What follows belongs to an exercise in optimizing a design on an open flow for small area and a short achievable clock period; a production flow would make more cautious choices. Some runs may be left out. An edit can pass the tests and still lose a function that they never use. No functional check of the RTL was part of any run shown here. Power and IR drop assume default switching activity.

## design.v

```verilog
`timescale 1 ns / 1 ps
module ModulatorFrontEnd(
	input SYMBOL_CLK,
	input RST,
	input [15:0] SUBCARRIER_INDEX,
	input [3:0] ALLOCATED_BIT_NUM,
	input [9:0] PARALLEL_BIT_IN,
	input PARALLEL_BIT_IN_VALID,
	output [27:0] DATA_OUT_RE,
	output [27:0] DATA_OUT_IM,
	output [15:0] DATA_OUT_INDEX,
	output DATA_OUT_VALID,
	output [27:0] DATA_OUT_RE_HER,
	output [27:0] DATA_OUT_IM_HER,
	output [15:0] DATA_OUT_INDEX_HER,
	output DATA_OUT_VALID_HER
);
wire en = (SUBCARRIER_INDEX >= 16'd3) && (SUBCARRIER_INDEX <= 16'd49);
wire [3:0] nb = ALLOCATED_BIT_NUM;
wire s_re = (nb == 4'd1) ? ~PARALLEL_BIT_IN[9] :
		(nb == 4'd2) ? ~PARALLEL_BIT_IN[9] :
		(nb == 4'd3) ? ~PARALLEL_BIT_IN[9] :
		(nb == 4'd4) ? ~PARALLEL_BIT_IN[9] :
		(nb == 4'd5) ? ~PARALLEL_BIT_IN[9] :
		(nb == 4'd6) ? ~PARALLEL_BIT_IN[9] :
		(nb == 4'd7) ? ~PARALLEL_BIT_IN[9] :
		(nb == 4'd8) ? ~PARALLEL_BIT_IN[9] :
		1'b0;
wire [12:0] m_re = en ? ((nb == 4'd1) ? 13'd4096 :
		(nb == 4'd2) ? 13'd2896 :
		(nb == 4'd3) ? (PARALLEL_BIT_IN[8] ? 13'd1672 : 13'd5017) :
		(nb == 4'd4) ? (PARALLEL_BIT_IN[8] ? 13'd1295 : 13'd3886) :
		(nb == 4'd5) ? (PARALLEL_BIT_IN[8] ? (PARALLEL_BIT_IN[7] ? 13'd2748 : 13'd916) : (PARALLEL_BIT_IN[7] ? 13'd4579 : (PARALLEL_BIT_IN[5] ? 13'd916 : 13'd2748))) :
		(nb == 4'd6) ? (PARALLEL_BIT_IN[8] ? (PARALLEL_BIT_IN[7] ? 13'd1896 : 13'd632) : (PARALLEL_BIT_IN[7] ? 13'd3160 : 13'd4424)) :
		(nb == 4'd7) ? (PARALLEL_BIT_IN[8] ? (PARALLEL_BIT_IN[7] ? (PARALLEL_BIT_IN[6] ? 13'd2262 : 13'd3166) : (PARALLEL_BIT_IN[6] ? 13'd1357 : 13'd452)) : (PARALLEL_BIT_IN[7] ? (PARALLEL_BIT_IN[6] ? 13'd4976 : 13'd4071) : (PARALLEL_BIT_IN[6] ? (PARALLEL_BIT_IN[4] ? 13'd1357 : 13'd2262) : (PARALLEL_BIT_IN[4] ? 13'd452 : 13'd3166)))) :
		(nb == 4'd8) ? (PARALLEL_BIT_IN[8] ? (PARALLEL_BIT_IN[7] ? (PARALLEL_BIT_IN[6] ? 13'd1571 : 13'd2199) : (PARALLEL_BIT_IN[6] ? 13'd942 : 13'd314)) : (PARALLEL_BIT_IN[7] ? (PARALLEL_BIT_IN[6] ? 13'd3456 : 13'd2827) : (PARALLEL_BIT_IN[6] ? 13'd4084 : 13'd4712))) :
		13'd0) : 13'd0;
wire [12:0] l_re;
assign l_re[0] = 1'b0;
genvar g_re;
generate for (g_re = 1; g_re < 13; g_re = g_re + 1) begin : low_re
	assign l_re[g_re] = l_re[g_re-1] | m_re[g_re-1];
end endgenerate
wire nz_re = l_re[12] | m_re[12];
wire [13:0] p_re = {s_re & nz_re, m_re ^ ({13{s_re}} & l_re)};
wire [13:0] n_re = {~s_re & nz_re, m_re ^ ({13{~s_re}} & l_re)};
wire s_im = (nb == 4'd1) ? 1'b0 :
		(nb == 4'd2) ? PARALLEL_BIT_IN[8] :
		(nb == 4'd3) ? PARALLEL_BIT_IN[7] :
		(nb == 4'd4) ? PARALLEL_BIT_IN[7] :
		(nb == 4'd5) ? PARALLEL_BIT_IN[6] :
		(nb == 4'd6) ? PARALLEL_BIT_IN[6] :
		(nb == 4'd7) ? PARALLEL_BIT_IN[5] :
		(nb == 4'd8) ? PARALLEL_BIT_IN[5] :
		1'b0;
wire [12:0] m_im = en ? ((nb == 4'd1) ? 13'd0 :
		(nb == 4'd2) ? 13'd2896 :
		(nb == 4'd3) ? 13'd1672 :
		(nb == 4'd4) ? (PARALLEL_BIT_IN[6] ? 13'd1295 : 13'd3886) :
		(nb == 4'd5) ? (PARALLEL_BIT_IN[8] ? (PARALLEL_BIT_IN[5] ? 13'd916 : 13'd2748) : (PARALLEL_BIT_IN[7] ? (PARALLEL_BIT_IN[5] ? 13'd916 : 13'd2748) : 13'd4579)) :
		(nb == 4'd6) ? (PARALLEL_BIT_IN[5] ? (PARALLEL_BIT_IN[4] ? 13'd1896 : 13'd632) : (PARALLEL_BIT_IN[4] ? 13'd3160 : 13'd4424)) :
		(nb == 4'd7) ? (PARALLEL_BIT_IN[8] ? (PARALLEL_BIT_IN[4] ? (PARALLEL_BIT_IN[3] ? 13'd1357 : 13'd452) : (PARALLEL_BIT_IN[3] ? 13'd2262 : 13'd3166)) : (PARALLEL_BIT_IN[7] ? (PARALLEL_BIT_IN[4] ? (PARALLEL_BIT_IN[3] ? 13'd1357 : 13'd452) : (PARALLEL_BIT_IN[3] ? 13'd2262 : 13'd3166)) : (PARALLEL_BIT_IN[3] ? 13'd4976 : 13'd4071))) :
		(nb == 4'd8) ? (PARALLEL_BIT_IN[4] ? (PARALLEL_BIT_IN[3] ? (PARALLEL_BIT_IN[2] ? 13'd1571 : 13'd2199) : (PARALLEL_BIT_IN[2] ? 13'd942 : 13'd314)) : (PARALLEL_BIT_IN[3] ? (PARALLEL_BIT_IN[2] ? 13'd3456 : 13'd2827) : (PARALLEL_BIT_IN[2] ? 13'd4084 : 13'd4712))) :
		13'd0) : 13'd0;
wire [12:0] l_im;
assign l_im[0] = 1'b0;
genvar g_im;
generate for (g_im = 1; g_im < 13; g_im = g_im + 1) begin : low_im
	assign l_im[g_im] = l_im[g_im-1] | m_im[g_im-1];
end endgenerate
wire nz_im = l_im[12] | m_im[12];
wire [13:0] p_im = {s_im & nz_im, m_im ^ ({13{s_im}} & l_im)};
wire [13:0] n_im = {~s_im & nz_im, m_im ^ ({13{~s_im}} & l_im)};
reg [13:0] q_re, q_im, q_imn;
reg [15:0] q_index;
reg q_valid;
always @(posedge SYMBOL_CLK) begin
	q_re <= p_re;
	q_im <= p_im;
	q_imn <= n_im;
	q_index <= SUBCARRIER_INDEX;
	q_valid <= PARALLEL_BIT_IN_VALID & ~RST;
end
assign DATA_OUT_RE = {{2{q_re[13]}}, q_re, 12'd0};
assign DATA_OUT_IM = {{2{q_im[13]}}, q_im, 12'd0};
assign DATA_OUT_RE_HER = {{2{q_re[13]}}, q_re, 12'd0};
assign DATA_OUT_IM_HER = {{2{q_imn[13]}}, q_imn, 12'd0};
assign DATA_OUT_INDEX = q_index;
assign DATA_OUT_INDEX_HER = q_index;
assign DATA_OUT_VALID = q_valid;
assign DATA_OUT_VALID_HER = q_valid;
endmodule
```

## flow/run.sh

```bash
#!/bin/bash
# Standard ORFS layout, with the port buffers made of buf_1 cells instead of
# the delay buffers buffer_ports picks by default.
set -euo pipefail
bash standard.sh BUFFER_PORTS_ARGS="-buffer_cell sky130_fd_sc_hd__buf_1" finish > standard.log 2>&1
```

## standard.sh

```bash
#!/bin/bash
# synth_recipe.tcl (not shown) runs the flow's synth.tcl, then flattens the netlist and writes it again
# the make line also repeats each setting of config.mk as NAME=value (left out here)
make -C /OpenROAD-flow-scripts/flow DESIGN_CONFIG=/design/flow/config.mk WORK_HOME=/design/flow/orfs CLKGATE_MAP_FILE= SYNTH_SCRIPT=/design/flow/synth_recipe.tcl "${@:-finish}"
```

## config.mk

```make
export PLATFORM = sky130hd
export DESIGN_NAME = ModulatorFrontEnd
export DESIGN_NICKNAME = ModulatorFrontEnd
export VERILOG_FILES = /design/flow/design.v
export SDC_FILE = /design/flow/constraint.sdc
export NUM_CORES = 4
export LEC_CHECK = 0
export ABC_AREA = 1
export CAP_MARGIN = 20
export CORE_MARGIN = 2
export CORE_UTILIZATION = 40
export SLEW_MARGIN = 20
```

## constraint.sdc

```tcl
create_clock -name core_clock -period 4.5 [get_ports {SYMBOL_CLK}]
set_input_delay 0.9000 -clock core_clock [delete_from_list [all_inputs] [get_ports {SYMBOL_CLK}]]
set_output_delay 0.9000 -clock core_clock [all_outputs]
set_load 0.01 [all_outputs]
```

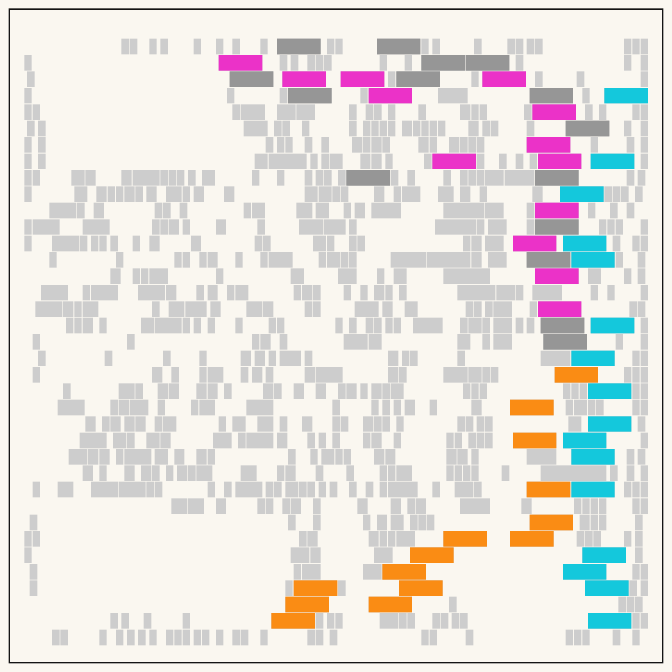
*Where the registers sit, run 1*
legend:
  orange:
    signal: q_re
    sequential_cells: 14
  cyan:
    signal: q_index
    sequential_cells: 16
  magenta:
    signal: q_im
    sequential_cells: 13
    where: upper right
sequential cell area share: 25.02%
register area: 1161 um^2
sequential logic power: 0.000526 W

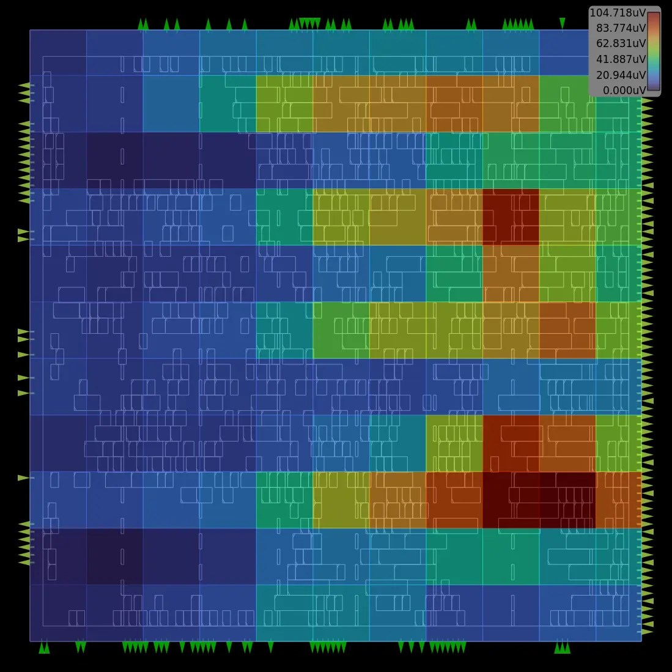
*IR drop map, run 1*
Overall Power: 0.001163 W
internal power: 0.0008235 W
Psw: 0.0003396 W
P per Cell Area: 250.6 nW/um^2

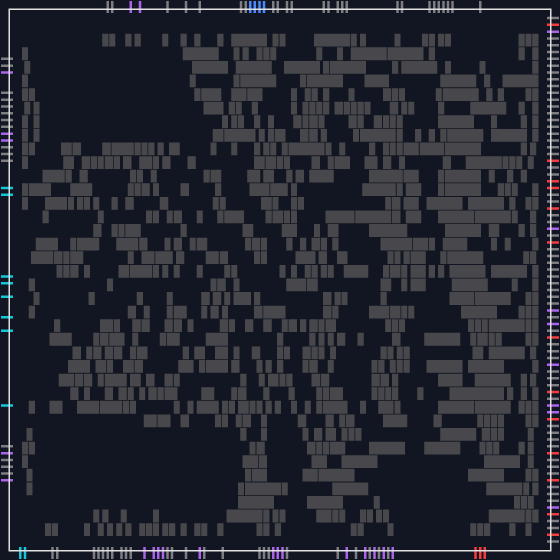
*I/O pins on the die edge, run 1*
Pins as bars across the die edge, other pins in grey.
legend:
  blue:
    port: ALLOCATED_BIT_NUM
    pins: 4
    direction: input
    edge: top
  red:
    port: SUBCARRIER_INDEX
    pins: 16
    direction: input
    edge: 13 right, 3 bottom
  purple:
    port: DATA_OUT_RE_HER
    pins: 28
    direction: output
    edge: 13 bottom, 8 right, 5 left, 2 top
  cyan:
    port: PARALLEL_BIT_IN
    pins: 10
    direction: input
    edge: 8 left, 2 bottom
all pins by edge: 78 right, 42 bottom, 31 top, 28 left

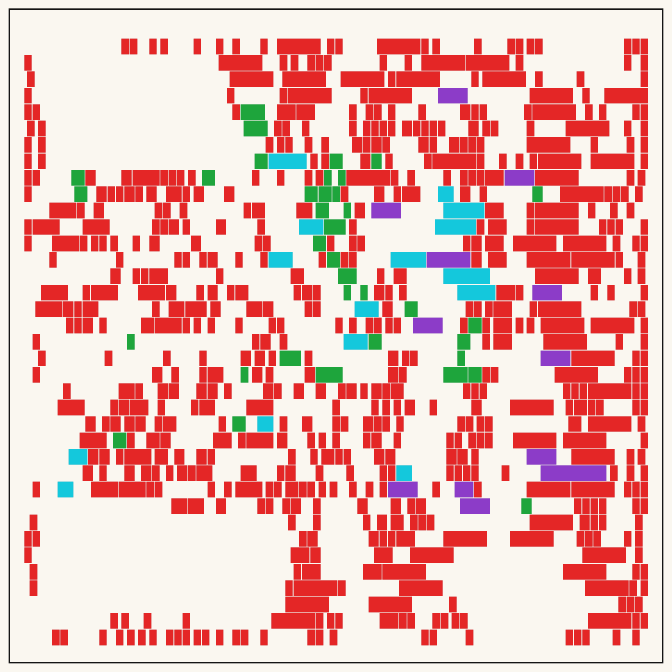
*Sizing map, run 1*
legend:
  cyan:
    size: drive 3 to 4
    cells: 15
    most_used: nor2_4
  red:
    size: drive 1 or less
    cells: 655
    most_used: nand2_1
  green:
    size: drive 2
    cells: 36
    most_used: inv_2
  purple:
    size: drive 6 and up
    cells: 12
    most_used: clkbuf_8

==> metrics.md, run 1 <==
| Metric | Value |
|---|---|
| Per-cell routed wire length | `12.60 um` |
| Worst-path cell with the longest stage delay | `buf_1` |
| Xor/xnor share of the synthesized area | `3.642%` |
| Post-Synthesis Mean Instance Area | `6.938 um^2` |
| Die X-Extent | `108.0 um` |
| Comb_multi_in | `423` |
| IO buf count | `128` |
| Placement Cell Area | `4448 um^2` |
| CTS tree | `done` |
| DRT Pass-1 Iters | `6` |
| Clock tree buffer depth | `2` |
| Seq_cells | `58` |
| #FFs+latches synth | `58` |
| Post-cts resize count | `0` |
| Largest cells by area after synthesis | `dfxtp_1, buf_4, nand2_1` |
| Worst Hold Class | `in -> reg` |
| Fraction of area in multi-input gates | `49.02%` |
| VDD IR max | `0.2508 mV` |
| Area grow syn2layout | `7.197%` |
| Final setup TNS | `0 ps` |
| Root Driver | `clkbuf_8` |
| Ys Warns | `1` |
| Crit path largest cell delay | `460 ps` |
| Dpl cells | `838` |
| Hold Crit Depth | `1` |
| CP startpoint | `PARALLEL_BIT_IN[8]` |
| Tcrit/Tclk final | `72.18%` |
| Tmin final | `3248 ps` |
| Post-DR vias/cell | `4.581` |
| GRT Total Usage | `18.18%` |
| Share of the synthesized area in the top cell type | `26.82%` |
| Total grt overflow | `0` |
| Met1 Wirelength | `4768 um` |
| CP Depth | `13` |
| CP Capture Type | `register` |
| Finished Cell Area | `4641 um^2` |
| Logic inverters | `91` |
| Clk. pwr | `0.000460 W` |
| Commonest cells after routing, fill and taps aside | `nand2_1, buf_1, inv_1` |
| Post-DP HPWL | `8776 um` |
| Post-Syn Area | `4329 um^2` |
| Initial Utilization | `41.56%` |
| Critical Path End | `q_re[12]` |
| Deepest level of the CTS H-tree | `3` |
| Net count, final | `764` |
| Most common cell in the synthesized netlist | `nand2_1` |
| WP data required | `4730 ps` |
| Simple logic cell fraction of the synthesized area | `27.66%` |
| Critical path launch point type | `input pin` |
| Setup Buffers After CTS | `0` |
| Switching Fraction | `29.20%` |
| Drt initial violations | `210` |
| WS Path Type | `in -> reg` |
| Top power group | `sequential cells` |
| Most flops, register | `q_index` |
| Gr busiest metal | `met2` |
| CP bufs+invs | `3` |
| Post-synth EDFFs | `0` |
| Antenna violations before repair | `0` |
| Worst EP arrival | `3480 ps` |
| Met2 WL post-DR | `5133 um` |
| Least-Margin Pin Slew | `686.0 ps` |
| Placer Congestion | `0.9214` |
| CTS Hold Bufs | `0` |
| Asr flop ratio synth | `0%` |
| Post-Synth Adder-Cell Area | `5.202%` |
| CTS Buf Count | `9` |
| FMAX | `0.3079 GHz` |
| Met3 Use GR | `2.411%` |
| N_taps | `136` |
| Max FFs per register | `16` |
| ClkCell Share | `4.152%` |
| Worst setup margin | `1252 ps` |
| CTS Sinks | `58` |
| FILL cells | `1,137` |
| Comb pwr share | `15.2%` |
| Met2 Track Usage GR | `31.18%` |
| Core ar. | `10,420 um^2` |
| # setup viols final | `0` |
| Final Max Slew Viols | `0` |
| Count of final hold-check violations | `0` |
| Top Ports | `179` |
| Post-synthesis mux area share | `0.5202%` |
| ANT nets after route | `0` |
| Rel. slew slack | `54.27%` |
| Largest net degree at the start of global routing | `16` |
| Critical-path cell list | `buf_1, inv_1, ha_1, o211ai_1, nand3_1, nand4_1, nand3_4, nor2_8, nand4_4, o21bai_2, nand2_1, nand2_1, inv_1` |
| Fin util | `44.55%` |
| Site Rows | `37` |
| CP delay by family, top | `simple AND/OR/NAND/NOR gates` |
| Die H | `108.0 um` |
| Worst-path clk slew | `60 ps` |
| First-pass GRT wire length | `16,860 um` |
| Clock power frac | `39.6%` |
| Synth Area in Compound Gates | `11.36%` |
| Post-place setup slack | `915.0 ps` |
| Largest family of logic cells by synthesized area | `simple AND/OR/NAND/NOR gates` |
| Status | `finished clean` |
| Layout cells sized above 1 | `8.774%` |
| Residual DRC | `0` |
| Final non-filler cell total | `854` |
| Area leader, netlist | `dfxtp_1` |
| Largest regs | `q_index: 16 flops, q_imn: 14 flops, q_re: 14 flops` |
| Logic power comb | `0.000177 W` |
| Worst hold slack | `686.8 ps` |
| MaxCap Viol Count | `0` |
| Die ar. | `11,670 um^2` |
| Non-Clock Buffer Area Fraction | `10.68%` |
| Share of total power in sequential cells | `45.2%` |
| Cells after synthesis | `624` |
| Vias in the first global route | `3,466` |
| Commonest cells post-synth | `nand2_1, buf_4, inv_1` |
| Post-synthesis sequential area ratio | `26.82%` |
| Vias | `3,912` |
| Hold worst-path end | `q_index[15]` |
| Ys flop type | `dfxtp_1` |
| Footprint of the multi-input gates | `2275 um^2` |
| Number of clock buffers in the layout | `9` |
| Largest class | `multi-input combinational cells` |
| DR WL met3 | `740 um` |
| Most common cell after layout, fill and taps aside | `nand2_1` |
| ANT cells | `0` |
| Critical-path maximum fanout | `14` |
| Distinct cells, synth | `47` |
| Worst hold start | `SUBCARRIER_INDEX[15]` |
| Top layer in use | `met4` |
| Non-Clock Buffer Count | `130` |
| Met1 usage | `23.80%` |
| Leakage Power | `2.425 nW` |
| RSZ-0062 raised after global routing | `false` |
| Total Wirelength | `10,760 um` |
### I/O nets highlighted, run 1

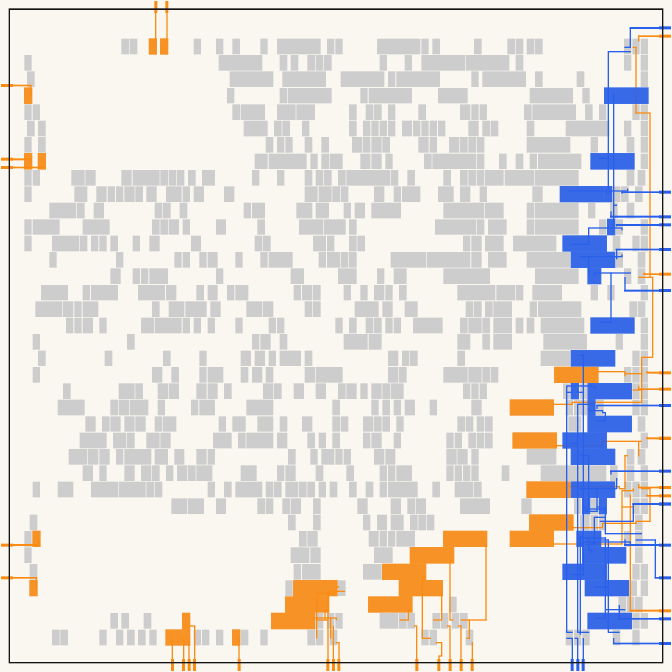

--- run 2 (changed files replaced; the others as in run 1) ---
==> design.v <==
`timescale 1 ns / 1 ps
module ModulatorFrontEnd(
	input SYMBOL_CLK,
	input RST,
	input [15:0] SUBCARRIER_INDEX,
	input [3:0] ALLOCATED_BIT_NUM,
	input [9:0] PARALLEL_BIT_IN,
	input PARALLEL_BIT_IN_VALID,
	output [27:0] DATA_OUT_RE,
	output [27:0] DATA_OUT_IM,
	output [15:0] DATA_OUT_INDEX,
	output DATA_OUT_VALID,
	output [27:0] DATA_OUT_RE_HER,
	output [27:0] DATA_OUT_IM_HER,
	output [15:0] DATA_OUT_INDEX_HER,
	output DATA_OUT_VALID_HER
);
reg [15:0] ix;
reg [3:0] nbx;
reg [9:2] bx;
reg vx;
always @(posedge SYMBOL_CLK) begin
	ix <= SUBCARRIER_INDEX;
	nbx <= ALLOCATED_BIT_NUM;
	bx <= PARALLEL_BIT_IN[9:2];
	vx <= PARALLEL_BIT_IN_VALID & ~RST;
end
wire [5:0] sl = ix[5:0];
wire en = ~|ix[15:6] & (sl[5] ? (sl[4] ? (sl[3] ? 1'b0 : (sl[2] ? 1'b0 : (sl[1] ? 1'b0 : 1'b1))) : 1'b1) : (sl[4] ? 1'b1 : (sl[3] ? 1'b1 : (sl[2] ? 1'b1 : (sl[1] ? (sl[0] ? 1'b1 : 1'b0) : 1'b0)))));
wire [3:0] nb = nbx;
wire [8:1] D;
assign D[1] = en & (nb == 4'd1);
assign D[2] = en & (nb == 4'd2);
assign D[3] = en & (nb == 4'd3);
assign D[4] = en & (nb == 4'd4);
assign D[5] = en & (nb == 4'd5);
assign D[6] = en & (nb == 4'd6);
assign D[7] = en & (nb == 4'd7);
assign D[8] = en & (nb == 4'd8);
wire s_re = ({1{D[1]}} & ~bx[9]) |
		({1{D[2]}} & ~bx[9]) |
		({1{D[3]}} & ~bx[9]) |
		({1{D[4]}} & ~bx[9]) |
		({1{D[5]}} & ~bx[9]) |
		({1{D[6]}} & ~bx[9]) |
		({1{D[7]}} & ~bx[9]) |
		({1{D[8]}} & ~bx[9]);
wire [12:0] m_re = ({13{D[1]}} & 13'd4096) |
		({13{D[2]}} & 13'd2896) |
		({13{D[3]}} & (bx[8] ? 13'd1672 : 13'd5017)) |
		({13{D[4]}} & (bx[8] ? 13'd1295 : 13'd3886)) |
		({13{D[5]}} & (bx[8] ? (bx[7] ? 13'd2748 : 13'd916) : (bx[7] ? 13'd4579 : (bx[5] ? 13'd916 : 13'd2748)))) |
		({13{D[6]}} & (bx[8] ? (bx[7] ? 13'd1896 : 13'd632) : (bx[7] ? 13'd3160 : 13'd4424))) |
		({13{D[7]}} & (bx[8] ? (bx[7] ? (bx[6] ? 13'd2262 : 13'd3166) : (bx[6] ? 13'd1357 : 13'd452)) : (bx[7] ? (bx[6] ? 13'd4976 : 13'd4071) : (bx[6] ? (bx[4] ? 13'd1357 : 13'd2262) : (bx[4] ? 13'd452 : 13'd3166))))) |
		({13{D[8]}} & (bx[8] ? (bx[7] ? (bx[6] ? 13'd1571 : 13'd2199) : (bx[6] ? 13'd942 : 13'd314)) : (bx[7] ? (bx[6] ? 13'd3456 : 13'd2827) : (bx[6] ? 13'd4084 : 13'd4712))));
wire [12:0] l_re = ({13{D[2]}} & 13'd8160) |
		({13{D[3]}} & (bx[8] ? 13'd8176 : 13'd8190)) |
		({13{D[4]}} & (bx[8] ? 13'd8190 : 13'd8188)) |
		({13{D[5]}} & (bx[8] ? 13'd8184 : (bx[7] ? 13'd8190 : 13'd8184))) |
		({13{D[6]}} & 13'd8176) |
		({13{D[7]}} & (bx[8] ? (bx[7] ? 13'd8188 : (bx[6] ? 13'd8190 : 13'd8184)) : (bx[7] ? (bx[6] ? 13'd8160 : 13'd8190) : (bx[6] ? (bx[4] ? 13'd8190 : 13'd8188) : (bx[4] ? 13'd8184 : 13'd8188))))) |
		({13{D[8]}} & (bx[8] ? (bx[7] ? 13'd8190 : 13'd8188) : (bx[7] ? (bx[6] ? 13'd7936 : 13'd8190) : (bx[6] ? 13'd8184 : 13'd8176))));
wire nz_re = l_re[12] | m_re[12];
wire [13:0] p_re = {s_re & nz_re, m_re ^ ({13{s_re}} & l_re)};
wire [13:0] n_re = {~s_re & nz_re, m_re ^ ({13{~s_re}} & l_re)};
wire s_im = ({1{D[2]}} & bx[8]) |
		({1{D[3]}} & bx[7]) |
		({1{D[4]}} & bx[7]) |
		({1{D[5]}} & bx[6]) |
		({1{D[6]}} & bx[6]) |
		({1{D[7]}} & bx[5]) |
		({1{D[8]}} & bx[5]);
wire [12:0] m_im = ({13{D[2]}} & 13'd2896) |
		({13{D[3]}} & 13'd1672) |
		({13{D[4]}} & (bx[6] ? 13'd1295 : 13'd3886)) |
		({13{D[5]}} & (bx[8] ? (bx[5] ? 13'd916 : 13'd2748) : (bx[7] ? (bx[5] ? 13'd916 : 13'd2748) : 13'd4579))) |
		({13{D[6]}} & (bx[5] ? (bx[4] ? 13'd1896 : 13'd632) : (bx[4] ? 13'd3160 : 13'd4424))) |
		({13{D[7]}} & (bx[8] ? (bx[4] ? (bx[3] ? 13'd1357 : 13'd452) : (bx[3] ? 13'd2262 : 13'd3166)) : (bx[7] ? (bx[4] ? (bx[3] ? 13'd1357 : 13'd452) : (bx[3] ? 13'd2262 : 13'd3166)) : (bx[3] ? 13'd4976 : 13'd4071)))) |
		({13{D[8]}} & (bx[4] ? (bx[3] ? (bx[2] ? 13'd1571 : 13'd2199) : (bx[2] ? 13'd942 : 13'd314)) : (bx[3] ? (bx[2] ? 13'd3456 : 13'd2827) : (bx[2] ? 13'd4084 : 13'd4712))));
wire [12:0] l_im = ({13{D[2]}} & 13'd8160) |
		({13{D[3]}} & 13'd8176) |
		({13{D[4]}} & (bx[6] ? 13'd8190 : 13'd8188)) |
		({13{D[5]}} & (bx[8] ? 13'd8184 : (bx[7] ? 13'd8184 : 13'd8190))) |
		({13{D[6]}} & 13'd8176) |
		({13{D[7]}} & (bx[8] ? (bx[4] ? (bx[3] ? 13'd8190 : 13'd8184) : 13'd8188) : (bx[7] ? (bx[4] ? (bx[3] ? 13'd8190 : 13'd8184) : 13'd8188) : (bx[3] ? 13'd8160 : 13'd8190)))) |
		({13{D[8]}} & (bx[4] ? (bx[3] ? 13'd8190 : 13'd8188) : (bx[3] ? (bx[2] ? 13'd7936 : 13'd8190) : (bx[2] ? 13'd8184 : 13'd8176))));
wire nz_im = l_im[12] | m_im[12];
wire [13:0] p_im = {s_im & nz_im, m_im ^ ({13{s_im}} & l_im)};
wire [13:0] n_im = {~s_im & nz_im, m_im ^ ({13{~s_im}} & l_im)};
reg [13:0] q_re, q_im, q_imn;
reg [15:0] q_index;
reg q_valid;
always @(posedge SYMBOL_CLK) begin
	q_re <= p_re;
	q_im <= p_im;
	q_imn <= n_im;
	q_index <= ix;
	q_valid <= vx & ~RST;
end
assign DATA_OUT_RE = {{2{q_re[13]}}, q_re, 12'd0};
assign DATA_OUT_IM = {{2{q_im[13]}}, q_im, 12'd0};
assign DATA_OUT_RE_HER = {{2{q_re[13]}}, q_re, 12'd0};
assign DATA_OUT_IM_HER = {{2{q_imn[13]}}, q_imn, 12'd0};
assign DATA_OUT_INDEX = q_index;
assign DATA_OUT_INDEX_HER = q_index;
assign DATA_OUT_VALID = q_valid;
assign DATA_OUT_VALID_HER = q_valid;
endmodule
==> config.mk <==
export PLATFORM = sky130hd
export DESIGN_NAME = ModulatorFrontEnd
export DESIGN_NICKNAME = ModulatorFrontEnd
export VERILOG_FILES = /design/flow/design.v
export SDC_FILE = /design/flow/constraint.sdc
export NUM_CORES = 4
export LEC_CHECK = 0
export ABC_AREA = 1
export CAP_MARGIN = 20
export CORE_MARGIN = 2
export CORE_UTILIZATION = 30
export SLEW_MARGIN = 20
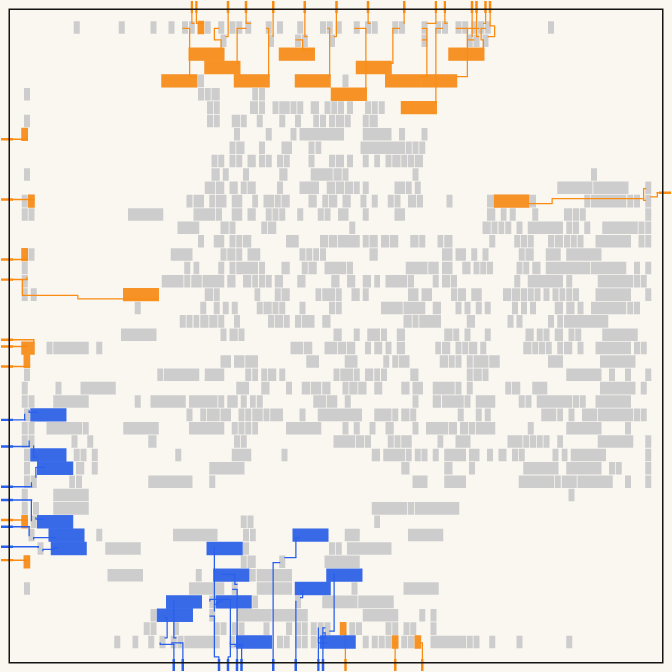
*I/O nets highlighted, run 2*
legend:
  orange:
    port: DATA_OUT_RE_HER
    direction: output
    edge: 15 top, 9 left, 3 bottom, 1 right
    end_cells: 26
    buffers: 16
    wire: 308 um
  blue:
    port: SUBCARRIER_INDEX
    direction: input
    edge: 10 bottom, 6 left
    end_cells: 16
    buffers: 16
    wire: 223 um

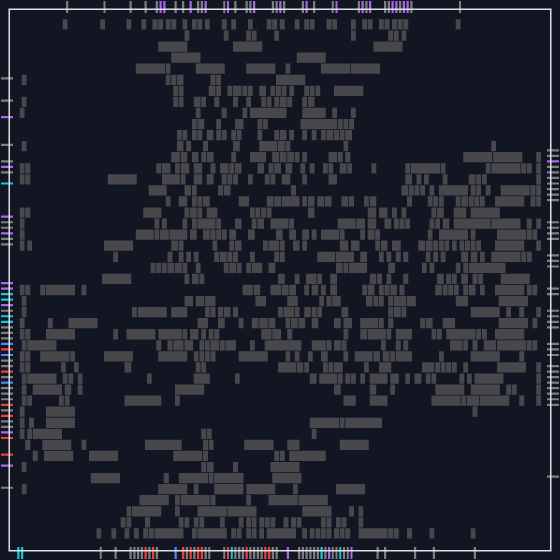
*I/O pins on the die edge, run 2*
Pins as bars across the die edge, other pins in grey.
legend:
  red:
    port: SUBCARRIER_INDEX
    pins: 16
    direction: input
    edge: 10 bottom, 6 left
  cyan:
    port: PARALLEL_BIT_IN
    pins: 10
    direction: input
    edge: 5 bottom, 5 left
  purple:
    port: DATA_OUT_RE_HER
    pins: 28
    direction: output
    edge: 15 top, 9 left, 3 bottom, 1 right
  blue:
    port: ALLOCATED_BIT_NUM
    pins: 4
    direction: input
    edge: 3 left, 1 bottom
all pins by edge: 57 bottom, 46 left, 41 top, 35 right
Die H: 132.8 um
Die X-Extent: 132.8 um
IO buf count: 128

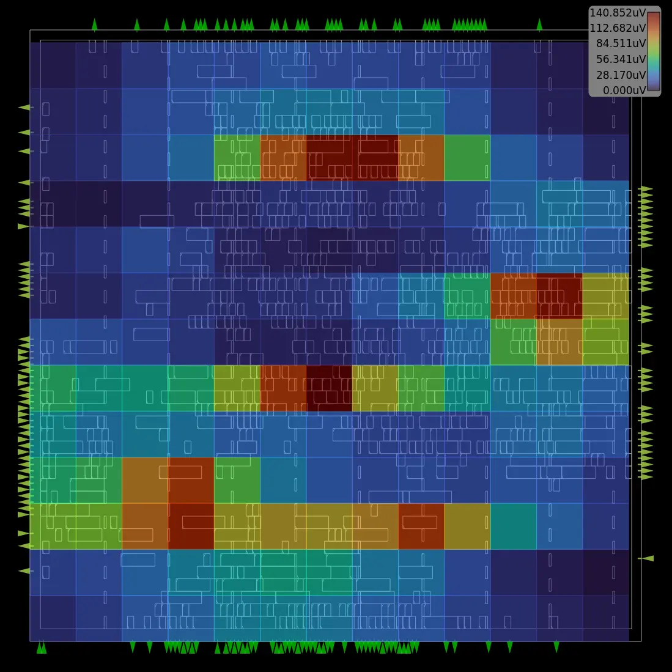
*IR drop map, run 2*
Psw: 0.0004307 W
Overall Power: 0.001642 W
internal power: 0.001211 W
P per Cell Area: 302.1 nW/um^2

==> run 2 against run 1 <==
  * Routed wire length grew 9.3%
  * Clock power up 55%
  * Global-route usage decreased by 5.1 points
  * Critical path type is now reg -> reg
  * Critical endpoint is now q_re[8]
  * Sequential cell count grew 29
  * Sequential share of layout area increased by 7.0 points
  * Design area grew 17%
  * Highest routed layer unchanged
  * Fmax grew 15%
  * Non-clock buffer count grew 2
  * Hold slack worse by 340 ps
  * Cell count grew 18%
  * Count of clock-buffer cells in the layout unchanged
==> metrics.md, run 2 <==
| Metric | Value |
|---|---|
| Total Wirelength | `11,760 um` |
| Root Driver | `clkbuf_16` |
| ClkCell Share | `5.387%` |
| GRT Total Usage | `13.10%` |
| Worst-path cell with the longest stage delay | `nor2_4` |
| Count of final hold-check violations | `0` |
| Post-place setup slack | `1663 ps` |
| Worst setup margin | `1680 ps` |
| Synth Area in Compound Gates | `4.478%` |
| N_taps | `220` |
| Worst r2r path cells | `12` |
| Ys flop type | `dfxtp_1` |
| Critical Path End | `q_re[8]` |
| Tcrit/Tclk final | `62.67%` |
| First-pass GRT wire length | `18,260 um` |
| Post-Synth Adder-Cell Area | `4.780%` |
| Final setup TNS | `0 ps` |
| Dpl cells | `995` |
| Top power group | `sequential cells` |
| CP bufs+invs | `0` |
| CTS Buf Count | `9` |
| Clk_skew | `9.228 ps` |
| Post-synth EDFFs | `0` |
| Crit path largest cell delay | `690 ps` |
| Clock tree buffer depth | `2` |
| Met3 Use GR | `3.448%` |
| R2r setup slk | `1680 ps` |
| Non-Clock Buffer Count | `132` |
| Register area | `1742 um^2` |
| Share of total power in sequential cells | `49.5%` |
| Setup Buffers After CTS | `0` |
| Post-synthesis mux area share | `0%` |
| Vias in the first global route | `3,655` |
| Simple logic cell fraction of the synthesized area | `32.28%` |
| Die ar. | `17,620 um^2` |
| #FFs+latches synth | `87` |
| ANT nets after route | `0` |
| Comb pwr share | `6.9%` |
| CP startpoint | `ix[3]` |
| Rel. slew slack | `39.23%` |
| Largest cells by area after synthesis | `dfxtp_1, buf_4, nand2_1` |
| ANT cells | `0` |
| Gr busiest metal | `met2` |
| Deepest level of the CTS H-tree | `3` |
| Worst-path clk slew | `70 ps` |
| Met1 usage | `17.27%` |
| Core ar. | `16,410 um^2` |
| CTS Sinks | `87` |
| RSZ-0062 raised after global routing | `false` |
| CP delay by family, top | `simple AND/OR/NAND/NOR gates` |
| Placer Congestion | `0.9129` |
| Number of clock buffers in the layout | `9` |
| Logic inverters | `85` |
| FILL cells | `1,806` |
| Drt initial violations | `291` |
| Post-Syn Area | `4974 um^2` |
| Clk. pwr | `0.000715 W` |
| Critical-path cell list | `nor2_1, nand2_1, nand2_1, nand2_1, nor2_4, o21ai_1, nand2_1, nor2_1, nor2_4, nand2_1, nand2_1, nand2_1` |
| Status | `finished clean` |
| # setup viols final | `0` |
| CP Capture Type | `register` |
| Tmin final | `2820 ps` |
| CTS tree | `done` |
| Largest class | `multi-input combinational cells` |
| Post-Synthesis Mean Instance Area | `7.045 um^2` |
| FMAX | `0.3546 GHz` |
| Vias | `4,366` |
| WP data required | `4740 ps` |
| Area leader, netlist | `dfxtp_1` |
| Net count, final | `838` |
| Commonest cells post-synth | `nand2_1, buf_4, dfxtp_1` |
| Share of the synthesized area in the top cell type | `35.02%` |
| Residual DRC | `0` |
| Sequential cell area share | `32.04%` |
| Clock latency on the worst-skew pair | `350 ps` |
| Switching Fraction | `26.23%` |
| Largest family of logic cells by synthesized area | `simple AND/OR/NAND/NOR gates` |
| Critical-path maximum fanout | `42` |
| Met2 WL post-DR | `5340 um` |
| Reg2reg start | `ix[3]` |
| Worst Hold Class | `reg -> reg` |
| Area grow syn2layout | `9.283%` |
| Footprint of the multi-input gates | `2296 um^2` |
| DRT Pass-1 Iters | `5` |
| Non-Clock Buffer Area Fraction | `9.392%` |
| Antenna violations before repair | `0` |
| Least-Margin Pin Slew | `910.5 ps` |
| Cells after synthesis | `706` |
| Commonest cells after routing, fill and taps aside | `nand2_1, buf_1, dfxtp_1` |
| Final Max Slew Viols | `0` |
| MaxCap Viol Count | `0` |
| Comb_multi_in | `471` |
| Per-cell routed wire length | `11.63 um` |
| Worst hold slack | `350.4 ps` |
| CTS Hold Bufs | `0` |
| Distinct cells, synth | `32` |
| Total grt overflow | `0` |
| Hold Crit Depth | `0` |
| CP Depth | `12` |
| Post-cts resize count | `0` |
| Fraction of area in multi-input gates | `42.24%` |
| Sequential logic power | `0.000813 W` |
| RR Endpoint | `q_re[8]` |
| Met1 Wirelength | `5317 um` |
| Asr flop ratio synth | `0%` |
| Worst hold start | `ix[9]` |
| Ys Warns | `1` |
| Final non-filler cell total | `1,011` |
| VDD IR max | `0.1764 mV` |
| WS Path Type | `reg -> reg` |
| Seq_cells | `87` |
| Finished Cell Area | `5435 um^2` |
| Initial Utilization | `30.31%` |
| Critical path launch point type | `register` |
| Post-DR vias/cell | `4.318` |
| Clock power frac | `43.6%` |
| Top Ports | `179` |
| Crit-path most repeated cell | `nand2_1` |
| Site Rows | `47` |
| Layout cells sized above 1 | `5.689%` |
| Largest regs | `ix: 16 flops, q_index: 16 flops` |
| Leakage Power | `2.808 nW` |
| Most common cell in the synthesized netlist | `nand2_1` |
| Hold worst-path end | `q_index[9]` |
| Fin util | `33.13%` |
| Top layer in use | `met4` |
| Post-DP HPWL | `8864 um` |
| DR WL met3 | `899 um` |
| Most common cell after layout, fill and taps aside | `nand2_1` |
| Xor/xnor share of the synthesized area | `0.8805%` |
| Largest net degree at the start of global routing | `43` |
| Met2 Track Usage GR | `20.58%` |
| Worst EP arrival | `3060 ps` |
| Placement Cell Area | `5142 um^2` |
| Post-synthesis sequential area ratio | `35.02%` |
| Logic power comb | `0.000113 W` |
### Sizing map, run 2

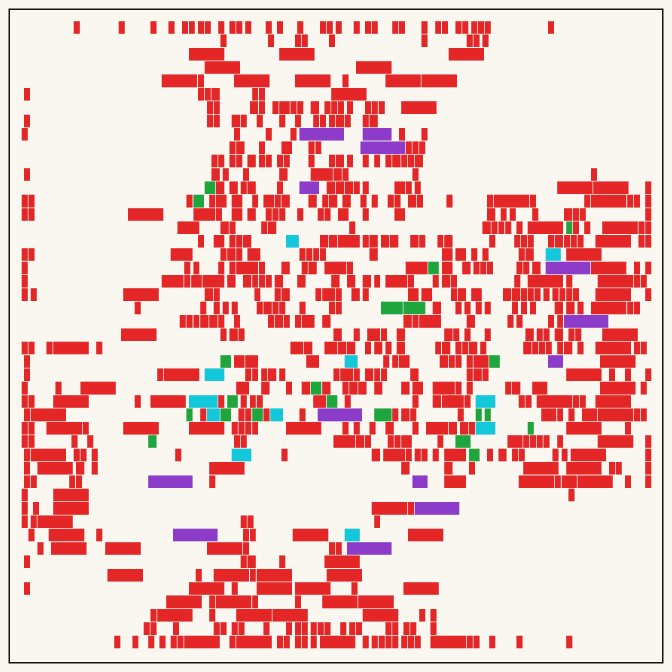

==> run 3, diff against run 2 <==
--- a/config.mk
+++ b/config.mk
@@ -10,3 +10,5 @@
 export CORE_MARGIN = 2
 export CORE_UTILIZATION = 30
+export SETUP_SLACK_MARGIN = 2.0
 export SLEW_MARGIN = 20
+export TNS_END_PERCENT = 100
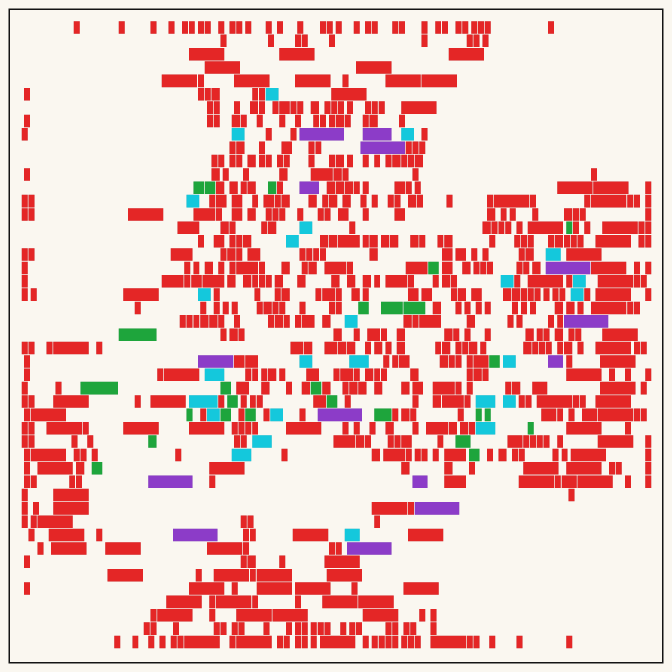
*Sizing map, run 3*
legend:
  purple:
    size: drive 6 and up
    cells: 14
    most_used: clkbuf_16
  green:
    size: drive 2
    cells: 26
  cyan:
    size: drive 3 to 4
    cells: 25
    most_used: buf_4
  red:
    size: drive 1 or less
    cells: 741
    most_used: nand2_1
Non-Clock Buffer Count: 144
Finished Cell Area: 5577 um^2
worst setup margin: 2214 ps
area grow syn2layout: 12.13%

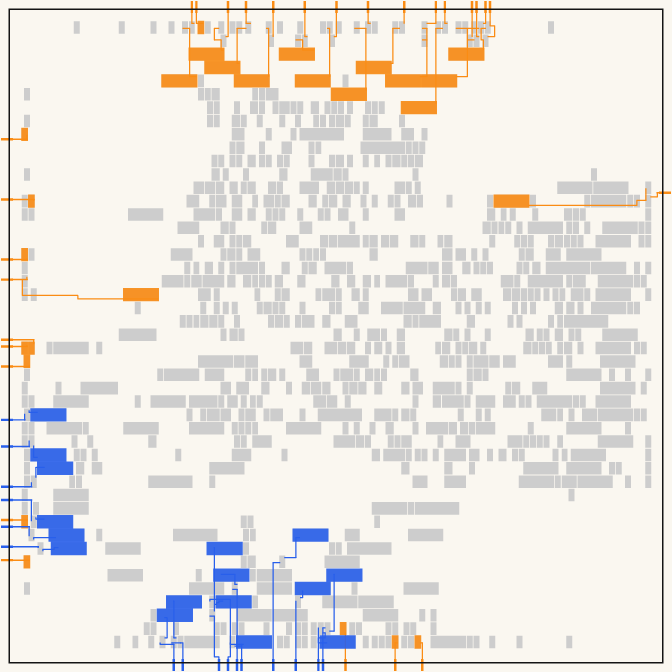
*I/O nets highlighted, run 3*
legend:
  blue:
    port: SUBCARRIER_INDEX
    direction: input
    edge: 10 bottom, 6 left
    end_cells: 16
    buffers: 16
    wire: 223 um
  orange:
    port: DATA_OUT_RE_HER
    direction: output
    edge: 15 top, 9 left, 3 bottom, 1 right
    end_cells: 26
    buffers: 16
    wire: 308 um

==> run 3 against run 2 <==
  * Synthesized cell count unchanged
  * Cell count up 1.5%
  * Sequential share of layout area fell by 0.77 points
  * Hold slack stayed put
  * Non-clock buffer count up 12
  * Via count rose by 2.1%
  * Power grew 0.23%
  * Highest routed layer unchanged
  * Global-route usage grew 0.36 points
  * Critical path type unchanged
  * Fmax rose by 23%
  * Die area stayed put
  * Area after synthesis did not move
==> metrics.md, run 3 <==
| Metric | Value |
|---|---|
| # setup viols final | `0` |
| Tcrit/Tclk final | `50.80%` |
| Clk. pwr | `0.000716 W` |
| Critical path launch point type | `register` |
| Met3 Use GR | `3.448%` |
| RSZ-0062 raised after global routing | `false` |
| Setup Buffers After CTS | `0` |
| Initial Utilization | `30.31%` |
| Commonest cells after routing, fill and taps aside | `nand2_1, buf_1, dfxtp_1` |
| Post-place setup slack | `1663 ps` |
| Most common cell after layout, fill and taps aside | `nand2_1` |
| Core ar. | `16,410 um^2` |
| Total Wirelength | `12,240 um` |
| IO buf count | `128` |
| Root Driver | `clkbuf_16` |
| Placement Cell Area | `5142 um^2` |
| Worst-path clk slew | `70 ps` |
| DR WL met3 | `922 um` |
| Hold Crit Depth | `0` |
| Overall Power | `0.001646 W` |
| Sequential cell area share | `31.28%` |
| Hold worst-path end | `q_index[9]` |
| CTS Hold Bufs | `0` |
| Commonest cells post-synth | `nand2_1, buf_4, dfxtp_1` |
| Die H | `132.8 um` |
| Tmin final | `2286 ps` |
| Final Max Slew Viols | `0` |
| Status | `finished clean` |
| R2r setup slk | `2210 ps` |
| Fin util | `33.99%` |
| Met1 usage | `17.90%` |
| Post-Syn Area | `4974 um^2` |
| WS Path Type | `reg -> reg` |
| Critical Path End | `q_imn[7]` |
| Largest class | `multi-input combinational cells` |
| Fraction of area in multi-input gates | `41.66%` |
| #FFs+latches synth | `87` |
| Share of the synthesized area in the top cell type | `35.02%` |
| Die X-Extent | `132.8 um` |
| Worst hold slack | `350.4 ps` |
| Share of total power in sequential cells | `49.4%` |
| Clk_skew | `9.147 ps` |
| Ys flop type | `dfxtp_1` |
| ANT nets after route | `0` |
| Top layer in use | `met4` |
| CTS Buf Count | `9` |
| CP delay by family, top | `flip-flops` |
| Clock latency on the worst-skew pair | `350 ps` |
| Register area | `1744 um^2` |
| Post-DR vias/cell | `4.344` |
| CP Capture Type | `register` |
| Ys Warns | `1` |
| Internal power | `0.001212 W` |
| Comb_multi_in | `473` |
| Logic inverters | `86` |
| Clock tree buffer depth | `2` |
| Clock power frac | `43.5%` |
| Largest family of logic cells by synthesized area | `simple AND/OR/NAND/NOR gates` |
| Residual DRC | `0` |
| Vias | `4,457` |
| CP bufs+invs | `2` |
| Deepest level of the CTS H-tree | `3` |
| Seq_cells | `87` |
| Sequential logic power | `0.000814 W` |
| Drt initial violations | `316` |
| Number of clock buffers in the layout | `9` |
| MaxCap Viol Count | `0` |
| DRT Pass-1 Iters | `5` |
| Largest regs | `ix: 16 flops, q_index: 16 flops` |
| Distinct cells, synth | `32` |
| Site Rows | `47` |
| Post-Synth Adder-Cell Area | `4.780%` |
| CP startpoint | `bx[4]` |
| Psw | `0.0004338 W` |
| Synth Area in Compound Gates | `4.478%` |
| Top Ports | `179` |
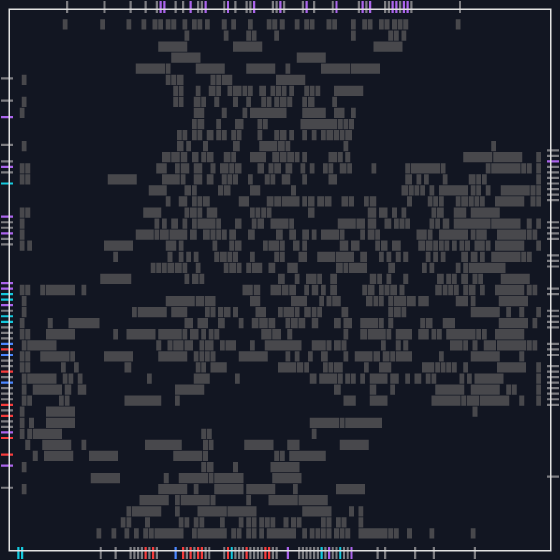
*I/O pins on the die edge, run 3*
Pins as bars across the die edge, other pins in grey.
legend:
  blue:
    port: ALLOCATED_BIT_NUM
    pins: 4
    direction: input
    edge: 3 left, 1 bottom
  red:
    port: SUBCARRIER_INDEX
    pins: 16
    direction: input
    edge: 10 bottom, 6 left
  cyan:
    port: PARALLEL_BIT_IN
    pins: 10
    direction: input
    edge: 5 bottom, 5 left
  purple:
    port: DATA_OUT_RE_HER
    pins: 28
    direction: output
    edge: 15 top, 9 left, 3 bottom, 1 right
all pins by edge: 57 bottom, 46 left, 41 top, 35 right

### Where the registers sit, run 3

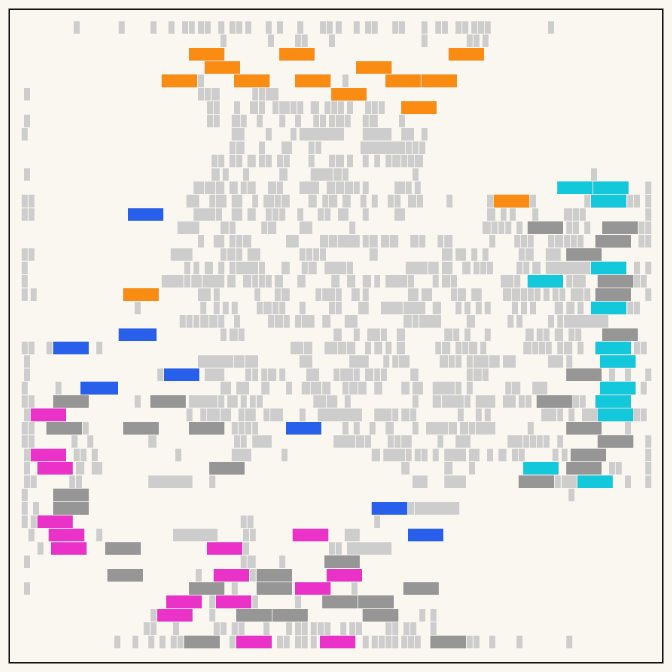

==> run 4, diff against run 3 <==
--- a/config.mk
+++ b/config.mk
@@ -10,5 +10,5 @@
 export CORE_MARGIN = 2
 export CORE_UTILIZATION = 30
-export SETUP_SLACK_MARGIN = 2.0
+export SETUP_SLACK_MARGIN = 2.8
 export SLEW_MARGIN = 20
 export TNS_END_PERCENT = 100
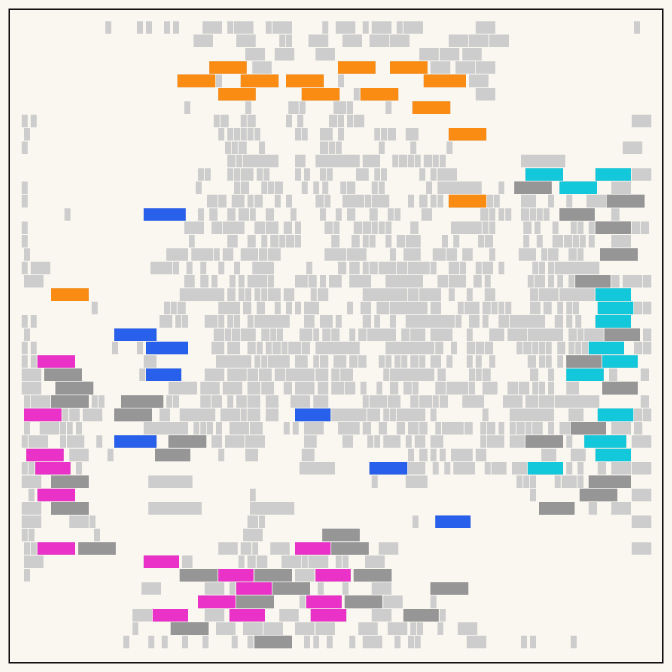
*Where the registers sit, run 4*
legend:
  orange:
    signal: q_re
    sequential_cells: 14
    where: top centre
  magenta:
    signal: ix
    sequential_cells: 16
  blue:
    signal: bx
    sequential_cells: 8
  cyan:
    signal: q_im
    sequential_cells: 13
    where: middle right
not coloured: 36

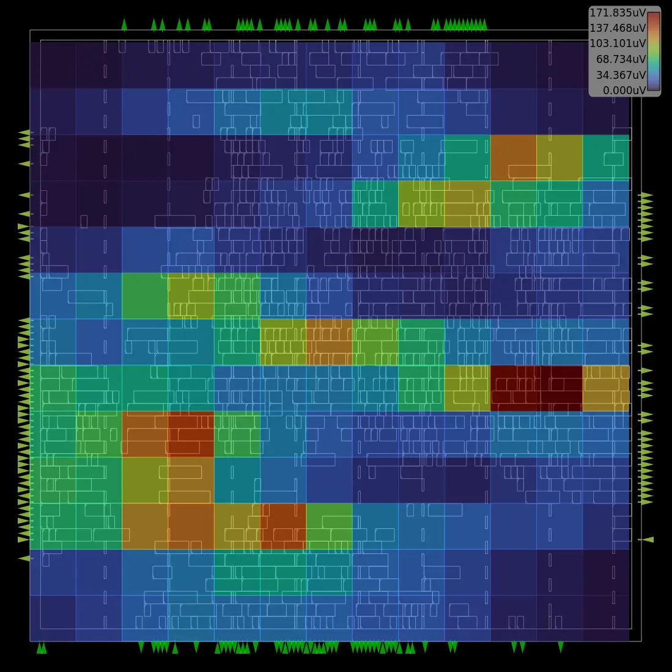
*IR drop map, run 4*
internal power: 0.001298 W
Overall Power: 0.001756 W

==> run 4 against run 3 <==
  * Still clean
  * Critical path depth grew 4
  * Die area is the same
  * Combinational power increased by 41%
  * Utilization increased by 9.0 points
  * Sequential cell count stayed put
  * Critical endpoint is now q_im[9]
  * Largest power group unchanged
==> metrics.md, run 4 <==
| Metric | Value |
|---|---|
| Worst setup margin | `2578 ps` |
| GRT Total Usage | `15.72%` |
| Logic power comb | `0.000163 W` |
| Placer Congestion | `0.8831` |
| Total grt overflow | `0` |
| Post-DR vias/cell | `4.522` |
| Asr flop ratio synth | `0%` |
| FMAX | `0.5202 GHz` |
| Hold Crit Depth | `0` |
| Non-Clock Buffer Area Fraction | `23.32%` |
| MaxCap Viol Count | `0` |
| Footprint of the multi-input gates | `2651 um^2` |
| CP Capture Type | `register` |
| Fin util | `43.03%` |
| Hold worst-path end | `q_index[14]` |
| Status | `finished clean` |
| Worst EP arrival | `2140 ps` |
| Comb_multi_in | `475` |
| Final non-filler cell total | `1,058` |
| Top Ports | `179` |
| CTS Buf Count | `9` |
| Met3 Use GR | `4.981%` |
| Die H | `132.8 um` |
| Antenna violations before repair | `0` |
| CP startpoint | `ix[2]` |
| WS Path Type | `reg -> reg` |
| #FFs+latches synth | `87` |
| Per-cell routed wire length | `13.71 um` |
| Die X-Extent | `132.8 um` |
| Initial Utilization | `30.31%` |
| Largest net degree at the start of global routing | `30` |
| Critical path launch point type | `register` |
| Final Max Slew Viols | `0` |
| CP delay by family, top | `simple AND/OR/NAND/NOR gates` |
| Vias in the first global route | `4,277` |
| RSZ-0062 raised after global routing | `true` |
| Psw | `0.0004574 W` |
| Clock tree buffer depth | `2` |
| Top power group | `sequential cells` |
| Met1 usage | `19.58%` |
| Non-Clock Buffer Count | `174` |
| Ys Warns | `1` |
| RR Endpoint | `q_im[9]` |
| CTS tree | `done` |
| Switching Fraction | `26.05%` |
| Most common cell after layout, fill and taps aside | `nand2_1` |
| CP bufs+invs | `3` |
| Core ar. | `16,410 um^2` |
| Post-cts resize count | `259` |
| Ys flop type | `dfxtp_1` |
| FILL cells | `1,616` |
| Critical Path End | `q_im[9]` |
| Finished Cell Area | `7061 um^2` |
| Post-synthesis sequential area ratio | `35.02%` |
| Share of the synthesized area in the top cell type | `35.02%` |
| P per Cell Area | `248.6 nW/um^2` |
| Critical-path cell list | `nor2_4, nand2_1, nand2_1, nand2_4, nor2_4, buf_6, buf_12, o211ai_1, nand2_2, nor2_4, buf_4, xor2_1` |
| Logic inverters | `86` |
| Net count, final | `885` |
| ClkCell Share | `4.395%` |
| Vias | `4,784` |
| Synth Area in Compound Gates | `4.478%` |
| Area grow syn2layout | `41.96%` |
| Leakage Power | `3.655 nW` |
| Count of final hold-check violations | `0` |
| Sequential logic power | `0.000819 W` |
| Layout cells sized above 1 | `36.04%` |
| Crit path largest cell delay | `330 ps` |
| Post-Synthesis Mean Instance Area | `7.045 um^2` |
| Post-place setup slack | `1837 ps` |
| CP Depth | `12` |
| R2r setup slk | `2580 ps` |
| ANT cells | `0` |
| # setup viols final | `0` |
| Met1 Wirelength | `5706 um` |
| Clk. pwr | `0.000773 W` |
| Crit-path most repeated cell | `nor2_4` |
| Tcrit/Tclk final | `42.72%` |
| Tmin final | `1922 ps` |
| DR WL met3 | `1384 um` |
| VDD IR max | `0.1743 mV` |
| Worst Hold Class | `reg -> reg` |
| DRT Pass-1 Iters | `7` |
| Gr busiest metal | `met2` |
| Cells after synthesis | `706` |
| Largest family of logic cells by synthesized area | `simple AND/OR/NAND/NOR gates` |
| IO buf count | `128` |
| Met2 Track Usage GR | `25.36%` |
| Post-DP HPWL | `8906 um` |
| Fraction of area in multi-input gates | `37.55%` |
| Worst-path cell with the longest stage delay | `dfxtp_2` |
| Rel. slew slack | `57.94%` |
| Clk_skew | `7.283 ps` |
| Worst hold slack | `343.5 ps` |
| Met2 WL post-DR | `6955 um` |
| N_taps | `220` |
| Post-synthesis mux area share | `0%` |
| Post-Syn Area | `4974 um^2` |
| Distinct cells, synth | `32` |
| Root Driver | `clkbuf_16` |
| Die ar. | `17,620 um^2` |
| Share of total power in sequential cells | `46.7%` |
| Post-Synth Adder-Cell Area | `4.780%` |
| Worst-path clk slew | `70 ps` |
| Deepest level of the CTS H-tree | `3` |
| CTS Hold Bufs | `0` |
| Commonest cells post-synth | `nand2_1, buf_4, dfxtp_1` |
| Residual DRC | `0` |
| Commonest cells after routing, fill and taps aside | `nand2_1, buf_6, inv_1` |
| Clock power frac | `44.1%` |
| Drt initial violations | `438` |
| Reg2reg start | `ix[2]` |
| Area leader, netlist | `dfxtp_1` |
| Clock latency on the worst-skew pair | `350 ps` |
| Sequential cell area share | `25.93%` |
| First-pass GRT wire length | `21,800 um` |
| Post-synth EDFFs | `0` |
| Site Rows | `47` |
| Number of clock buffers in the layout | `9` |
| Critical-path maximum fanout | `8` |
| Largest cells by area after synthesis | `dfxtp_1, buf_4, nand2_1` |
| Top layer in use | `met4` |
| Dpl cells | `993` |
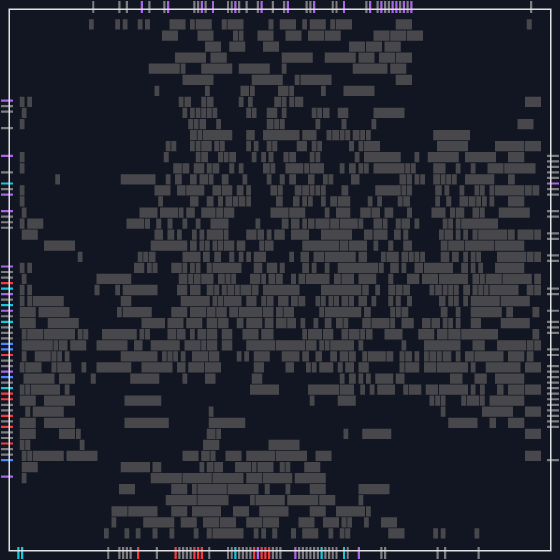
*I/O pins on the die edge, run 4*
Pins as bars across the die edge, other pins in grey.
legend:
  blue:
    port: ALLOCATED_BIT_NUM
    pins: 4
    direction: input
    edge: left
  cyan:
    port: PARALLEL_BIT_IN
    pins: 10
    direction: input
    edge: 5 bottom, 5 left
  purple:
    port: DATA_OUT_RE_HER
    pins: 28
    direction: output
    edge: 15 top, 9 left, 3 bottom, 1 right
  red:
    port: SUBCARRIER_INDEX
    pins: 16
    direction: input
    edge: 9 bottom, 7 left
all pins by edge: 53 bottom, 50 left, 41 top, 35 right

### Sizing map, run 4

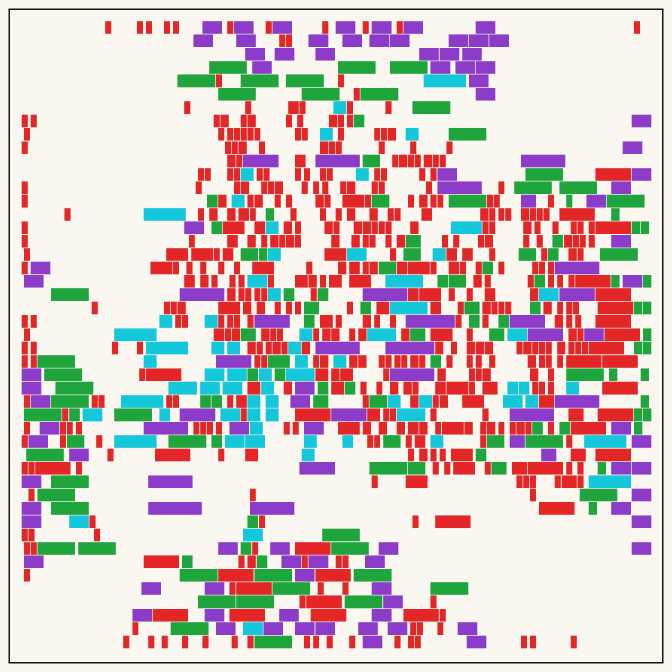

## Run 5: files that changed since run 4, shown whole
==> design.v <==
`timescale 1 ns / 1 ps
module ModulatorFrontEnd(
	input SYMBOL_CLK,
	input RST,
	input [15:0] SUBCARRIER_INDEX,
	input [3:0] ALLOCATED_BIT_NUM,
	input [9:0] PARALLEL_BIT_IN,
	input PARALLEL_BIT_IN_VALID,
	output [27:0] DATA_OUT_RE,
	output [27:0] DATA_OUT_IM,
	output [15:0] DATA_OUT_INDEX,
	output DATA_OUT_VALID,
	output [27:0] DATA_OUT_RE_HER,
	output [27:0] DATA_OUT_IM_HER,
	output [15:0] DATA_OUT_INDEX_HER,
	output DATA_OUT_VALID_HER
);
wire [15:0] ix = SUBCARRIER_INDEX;
wire [3:0] nbx = ALLOCATED_BIT_NUM;
wire [9:2] bx = PARALLEL_BIT_IN[9:2];
wire vx = PARALLEL_BIT_IN_VALID;
wire [5:0] sl = ix[5:0];
wire en = ~|ix[15:6] & (sl[5] ? (sl[4] ? (sl[3] ? 1'b0 : (sl[2] ? 1'b0 : (sl[1] ? 1'b0 : 1'b1))) : 1'b1) : (sl[4] ? 1'b1 : (sl[3] ? 1'b1 : (sl[2] ? 1'b1 : (sl[1] ? (sl[0] ? 1'b1 : 1'b0) : 1'b0)))));
wire [3:0] nb = nbx;
wire [8:1] D;
assign D[1] = (nb == 4'd1);
assign D[2] = (nb == 4'd2);
assign D[3] = (nb == 4'd3);
assign D[4] = (nb == 4'd4);
assign D[5] = (nb == 4'd5);
assign D[6] = (nb == 4'd6);
assign D[7] = (nb == 4'd7);
assign D[8] = (nb == 4'd8);
wire s_re = ({1{D[1]}} & ~bx[9]) |
		({1{D[2]}} & ~bx[9]) |
		({1{D[3]}} & ~bx[9]) |
		({1{D[4]}} & ~bx[9]) |
		({1{D[5]}} & ~bx[9]) |
		({1{D[6]}} & ~bx[9]) |
		({1{D[7]}} & ~bx[9]) |
		({1{D[8]}} & ~bx[9]);
wire [12:0] m_re = en ? (({13{D[1]}} & 13'd4096) |
		({13{D[2]}} & 13'd2896) |
		({13{D[3]}} & (bx[8] ? 13'd1672 : 13'd5017)) |
		({13{D[4]}} & (bx[8] ? 13'd1295 : 13'd3886)) |
		({13{D[5]}} & (bx[8] ? (bx[7] ? 13'd2748 : 13'd916) : (bx[7] ? 13'd4579 : (bx[5] ? 13'd916 : 13'd2748)))) |
		({13{D[6]}} & (bx[8] ? (bx[7] ? 13'd1896 : 13'd632) : (bx[7] ? 13'd3160 : 13'd4424))) |
		({13{D[7]}} & (bx[8] ? (bx[7] ? (bx[6] ? 13'd2262 : 13'd3166) : (bx[6] ? 13'd1357 : 13'd452)) : (bx[7] ? (bx[6] ? 13'd4976 : 13'd4071) : (bx[6] ? (bx[4] ? 13'd1357 : 13'd2262) : (bx[4] ? 13'd452 : 13'd3166))))) |
		({13{D[8]}} & (bx[8] ? (bx[7] ? (bx[6] ? 13'd1571 : 13'd2199) : (bx[6] ? 13'd942 : 13'd314)) : (bx[7] ? (bx[6] ? 13'd3456 : 13'd2827) : (bx[6] ? 13'd4084 : 13'd4712))))) : 13'd0;
wire [12:0] l_re = en ? (({13{D[2]}} & 13'd8160) |
		({13{D[3]}} & (bx[8] ? 13'd8176 : 13'd8190)) |
		({13{D[4]}} & (bx[8] ? 13'd8190 : 13'd8188)) |
		({13{D[5]}} & (bx[8] ? 13'd8184 : (bx[7] ? 13'd8190 : 13'd8184))) |
		({13{D[6]}} & 13'd8176) |
		({13{D[7]}} & (bx[8] ? (bx[7] ? 13'd8188 : (bx[6] ? 13'd8190 : 13'd8184)) : (bx[7] ? (bx[6] ? 13'd8160 : 13'd8190) : (bx[6] ? (bx[4] ? 13'd8190 : 13'd8188) : (bx[4] ? 13'd8184 : 13'd8188))))) |
		({13{D[8]}} & (bx[8] ? (bx[7] ? 13'd8190 : 13'd8188) : (bx[7] ? (bx[6] ? 13'd7936 : 13'd8190) : (bx[6] ? 13'd8184 : 13'd8176))))) : 13'd0;
wire nz_re = l_re[12] | m_re[12];
wire [13:0] p_re = {s_re & nz_re, m_re ^ ({13{s_re}} & l_re)};
wire [13:0] n_re = {~s_re & nz_re, m_re ^ ({13{~s_re}} & l_re)};
wire s_im = ({1{D[2]}} & bx[8]) |
		({1{D[3]}} & bx[7]) |
		({1{D[4]}} & bx[7]) |
		({1{D[5]}} & bx[6]) |
		({1{D[6]}} & bx[6]) |
		({1{D[7]}} & bx[5]) |
		({1{D[8]}} & bx[5]);
wire [12:0] m_im = en ? (({13{D[2]}} & 13'd2896) |
		({13{D[3]}} & 13'd1672) |
		({13{D[4]}} & (bx[6] ? 13'd1295 : 13'd3886)) |
		({13{D[5]}} & (bx[8] ? (bx[5] ? 13'd916 : 13'd2748) : (bx[7] ? (bx[5] ? 13'd916 : 13'd2748) : 13'd4579))) |
		({13{D[6]}} & (bx[5] ? (bx[4] ? 13'd1896 : 13'd632) : (bx[4] ? 13'd3160 : 13'd4424))) |
		({13{D[7]}} & (bx[8] ? (bx[4] ? (bx[3] ? 13'd1357 : 13'd452) : (bx[3] ? 13'd2262 : 13'd3166)) : (bx[7] ? (bx[4] ? (bx[3] ? 13'd1357 : 13'd452) : (bx[3] ? 13'd2262 : 13'd3166)) : (bx[3] ? 13'd4976 : 13'd4071)))) |
		({13{D[8]}} & (bx[4] ? (bx[3] ? (bx[2] ? 13'd1571 : 13'd2199) : (bx[2] ? 13'd942 : 13'd314)) : (bx[3] ? (bx[2] ? 13'd3456 : 13'd2827) : (bx[2] ? 13'd4084 : 13'd4712))))) : 13'd0;
wire [12:0] l_im = en ? (({13{D[2]}} & 13'd8160) |
		({13{D[3]}} & 13'd8176) |
		({13{D[4]}} & (bx[6] ? 13'd8190 : 13'd8188)) |
		({13{D[5]}} & (bx[8] ? 13'd8184 : (bx[7] ? 13'd8184 : 13'd8190))) |
		({13{D[6]}} & 13'd8176) |
		({13{D[7]}} & (bx[8] ? (bx[4] ? (bx[3] ? 13'd8190 : 13'd8184) : 13'd8188) : (bx[7] ? (bx[4] ? (bx[3] ? 13'd8190 : 13'd8184) : 13'd8188) : (bx[3] ? 13'd8160 : 13'd8190)))) |
		({13{D[8]}} & (bx[4] ? (bx[3] ? 13'd8190 : 13'd8188) : (bx[3] ? (bx[2] ? 13'd7936 : 13'd8190) : (bx[2] ? 13'd8184 : 13'd8176))))) : 13'd0;
wire nz_im = l_im[12] | m_im[12];
wire [13:0] p_im = {s_im & nz_im, m_im ^ ({13{s_im}} & l_im)};
wire [13:0] n_im = {~s_im & nz_im, m_im ^ ({13{~s_im}} & l_im)};
wire [13:0] pe_re = p_re;
wire [13:0] pe_im = p_im;
wire [13:0] ne_im = n_im;
reg [13:0] q_re, q_im, q_imn;
reg [15:0] q_index;
reg q_valid;
always @(posedge SYMBOL_CLK) begin
	q_re <= pe_re;
	q_im <= pe_im;
	q_imn <= ne_im;
	q_index <= ix;
	q_valid <= vx & ~RST;
end
assign DATA_OUT_RE = {{2{q_re[13]}}, q_re, 12'd0};
assign DATA_OUT_IM = {{2{q_im[13]}}, q_im, 12'd0};
assign DATA_OUT_RE_HER = {{2{q_re[13]}}, q_re, 12'd0};
assign DATA_OUT_IM_HER = {{2{q_imn[13]}}, q_imn, 12'd0};
assign DATA_OUT_INDEX = q_index;
assign DATA_OUT_INDEX_HER = q_index;
assign DATA_OUT_VALID = q_valid;
assign DATA_OUT_VALID_HER = q_valid;
endmodule
==> flow/run.sh <==
#!/bin/bash
# Own flow: synthesis with Yosys and the ABC script flow/synth.abc, then the standard flow's
# standard ORFS layout of that netlist. flow/tie_buffers.tcl replaces the
# flow's port buffering: buf_2 on each input, buf_1 on each output, and the
# constant outputs share one tie cell with a buf_1 of their own each (instead
# of a tie cell each). Timing repair only resizes gates and swaps pins
# (SETUP_MOVE_SEQUENCE), so a setup margin adds no buffers. Registers are
# named after the wires they drive, as the standard synthesis names them.
set -euo pipefail
W=$(pwd)
LIB=$FLOW_HOME/platforms/$FLOW_PLATFORM/lib/sky130_fd_sc_hd__tt_025C_1v80.lib
DU=$(cat "$W/flow/dont_use.txt" | sed "s/^/-dont_use /" | tr "\n" " ")
yosys -l "$W/own_synth.log" -p "read_verilog -defer $FLOW_DESIGN; hierarchy -top $FLOW_TOP; \
  synth -flatten -nofsm -noshare -top $FLOW_TOP; rename -wire; opt -purge; \
  dfflibmap -liberty $LIB $DU; opt; \
  abc -script $W/flow/synth.abc -liberty $LIB $DU; opt_clean -purge; \
  hilomap -singleton -hicell sky130_fd_sc_hd__conb_1 HI -locell sky130_fd_sc_hd__conb_1 LO; \
  splitnets; opt_clean -purge; rename -hide w:*\$func\$*; stat -liberty $LIB; \
  write_verilog -noattr -nohex -nodec $W/own_synth.v" > /dev/null
bash standard.sh SYNTH_NETLIST_FILES="$W/own_synth.v" \
  DONT_BUFFER_PORTS=1 \
  SETUP_MOVE_SEQUENCE=sizeup,swap SKIP_REPAIR_TIE_FANOUT=1 PRE_GLOBAL_PLACE_TCL="$W/flow/tie_buffers.tcl" \
  finish > "$W/standard.log" 2>&1
==> flow/dont_use.txt <==
sky130_fd_sc_hd__probe_p_8
sky130_fd_sc_hd__probec_p_8
sky130_fd_sc_hd__lpflow_bleeder_1
sky130_fd_sc_hd__lpflow_clkbufkapwr_1
sky130_fd_sc_hd__lpflow_clkbufkapwr_16
sky130_fd_sc_hd__lpflow_clkbufkapwr_2
sky130_fd_sc_hd__lpflow_clkbufkapwr_4
sky130_fd_sc_hd__lpflow_clkbufkapwr_8
sky130_fd_sc_hd__lpflow_clkinvkapwr_1
sky130_fd_sc_hd__lpflow_clkinvkapwr_16
sky130_fd_sc_hd__lpflow_clkinvkapwr_2
sky130_fd_sc_hd__lpflow_clkinvkapwr_4
sky130_fd_sc_hd__lpflow_clkinvkapwr_8
sky130_fd_sc_hd__lpflow_decapkapwr_12
sky130_fd_sc_hd__lpflow_decapkapwr_3
sky130_fd_sc_hd__lpflow_decapkapwr_4
sky130_fd_sc_hd__lpflow_decapkapwr_6
sky130_fd_sc_hd__lpflow_decapkapwr_8
sky130_fd_sc_hd__lpflow_inputiso0n_1
sky130_fd_sc_hd__lpflow_inputiso0p_1
sky130_fd_sc_hd__lpflow_inputiso1n_1
sky130_fd_sc_hd__lpflow_inputiso1p_1
sky130_fd_sc_hd__lpflow_inputisolatch_1
sky130_fd_sc_hd__lpflow_isobufsrc_1
sky130_fd_sc_hd__lpflow_isobufsrc_16
sky130_fd_sc_hd__lpflow_isobufsrc_2
sky130_fd_sc_hd__lpflow_isobufsrc_4
sky130_fd_sc_hd__lpflow_isobufsrc_8
sky130_fd_sc_hd__lpflow_isobufsrckapwr_16
sky130_fd_sc_hd__lpflow_lsbuf_lh_hl_isowell_tap_1
sky130_fd_sc_hd__lpflow_lsbuf_lh_hl_isowell_tap_2
sky130_fd_sc_hd__lpflow_lsbuf_lh_hl_isowell_tap_4
sky130_fd_sc_hd__lpflow_lsbuf_lh_isowell_4
sky130_fd_sc_hd__lpflow_lsbuf_lh_isowell_tap_1
sky130_fd_sc_hd__lpflow_lsbuf_lh_isowell_tap_2
sky130_fd_sc_hd__lpflow_lsbuf_lh_isowell_tap_4
sky130_fd_sc_hd__fill_1
sky130_fd_sc_hd__fill_2
sky130_fd_sc_hd__fill_4
sky130_fd_sc_hd__fill_8
==> flow/synth.abc <==
strash
dch
map -a
topo
buffer -p
upsize
dnsize
==> flow/tie_buffers.tcl <==
# Give each output port that carries a constant its own buf_1, driven by the
# design's tie cell, so that every output port has a buffer (buffer_ports
# skips ports driven by tie cells).
set block [ord::get_db_block]
set master [[ord::get_db] findMaster sky130_fd_sc_hd__buf_1]
set count 0
foreach bterm [$block getBTerms] {
  if { [$bterm getIoType] != "OUTPUT" } { continue }
  set net [$bterm getNet]
  if { $net == "NULL" } { continue }
  set tie 0
  foreach it [$net getITerms] {
    if { [$it isOutputSignal] && [[[$it getInst] getMaster] getName] == "sky130_fd_sc_hd__conb_1" } {
      set tie 1
    }
  }
  if { !$tie } { continue }
  set inst [odb::dbInst_create $block $master "tie_obuf_$count"]
  set onet [odb::dbNet_create $block "tie_onet_$count"]
  $bterm disconnect
  $bterm connect $onet
  [$inst findITerm A] connect $net
  [$inst findITerm X] connect $onet
  incr count
}
puts "Inserted $count buffers on constant output ports."

# Port buffers (in place of the flow's own buffer_ports): buf_2 on the inputs,
# which fan out widely, and buf_1 on the outputs.
buffer_ports -inputs -buffer_cell sky130_fd_sc_hd__buf_2
buffer_ports -outputs -buffer_cell sky130_fd_sc_hd__buf_1
==> config.mk <==
export PLATFORM = sky130hd
export DESIGN_NAME = ModulatorFrontEnd
export DESIGN_NICKNAME = ModulatorFrontEnd
export VERILOG_FILES = /design/flow/design.v
export SDC_FILE = /design/flow/constraint.sdc
export NUM_CORES = 4
export LEC_CHECK = 0
export CAP_MARGIN = 20
export CORE_MARGIN = 2
export CORE_UTILIZATION = 25
export GPL_TIMING_DRIVEN = 0
export SETUP_SLACK_MARGIN = 1.8
export SLEW_MARGIN = 20
export TNS_END_PERCENT = 100
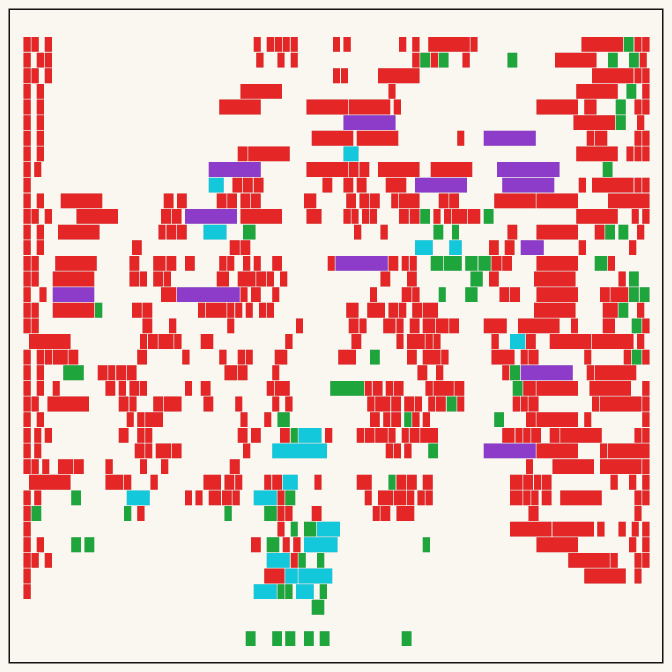
*Sizing map, run 5*
legend:
  red:
    size: drive 1 or less
    cells: 493
    most_used: buf_1
  green:
    size: drive 2
    cells: 68
    most_used: buf_2
  cyan:
    size: drive 3 to 4
    cells: 18
    most_used: nor2_4
  purple:
    size: drive 6 and up
    cells: 13
    most_used: clkbuf_16

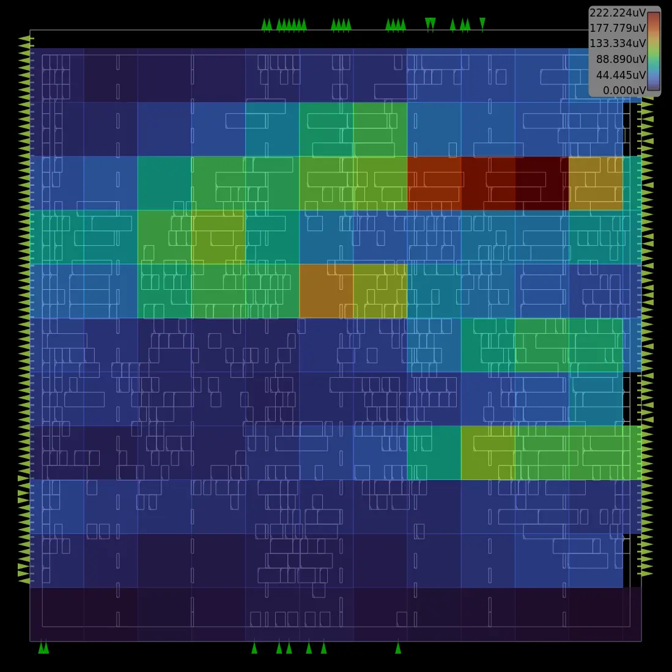
*IR drop map, run 5*
Overall Power: 0.001461 W
internal power: 0.001072 W

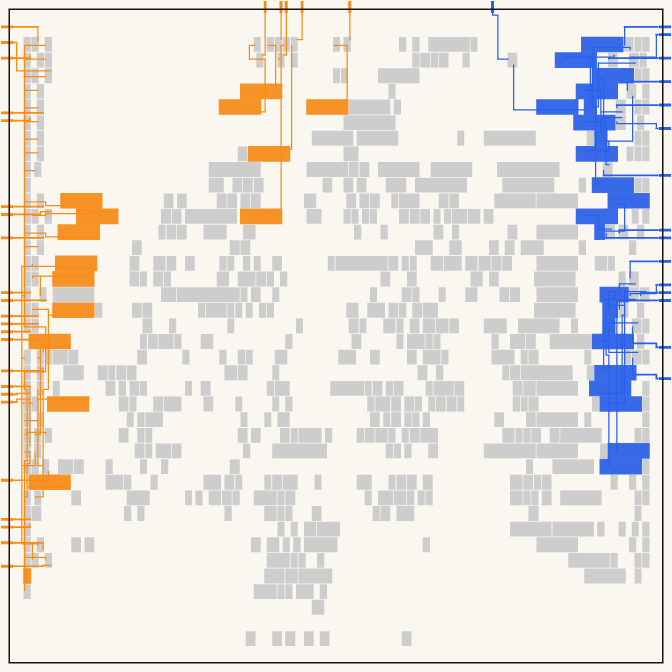
*I/O nets highlighted, run 5*
legend:
  orange:
    port: DATA_OUT_RE_HER
    direction: output
    edge: 23 left, 5 top
    end_cells: 15
    buffers: 28
    wire: 632 um
  blue:
    port: SUBCARRIER_INDEX
    direction: input
    edge: 15 right, 1 top
    end_cells: 23
    buffers: 16
    wire: 435 um

==> run 5 against run 4 <==
  * Critical path depth shrank 1
  * Routed wire length down 24%
  * Setup slack worse by 650 ps
  * Sequential power down 35%
  * Area after synthesis down 40%
  * Via count down 24%
  * Largest power group is now the clock network
  * Still clean on timing, DRC and antenna
  * Count of clock-buffer cells in the layout is the same
  * First-iteration DRC count is 54% lower
  * Synthesized cell count shrank 43%
  * Design area fell by 41%
  * Cell count decreased by 31%
==> metrics.md, run 5 <==
| Metric | Value |
|---|---|
| MaxCap Viol Count | `0` |
| Switching Fraction | `26.65%` |
| N_taps | `143` |
| Post-Syn Area | `2994 um^2` |
| Placer Congestion | `0.9283` |
| Cells after synthesis | `400` |
| Deepest level of the CTS H-tree | `3` |
| DR WL met3 | `881 um` |
| Logic inverters | `44` |
| ANT nets after route | `0` |
| Non-Clock Buffer Area Fraction | `18.09%` |
| Per-cell routed wire length | `14.93 um` |
| Footprint of the multi-input gates | `1599 um^2` |
| Final setup TNS | `0 ps` |
| Met2 Track Usage GR | `29.14%` |
| Seq_cells | `58` |
| Total grt overflow | `0` |
| Die ar. | `12,870 um^2` |
| Vias in the first global route | `3,233` |
| Rel. slew slack | `42.00%` |
| Fraction of area in multi-input gates | `38.15%` |
| CP delay by family, top | `simple AND/OR/NAND/NOR gates` |
| Crit-path most repeated cell | `nor2_1` |
| Hold worst-path end | `q_index[15]` |
| Layout cells sized above 1 | `16.72%` |
| Status | `finished clean` |
| Sequential cell area share | `27.70%` |
| Non-Clock Buffer Count | `186` |
| Met1 Wirelength | `4558 um` |
| Comb_multi_in | `288` |
| CP startpoint | `PARALLEL_BIT_IN[7]` |
| Crit path largest cell delay | `380 ps` |
| Final non-filler cell total | `735` |
| Worst-path cell with the longest stage delay | `nor4_1` |
| Worst hold start | `SUBCARRIER_INDEX[15]` |
| Count of final hold-check violations | `0` |
| ClkCell Share | `7.612%` |
| Worst-path clk slew | `50 ps` |
| Hold Crit Depth | `1` |
| Clock tree buffer depth | `2` |
| Psw | `0.0003895 W` |
| CP bufs+invs | `4` |
| First-pass GRT wire length | `16,510 um` |
| Post-Synthesis Mean Instance Area | `7.485 um^2` |
| Met3 Use GR | `3.932%` |
| Largest regs | `q_index: 16 flops, q_im: 14 flops, q_re: 14 flops` |
| Leakage Power | `1.717 nW` |
| CTS Hold Bufs | `0` |
| Dpl cells | `719` |
| Final Max Slew Viols | `0` |
| WP data required | `4720 ps` |
| Most common cell after layout, fill and taps aside | `buf_1` |
| Largest net degree at the start of global routing | `49` |
| Clk. pwr | `0.000717 W` |
| Worst EP arrival | `2790 ps` |
| Post-DP HPWL | `8723 um` |
| Worst setup margin | `1928 ps` |
| Root Driver | `clkbuf_16` |
| Post-cts resize count | `0` |
| Register area | `1161 um^2` |
| Initial Utilization | `25.89%` |
| Share of total power in sequential cells | `36.5%` |
| Post-DR vias/cell | `4.935` |
| Worst hold slack | `694.3 ps` |
| Least-Margin Pin Slew | `848.0 ps` |
| Number of clock buffers in the layout | `9` |
| Logic power comb | `0.000210 W` |
### Where the registers sit, run 5

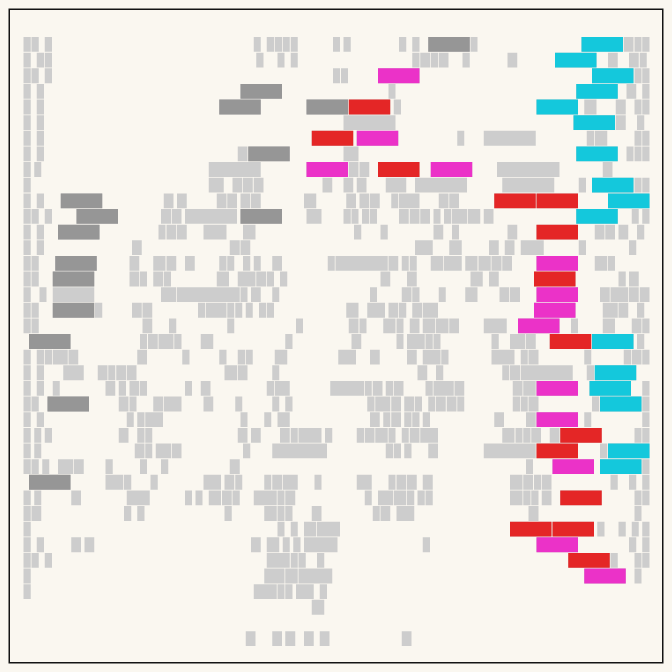

==> run 6, diff against run 5 <==
--- a/config.mk
+++ b/config.mk
@@ -10,5 +10,5 @@
 export CORE_UTILIZATION = 25
 export GPL_TIMING_DRIVEN = 0
-export SETUP_SLACK_MARGIN = 1.8
+export SETUP_SLACK_MARGIN = 2.2
 export SLEW_MARGIN = 20
 export TNS_END_PERCENT = 100
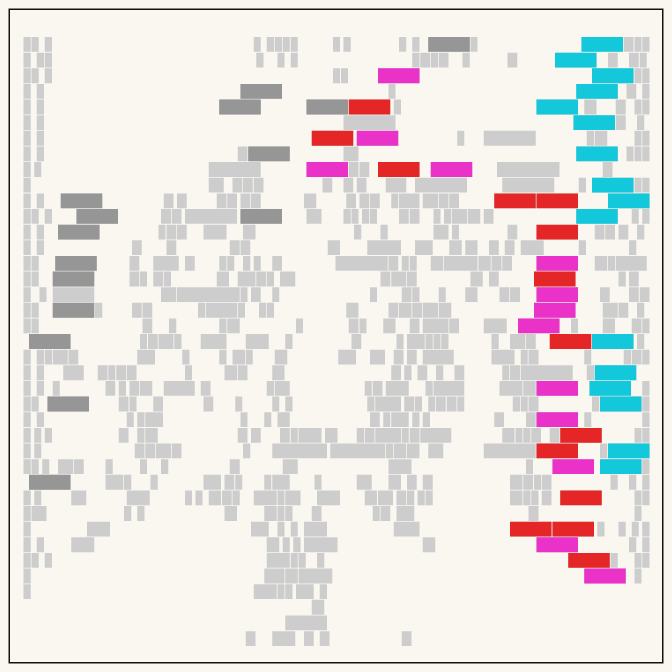
*Where the registers sit, run 6*
legend:
  red:
    signal: q_im
    sequential_cells: 14
  cyan:
    signal: q_index
    sequential_cells: 16
  magenta:
    signal: q_imn
    sequential_cells: 13

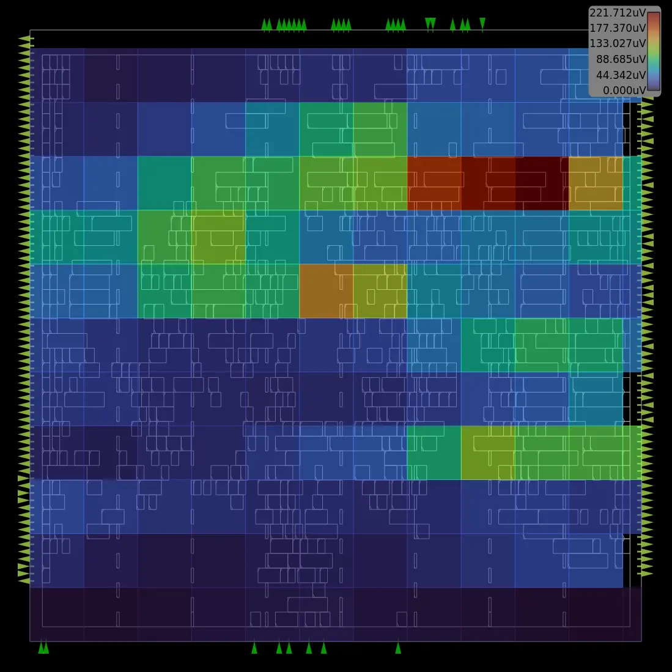
*IR drop map, run 6*
internal power: 0.001082 W
Psw: 0.0003984 W
Overall Power: 0.001481 W
P per Cell Area: 334.1 nW/um^2

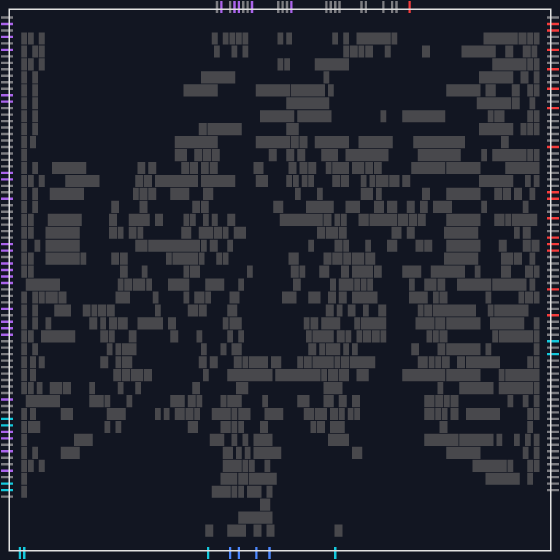
*I/O pins on the die edge, run 6*
Pins as bars across the die edge, other pins in grey.
legend:
  red:
    port: SUBCARRIER_INDEX
    pins: 16
    direction: input
    edge: 15 right, 1 top
  purple:
    port: DATA_OUT_RE_HER
    pins: 28
    direction: output
    edge: 23 left, 5 top
  blue:
    port: ALLOCATED_BIT_NUM
    pins: 4
    direction: input
    edge: bottom
  cyan:
    port: PARALLEL_BIT_IN
    pins: 10
    direction: input
    edge: 4 bottom, 4 left, 2 right
all pins by edge: 75 left, 74 right, 22 top, 8 bottom

==> run 6 against run 5 <==
  * Critical path type unchanged
  * Synthesized cell count did not move
  * Largest power group unchanged
  * Fmax rose by 11%
  * Still clean on timing, DRC and antenna
  * Critical path depth fell by 1
==> metrics.md, run 6 <==
| Metric | Value |
|---|---|
| Status | `finished clean` |
| Finished Cell Area | `4432 um^2` |
| Post-Synthesis Mean Instance Area | `7.485 um^2` |
| Deepest level of the CTS H-tree | `3` |
| Tcrit/Tclk final | `51.41%` |
| Met1 Wirelength | `4531 um` |
| Core ar. | `11,560 um^2` |
| Top Ports | `179` |
| Comb pwr share | `15.6%` |
| Met1 usage | `19.71%` |
| GRT Total Usage | `16.80%` |
| First-pass GRT wire length | `16,800 um` |
| Fin util | `38.32%` |
| Top layer in use | `met4` |
| Antenna violations before repair | `0` |
| Die H | `113.4 um` |
| Most flops, register | `q_index` |
| Logic power comb | `0.000230 W` |
| Met2 WL post-DR | `5279 um` |
| Dpl cells | `719` |
| Vias in the first global route | `3,293` |
| Critical-path cell list | `clkbuf_4, nor2_4, inv_4, nor2_2, nor2_2, o21ai_1, nand3_1, a311oi_2, or2_1, o21ai_1` |
| CP delay by family, top | `simple AND/OR/NAND/NOR gates` |
| Die ar. | `12,870 um^2` |
| Non-Clock Buffer Count | `186` |
| Hold worst-path end | `q_index[15]` |
| CTS tree | `done` |
| Critical path launch point type | `input pin` |
| Placer Congestion | `0.9283` |
| Final setup TNS | `0 ps` |
| Number of clock buffers in the layout | `9` |
| Post-DP HPWL | `8723 um` |
| Worst-path cell with the longest stage delay | `a311oi_2` |
| CTS Buf Count | `9` |
| Final non-filler cell total | `735` |
| Least-Margin Pin Slew | `513.7 ps` |
| Seq_cells | `58` |
| Post-place setup slack | `1659 ps` |
| Comb_multi_in | `288` |
| Max FFs per register | `16` |
| Drt initial violations | `190` |
| Cells after synthesis | `400` |
| ANT nets after route | `0` |
| Rel. slew slack | `65.63%` |
| Per-cell routed wire length | `15.17 um` |
| Commonest cells after routing, fill and taps aside | `buf_1, dfxtp_1, nor2_1` |
| Gr busiest metal | `met2` |
| Setup Buffers After CTS | `0` |
| Clock tree buffer depth | `2` |
| ANT cells | `0` |
| Register area | `1161 um^2` |
| Non-Clock Buffer Area Fraction | `18.44%` |
| Critical Path End | `q_imn[11]` |
| Critical-path maximum fanout | `11` |
| Ys Warns | `0` |
| VDD IR max | `0.1329 mV` |
| Tmin final | `2313 ps` |
| Vias | `3,653` |
| FMAX | `0.4323 GHz` |
| Area grow syn2layout | `48.02%` |
| Top power group | `the clock network` |
| Share of total power in sequential cells | `36.1%` |
| Net count, final | `620` |
| Largest net degree at the start of global routing | `49` |
| Count of final hold-check violations | `0` |
| CP Depth | `10` |
| WS Path Type | `in -> reg` |
| RSZ-0062 raised after global routing | `true` |
| Switching Fraction | `26.91%` |
| DR WL met3 | `963 um` |
| Post-DR vias/cell | `4.970` |
| Initial Utilization | `25.89%` |
| DRT Pass-1 Iters | `5` |
| Worst hold start | `SUBCARRIER_INDEX[15]` |
| Met2 Track Usage GR | `29.58%` |
| CTS Sinks | `58` |
| Clock power frac | `48.4%` |
| CTS Hold Bufs | `0` |
| Most common cell after layout, fill and taps aside | `buf_1` |
| N_taps | `143` |
| Hold Crit Depth | `1` |
| Total Wirelength | `11,150 um` |
| Worst Hold Class | `in -> reg` |
| Final Max Slew Viols | `0` |
### Sizing map, run 6

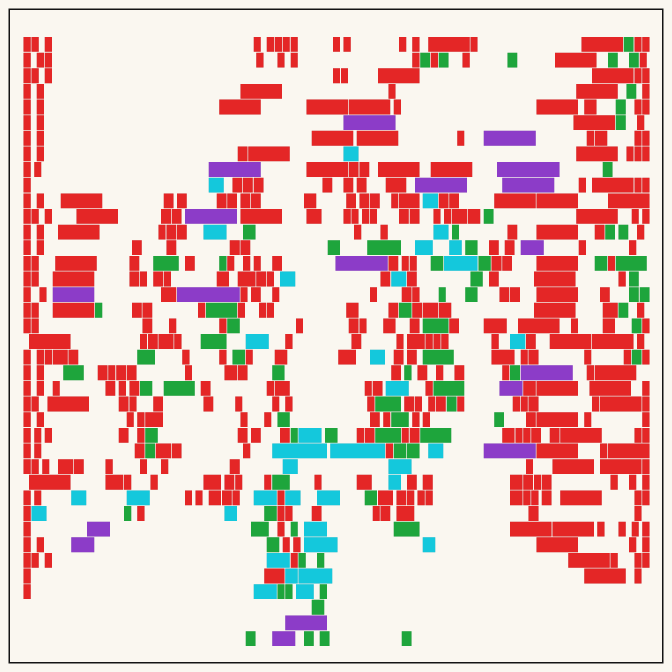

==> run 7, diff against run 6 <==
--- a/design.v
+++ b/design.v
@@ -16,8 +16,14 @@
 	output DATA_OUT_VALID_HER
 );
-wire [15:0] ix = SUBCARRIER_INDEX;
-wire [3:0] nbx = ALLOCATED_BIT_NUM;
-wire [9:2] bx = PARALLEL_BIT_IN[9:2];
-wire vx = PARALLEL_BIT_IN_VALID;
+reg [15:0] ix;
+reg [3:0] nbx;
+reg [9:2] bx;
+reg vx;
+always @(posedge SYMBOL_CLK) begin
+	ix <= SUBCARRIER_INDEX;
+	nbx <= ALLOCATED_BIT_NUM;
+	bx <= PARALLEL_BIT_IN[9:2];
+	vx <= PARALLEL_BIT_IN_VALID & ~RST;
+end
 wire [5:0] sl = ix[5:0];
 wire en = ~|ix[15:6] & (sl[5] ? (sl[4] ? (sl[3] ? 1'b0 : (sl[2] ? 1'b0 : (sl[1] ? 1'b0 : 1'b1))) : 1'b1) : (sl[4] ? 1'b1 : (sl[3] ? 1'b1 : (sl[2] ? 1'b1 : (sl[1] ? (sl[0] ? 1'b1 : 1'b0) : 1'b0)))));
--- a/config.mk
+++ b/config.mk
@@ -10,5 +10,5 @@
 export CORE_UTILIZATION = 25
 export GPL_TIMING_DRIVEN = 0
-export SETUP_SLACK_MARGIN = 2.2
+export SETUP_SLACK_MARGIN = 2.4
 export SLEW_MARGIN = 20
 export TNS_END_PERCENT = 100
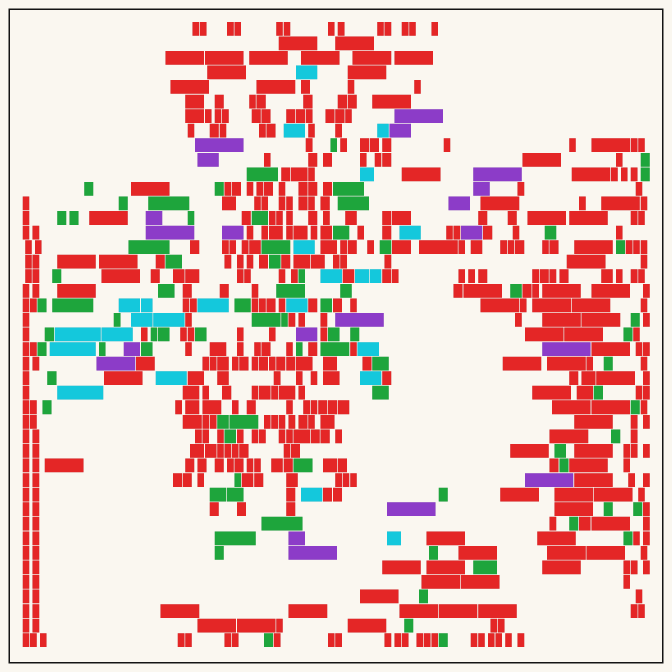
*Sizing map, run 7*
legend:
  green:
    size: drive 2
    cells: 79
    most_used: buf_2
  purple:
    size: drive 6 and up
    cells: 20
    most_used: clkbuf_16
  red:
    size: drive 1 or less
    cells: 494
    most_used: buf_1
  cyan:
    size: drive 3 to 4
    cells: 24
    most_used: nor2_4

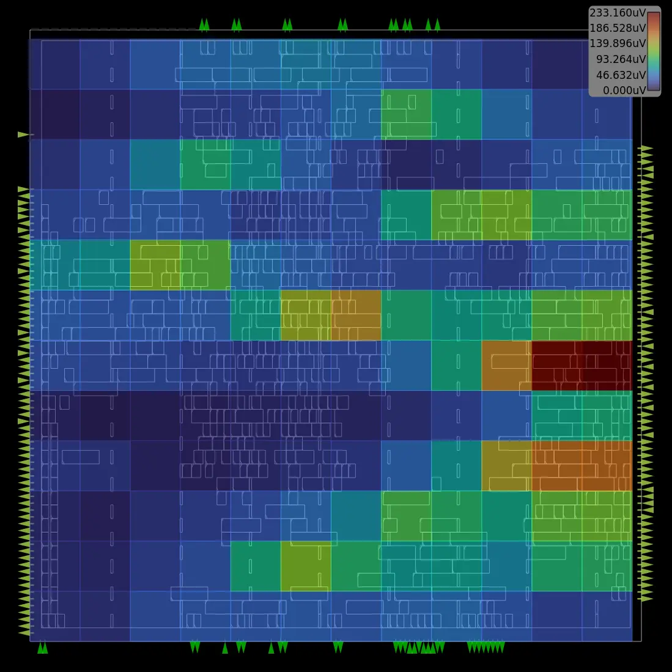
*IR drop map, run 7*
Overall Power: 0.001731 W
Psw: 0.0004819 W
internal power: 0.001249 W
P per Cell Area: 352.1 nW/um^2

==> run 7 against run 6 <==
  * Still clean
  * Cell count increased by 8.4%
  * Die area is 15% higher
  * Global-route usage down 2.7 points
  * Sequential power up 54%
  * Via count is 3.3% higher
  * First-iteration DRC count increased to 2.6 times the previous value
  * Utilization fell by 2.5 points
  * Routed wire length fell by 3.5%
  * Hold slack got worse by 350 ps
  * Design area rose by 11%
  * Clock power fell by 1%
  * Critical path type is now reg -> reg
  * Largest cell class is now flip-flops and latches
==> metrics.md, run 7 <==
| Metric | Value |
|---|---|
| Status | `finished clean` |
| MaxCap Viol Count | `0` |
| Clk_skew | `8.214 ps` |
| Fin util | `35.83%` |
| RR Endpoint | `q_im[11]` |
| Worst r2r path cells | `14` |
| Sequential logic power | `0.000823 W` |
| CTS Sinks | `87` |
| Area grow syn2layout | `41.64%` |
| Non-Clock Buffer Count | `184` |
| Top layer in use | `met4` |
| Tcrit/Tclk final | `46.37%` |
| Final Max Slew Viols | `0` |
| Logic power comb | `0.000199 W` |
| Ys Warns | `0` |
| Fraction of area in multi-input gates | `34.64%` |
| Critical Path End | `q_im[11]` |
| CP Depth | `14` |
| Post-Synthesis Mean Instance Area | `8.167 um^2` |
| ANT nets after route | `0` |
| Top power group | `sequential cells` |
| Comb pwr share | `11.5%` |
| DRT Pass-1 Iters | `6` |
| Non-Clock Buffer Area Fraction | `15.63%` |
| Footprint of the multi-input gates | `1703 um^2` |
| Commonest cells after routing, fill and taps aside | `buf_1, dfxtp_1, nor2_1` |
| Most common cell after layout, fill and taps aside | `buf_1` |
| Worst Hold Class | `reg -> reg` |
| Net count, final | `645` |
| Clock power frac | `40.9%` |
| Switching Fraction | `27.84%` |
| Tmin final | `2087 ps` |
| Core ar. | `13,720 um^2` |
| Deepest level of the CTS H-tree | `3` |
| FMAX | `0.4793 GHz` |
| Die ar. | `14,840 um^2` |
| Residual DRC | `0` |
| Vias in the first global route | `3,149` |
| Met3 Use GR | `5.056%` |
| Reg2reg start | `nbx[2]` |
| Critical path launch point type | `register` |
| Cells after synthesis | `425` |
| CP delay by family, top | `simple AND/OR/NAND/NOR gates` |
| Share of total power in sequential cells | `47.5%` |
| Top Ports | `179` |
| ANT cells | `0` |
| DR WL met3 | `1283 um` |
| Worst hold slack | `349.0 ps` |
| # setup viols final | `0` |
| Drt initial violations | `500` |
| Post-cts resize count | `46` |
| First-pass GRT wire length | `16,060 um` |
| CP Capture Type | `register` |
| Die H | `121.8 um` |
| Met2 Track Usage GR | `21.89%` |
| Post-DR vias/cell | `4.737` |
| CTS tree | `done` |
| Setup Buffers After CTS | `0` |
| N_taps | `180` |
| WS Path Type | `reg -> reg` |
| Layout cells sized above 1 | `19.94%` |
| Leakage Power | `1.932 nW` |
| Critical-path cell list | `inv_6, nor2_8, inv_4, nor3_4, inv_2, buf_6, nor2_4, inv_2, nor2_4, nor3_1, o311ai_1, a31oi_1, or2_1, o21ai_1` |
| Post-DP HPWL | `8150 um` |
| Crit path largest cell delay | `390 ps` |
| CTS Buf Count | `9` |
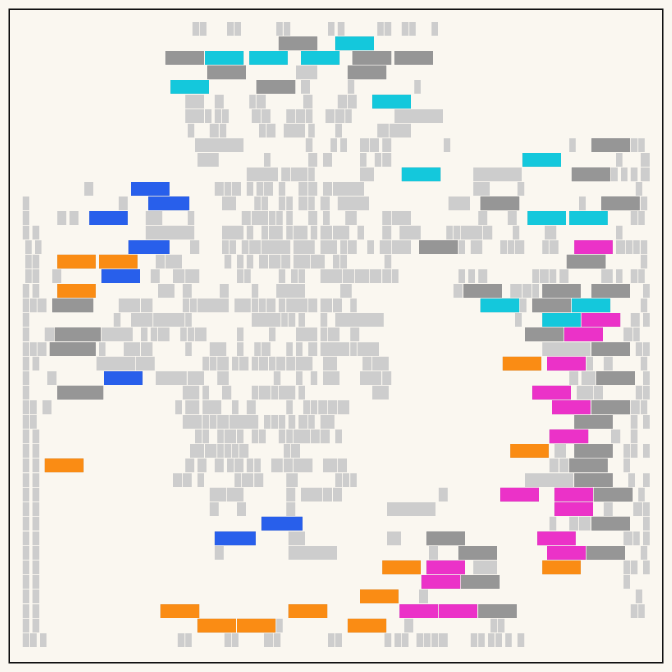
*Where the registers sit, run 7*
legend:
  cyan:
    signal: q_im
    sequential_cells: 13
  orange:
    signal: q_re
    sequential_cells: 14
  blue:
    signal: bx
    sequential_cells: 8
  magenta:
    signal: ix
    sequential_cells: 16

### I/O nets highlighted, run 7

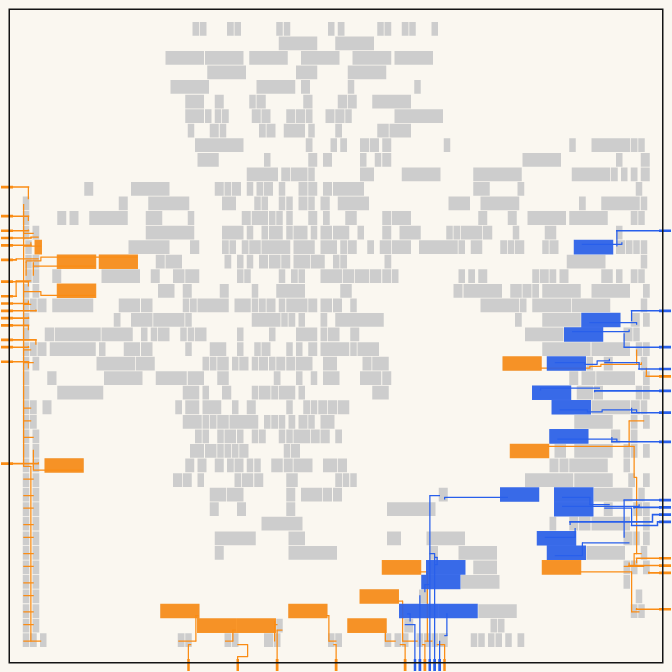

==> run 8, diff against run 7 <==
--- a/config.mk
+++ b/config.mk
@@ -10,5 +10,5 @@
 export CORE_UTILIZATION = 25
 export GPL_TIMING_DRIVEN = 0
-export SETUP_SLACK_MARGIN = 2.4
+export SETUP_SLACK_MARGIN = 2.7
 export SLEW_MARGIN = 20
 export TNS_END_PERCENT = 100
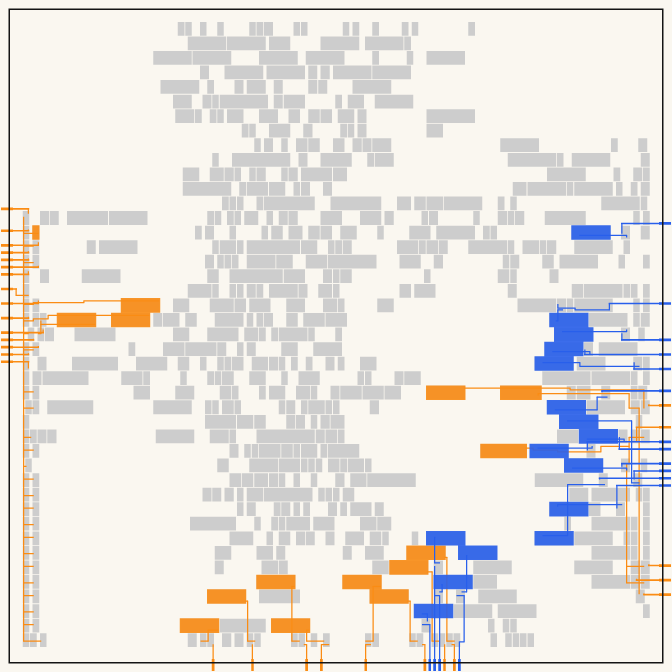
*I/O nets highlighted, run 8*
legend:
  orange:
    port: DATA_OUT_RE_HER
    direction: output
    edge: 15 left, 8 bottom, 5 right
    end_cells: 15
    buffers: 28
    wire: 530 um
  blue:
    port: SUBCARRIER_INDEX
    direction: input
    edge: 12 right, 4 bottom
    end_cells: 16
    buffers: 16
    wire: 353 um

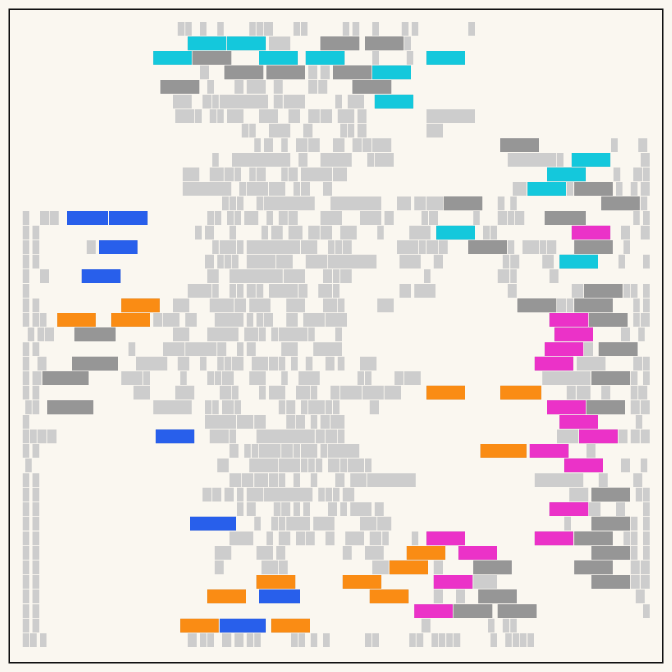
*Where the registers sit, run 8*
legend:
  blue:
    signal: bx
    sequential_cells: 8
  cyan:
    signal: q_im
    sequential_cells: 13
  orange:
    signal: q_re
    sequential_cells: 14
  magenta:
    signal: ix
    sequential_cells: 16
not coloured: 36
sequential cell area share: 33.59%
fin util: 38.41%
sequential logic power: 0.000824 W

==> run 8 against run 7 <==
  * Critical path type unchanged
  * Hold slack lost 3.7 ps
  * Combinational power grew 12%
  * First-iteration DRC count shrank 18%
  * Utilization grew 2.6 points
  * Critical endpoint is now q_imn[11]
  * Setup slack lost 98 ps
  * Clock skew grew 2.2 ps
  * Still clean on timing, DRC and antenna
  * Critical path depth is the same
  * Synthesized cell count is the same
  * Sequential share of layout area shrank 2.2 points
  * Sequential power is essentially flat
==> metrics.md, run 8 <==
| Metric | Value |
|---|---|
| Worst-path clk slew | `70 ps` |
| Worst Hold Class | `reg -> reg` |
| Critical path launch point type | `register` |
| Non-Clock Buffer Area Fraction | `15.15%` |
| CP bufs+invs | `5` |
| Final non-filler cell total | `796` |
| First-pass GRT wire length | `16,970 um` |
| Dpl cells | `781` |
| # setup viols final | `0` |
| Status | `finished clean` |
| Top Ports | `179` |
| Largest regs | `ix: 16 flops, q_index: 16 flops` |
| Finished Cell Area | `5270 um^2` |
| Least-Margin Pin Slew | `666.3 ps` |
| Largest net degree at the start of global routing | `49` |
| RR Endpoint | `q_imn[11]` |
| Worst hold slack | `345.3 ps` |
| RSZ-0062 raised after global routing | `true` |
| Top layer in use | `met4` |
| Worst EP arrival | `2460 ps` |
| CP Depth | `14` |
| CP startpoint | `nbx[2]` |
| Per-cell routed wire length | `14.04 um` |
| Post-cts resize count | `91` |
| Comb pwr share | `12.1%` |
| Fraction of area in multi-input gates | `37.35%` |
| DR WL met3 | `1232 um` |
| Critical Path End | `q_imn[11]` |
| Clk_skew | `10.45 ps` |
| Post-Synthesis Mean Instance Area | `8.167 um^2` |
| Comb_multi_in | `287` |
| Share of total power in sequential cells | `44.8%` |
| Number of clock buffers in the layout | `9` |
| Clock tree buffer depth | `2` |
| Clk. pwr | `0.000793 W` |
| Rel. slew slack | `55.17%` |
| Switching Fraction | `26.11%` |
| Residual DRC | `0` |
| Post-DR vias/cell | `4.834` |
| Final Max Slew Viols | `0` |
| Crit path largest cell delay | `390 ps` |
| Root Driver | `clkbuf_16` |
| Site Rows | `43` |
| ANT nets after route | `0` |
| CTS Sinks | `87` |
| Worst setup margin | `2315 ps` |
| MaxCap Viol Count | `0` |
| FILL cells | `1,424` |
| Ys Warns | `0` |
| Leakage Power | `2.054 nW` |
| WP data required | `4770 ps` |
| Vias in the first global route | `3,339` |
| Drt initial violations | `409` |
| Die ar. | `14,840 um^2` |
| Register area | `1770 um^2` |
| Clock latency on the worst-skew pair | `350 ps` |
| IO buf count | `128` |
| Footprint of the multi-input gates | `1968 um^2` |
| Met1 Wirelength | `4469 um` |
| Cells after synthesis | `425` |
| Worst-path cell with the longest stage delay | `dfxtp_4` |
| Antenna violations before repair | `0` |
| Commonest cells after routing, fill and taps aside | `buf_1, dfxtp_1, nor2_1` |
| FMAX | `0.4577 GHz` |
| ANT cells | `0` |
| Post-Syn Area | `3471 um^2` |
| GRT Total Usage | `14.95%` |
| Met2 WL post-DR | `5252 um` |
| Clock power frac | `43.1%` |
| Core ar. | `13,720 um^2` |
| Hold worst-path end | `q_index[2]` |
| Placer Congestion | `0.9740` |
| Count of final hold-check violations | `0` |
| Total Wirelength | `11,180 um` |
| Tcrit/Tclk final | `48.55%` |
| Setup Buffers After CTS | `0` |
| Layout cells sized above 1 | `30.36%` |
| Post-place setup slack | `1994 ps` |
| VDD IR max | `0.1527 mV` |
| Met3 Use GR | `4.728%` |
| Logic power comb | `0.000222 W` |
| Non-Clock Buffer Count | `184` |
| Placement Cell Area | `4397 um^2` |
| CP Capture Type | `register` |
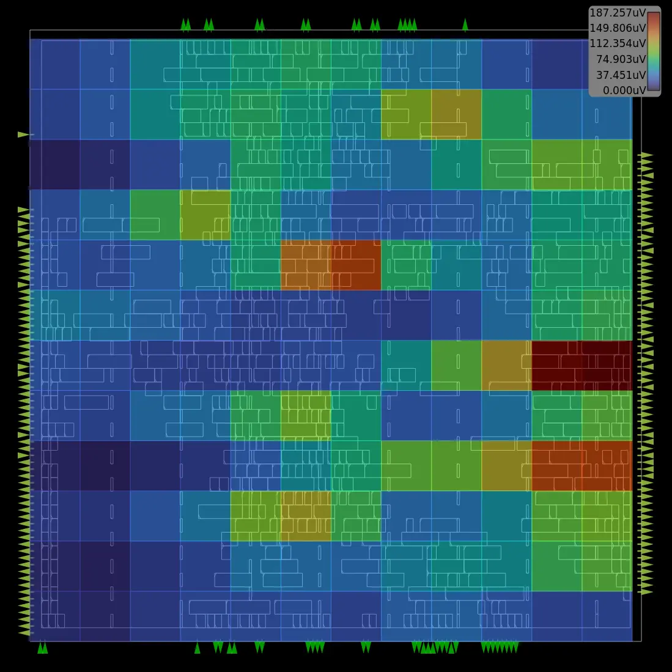
*IR drop map, run 8*
P per Cell Area: 348.7 nW/um^2
Overall Power: 0.001838 W
internal power: 0.001358 W
Psw: 0.0004798 W


## Gallery

I/O pins on the die edge.
Pins as bars across the die edge, other pins in grey.
Plate I
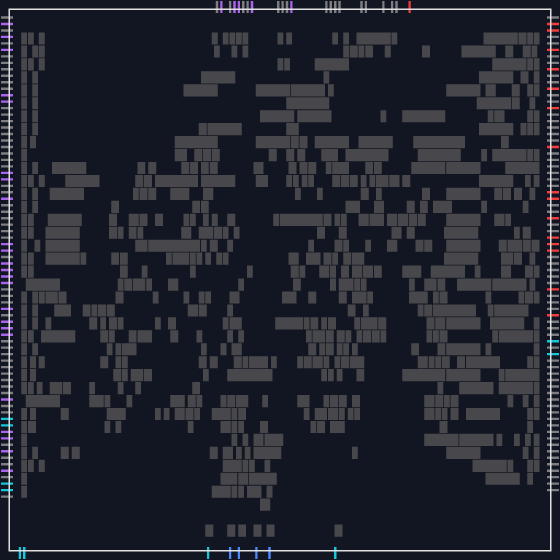
Plate II
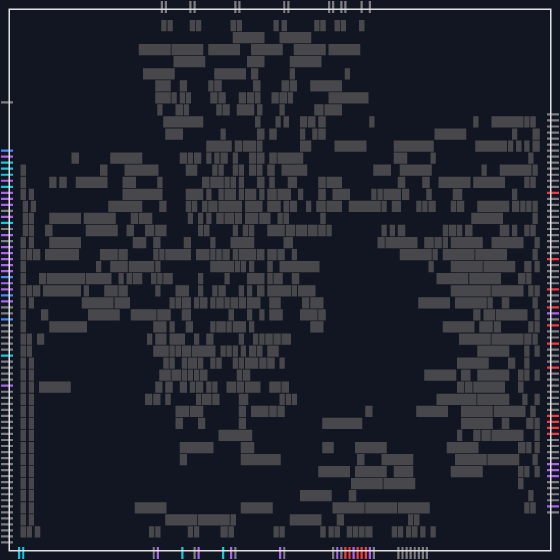
Plate I is run 5.
Plate II is run 7.

Key to Plate II:
legend:
  cyan:
    port: PARALLEL_BIT_IN
    pins: 10
    direction: input
    edge: 6 left, 4 bottom
  blue:
    port: ALLOCATED_BIT_NUM
    pins: 4
    direction: input
    edge: left
  red:
    port: SUBCARRIER_INDEX
    pins: 16
    direction: input
    edge: 11 right, 5 bottom
  purple:
    port: DATA_OUT_RE_HER
    pins: 28
    direction: output
    edge: 16 left, 7 bottom, 5 right
all pins by edge: 67 left, 67 right, 31 bottom, 14 top

==> afterwards: timing with drivers on the ports <==
The results above use ideal ports. As a check the final layouts listed here were re-extracted and re-timed, cells and wires unchanged. Step 1, drivers: a clkbuf_16 drives SYMBOL_CLK and a buf_2 each remaining input, both assumed. Step 2 moves the port delays by t, midway between the first and last clock arrival at a register: inputs arrive t later, outputs are due t later. That takes back most of the time a late clock gives input paths. Three values: ideal ports, drivers, drivers and shift; two values: the first two.
run | shift t [ns] | slack for setup (ns) | worst setup path after step 2 | worst register clock-pin slew, ns
run 1 | 0.359 | 1.252 / 1.255 / 0.896 | input to register | 0.07 / 0.07
run 2 | 0.380 | 1.680 / 1.680 / 1.680 | register to register | 0.07 / 0.07
run 3 | 0.380 | 2.214 / 2.214 / 2.214 | register to register | 0.07 / 0.07
run 4 | 0.390 | 2.578 / 2.578 / 2.578 | register to register | 0.07 / 0.07
run 5 | 0.362 | 1.928 / 1.940 / 1.577 | input to register | 0.05 / 0.05
run 6 | 0.359 | 2.187 / 2.201 / 1.842 | input to register | 0.05 / 0.05
run 7 | 0.380 | 2.413 / 2.413 / 2.413 | register to register | 0.07 / 0.07
run 8 | 0.378 | 2.315 / 2.315 / 2.315 | register to register | 0.07 / 0.07
After both steps every run listed still meets setup and hold. The setup slack of run 1, which loses most, moves by +0.003 ns with the drivers and by -0.356 ns with both steps.
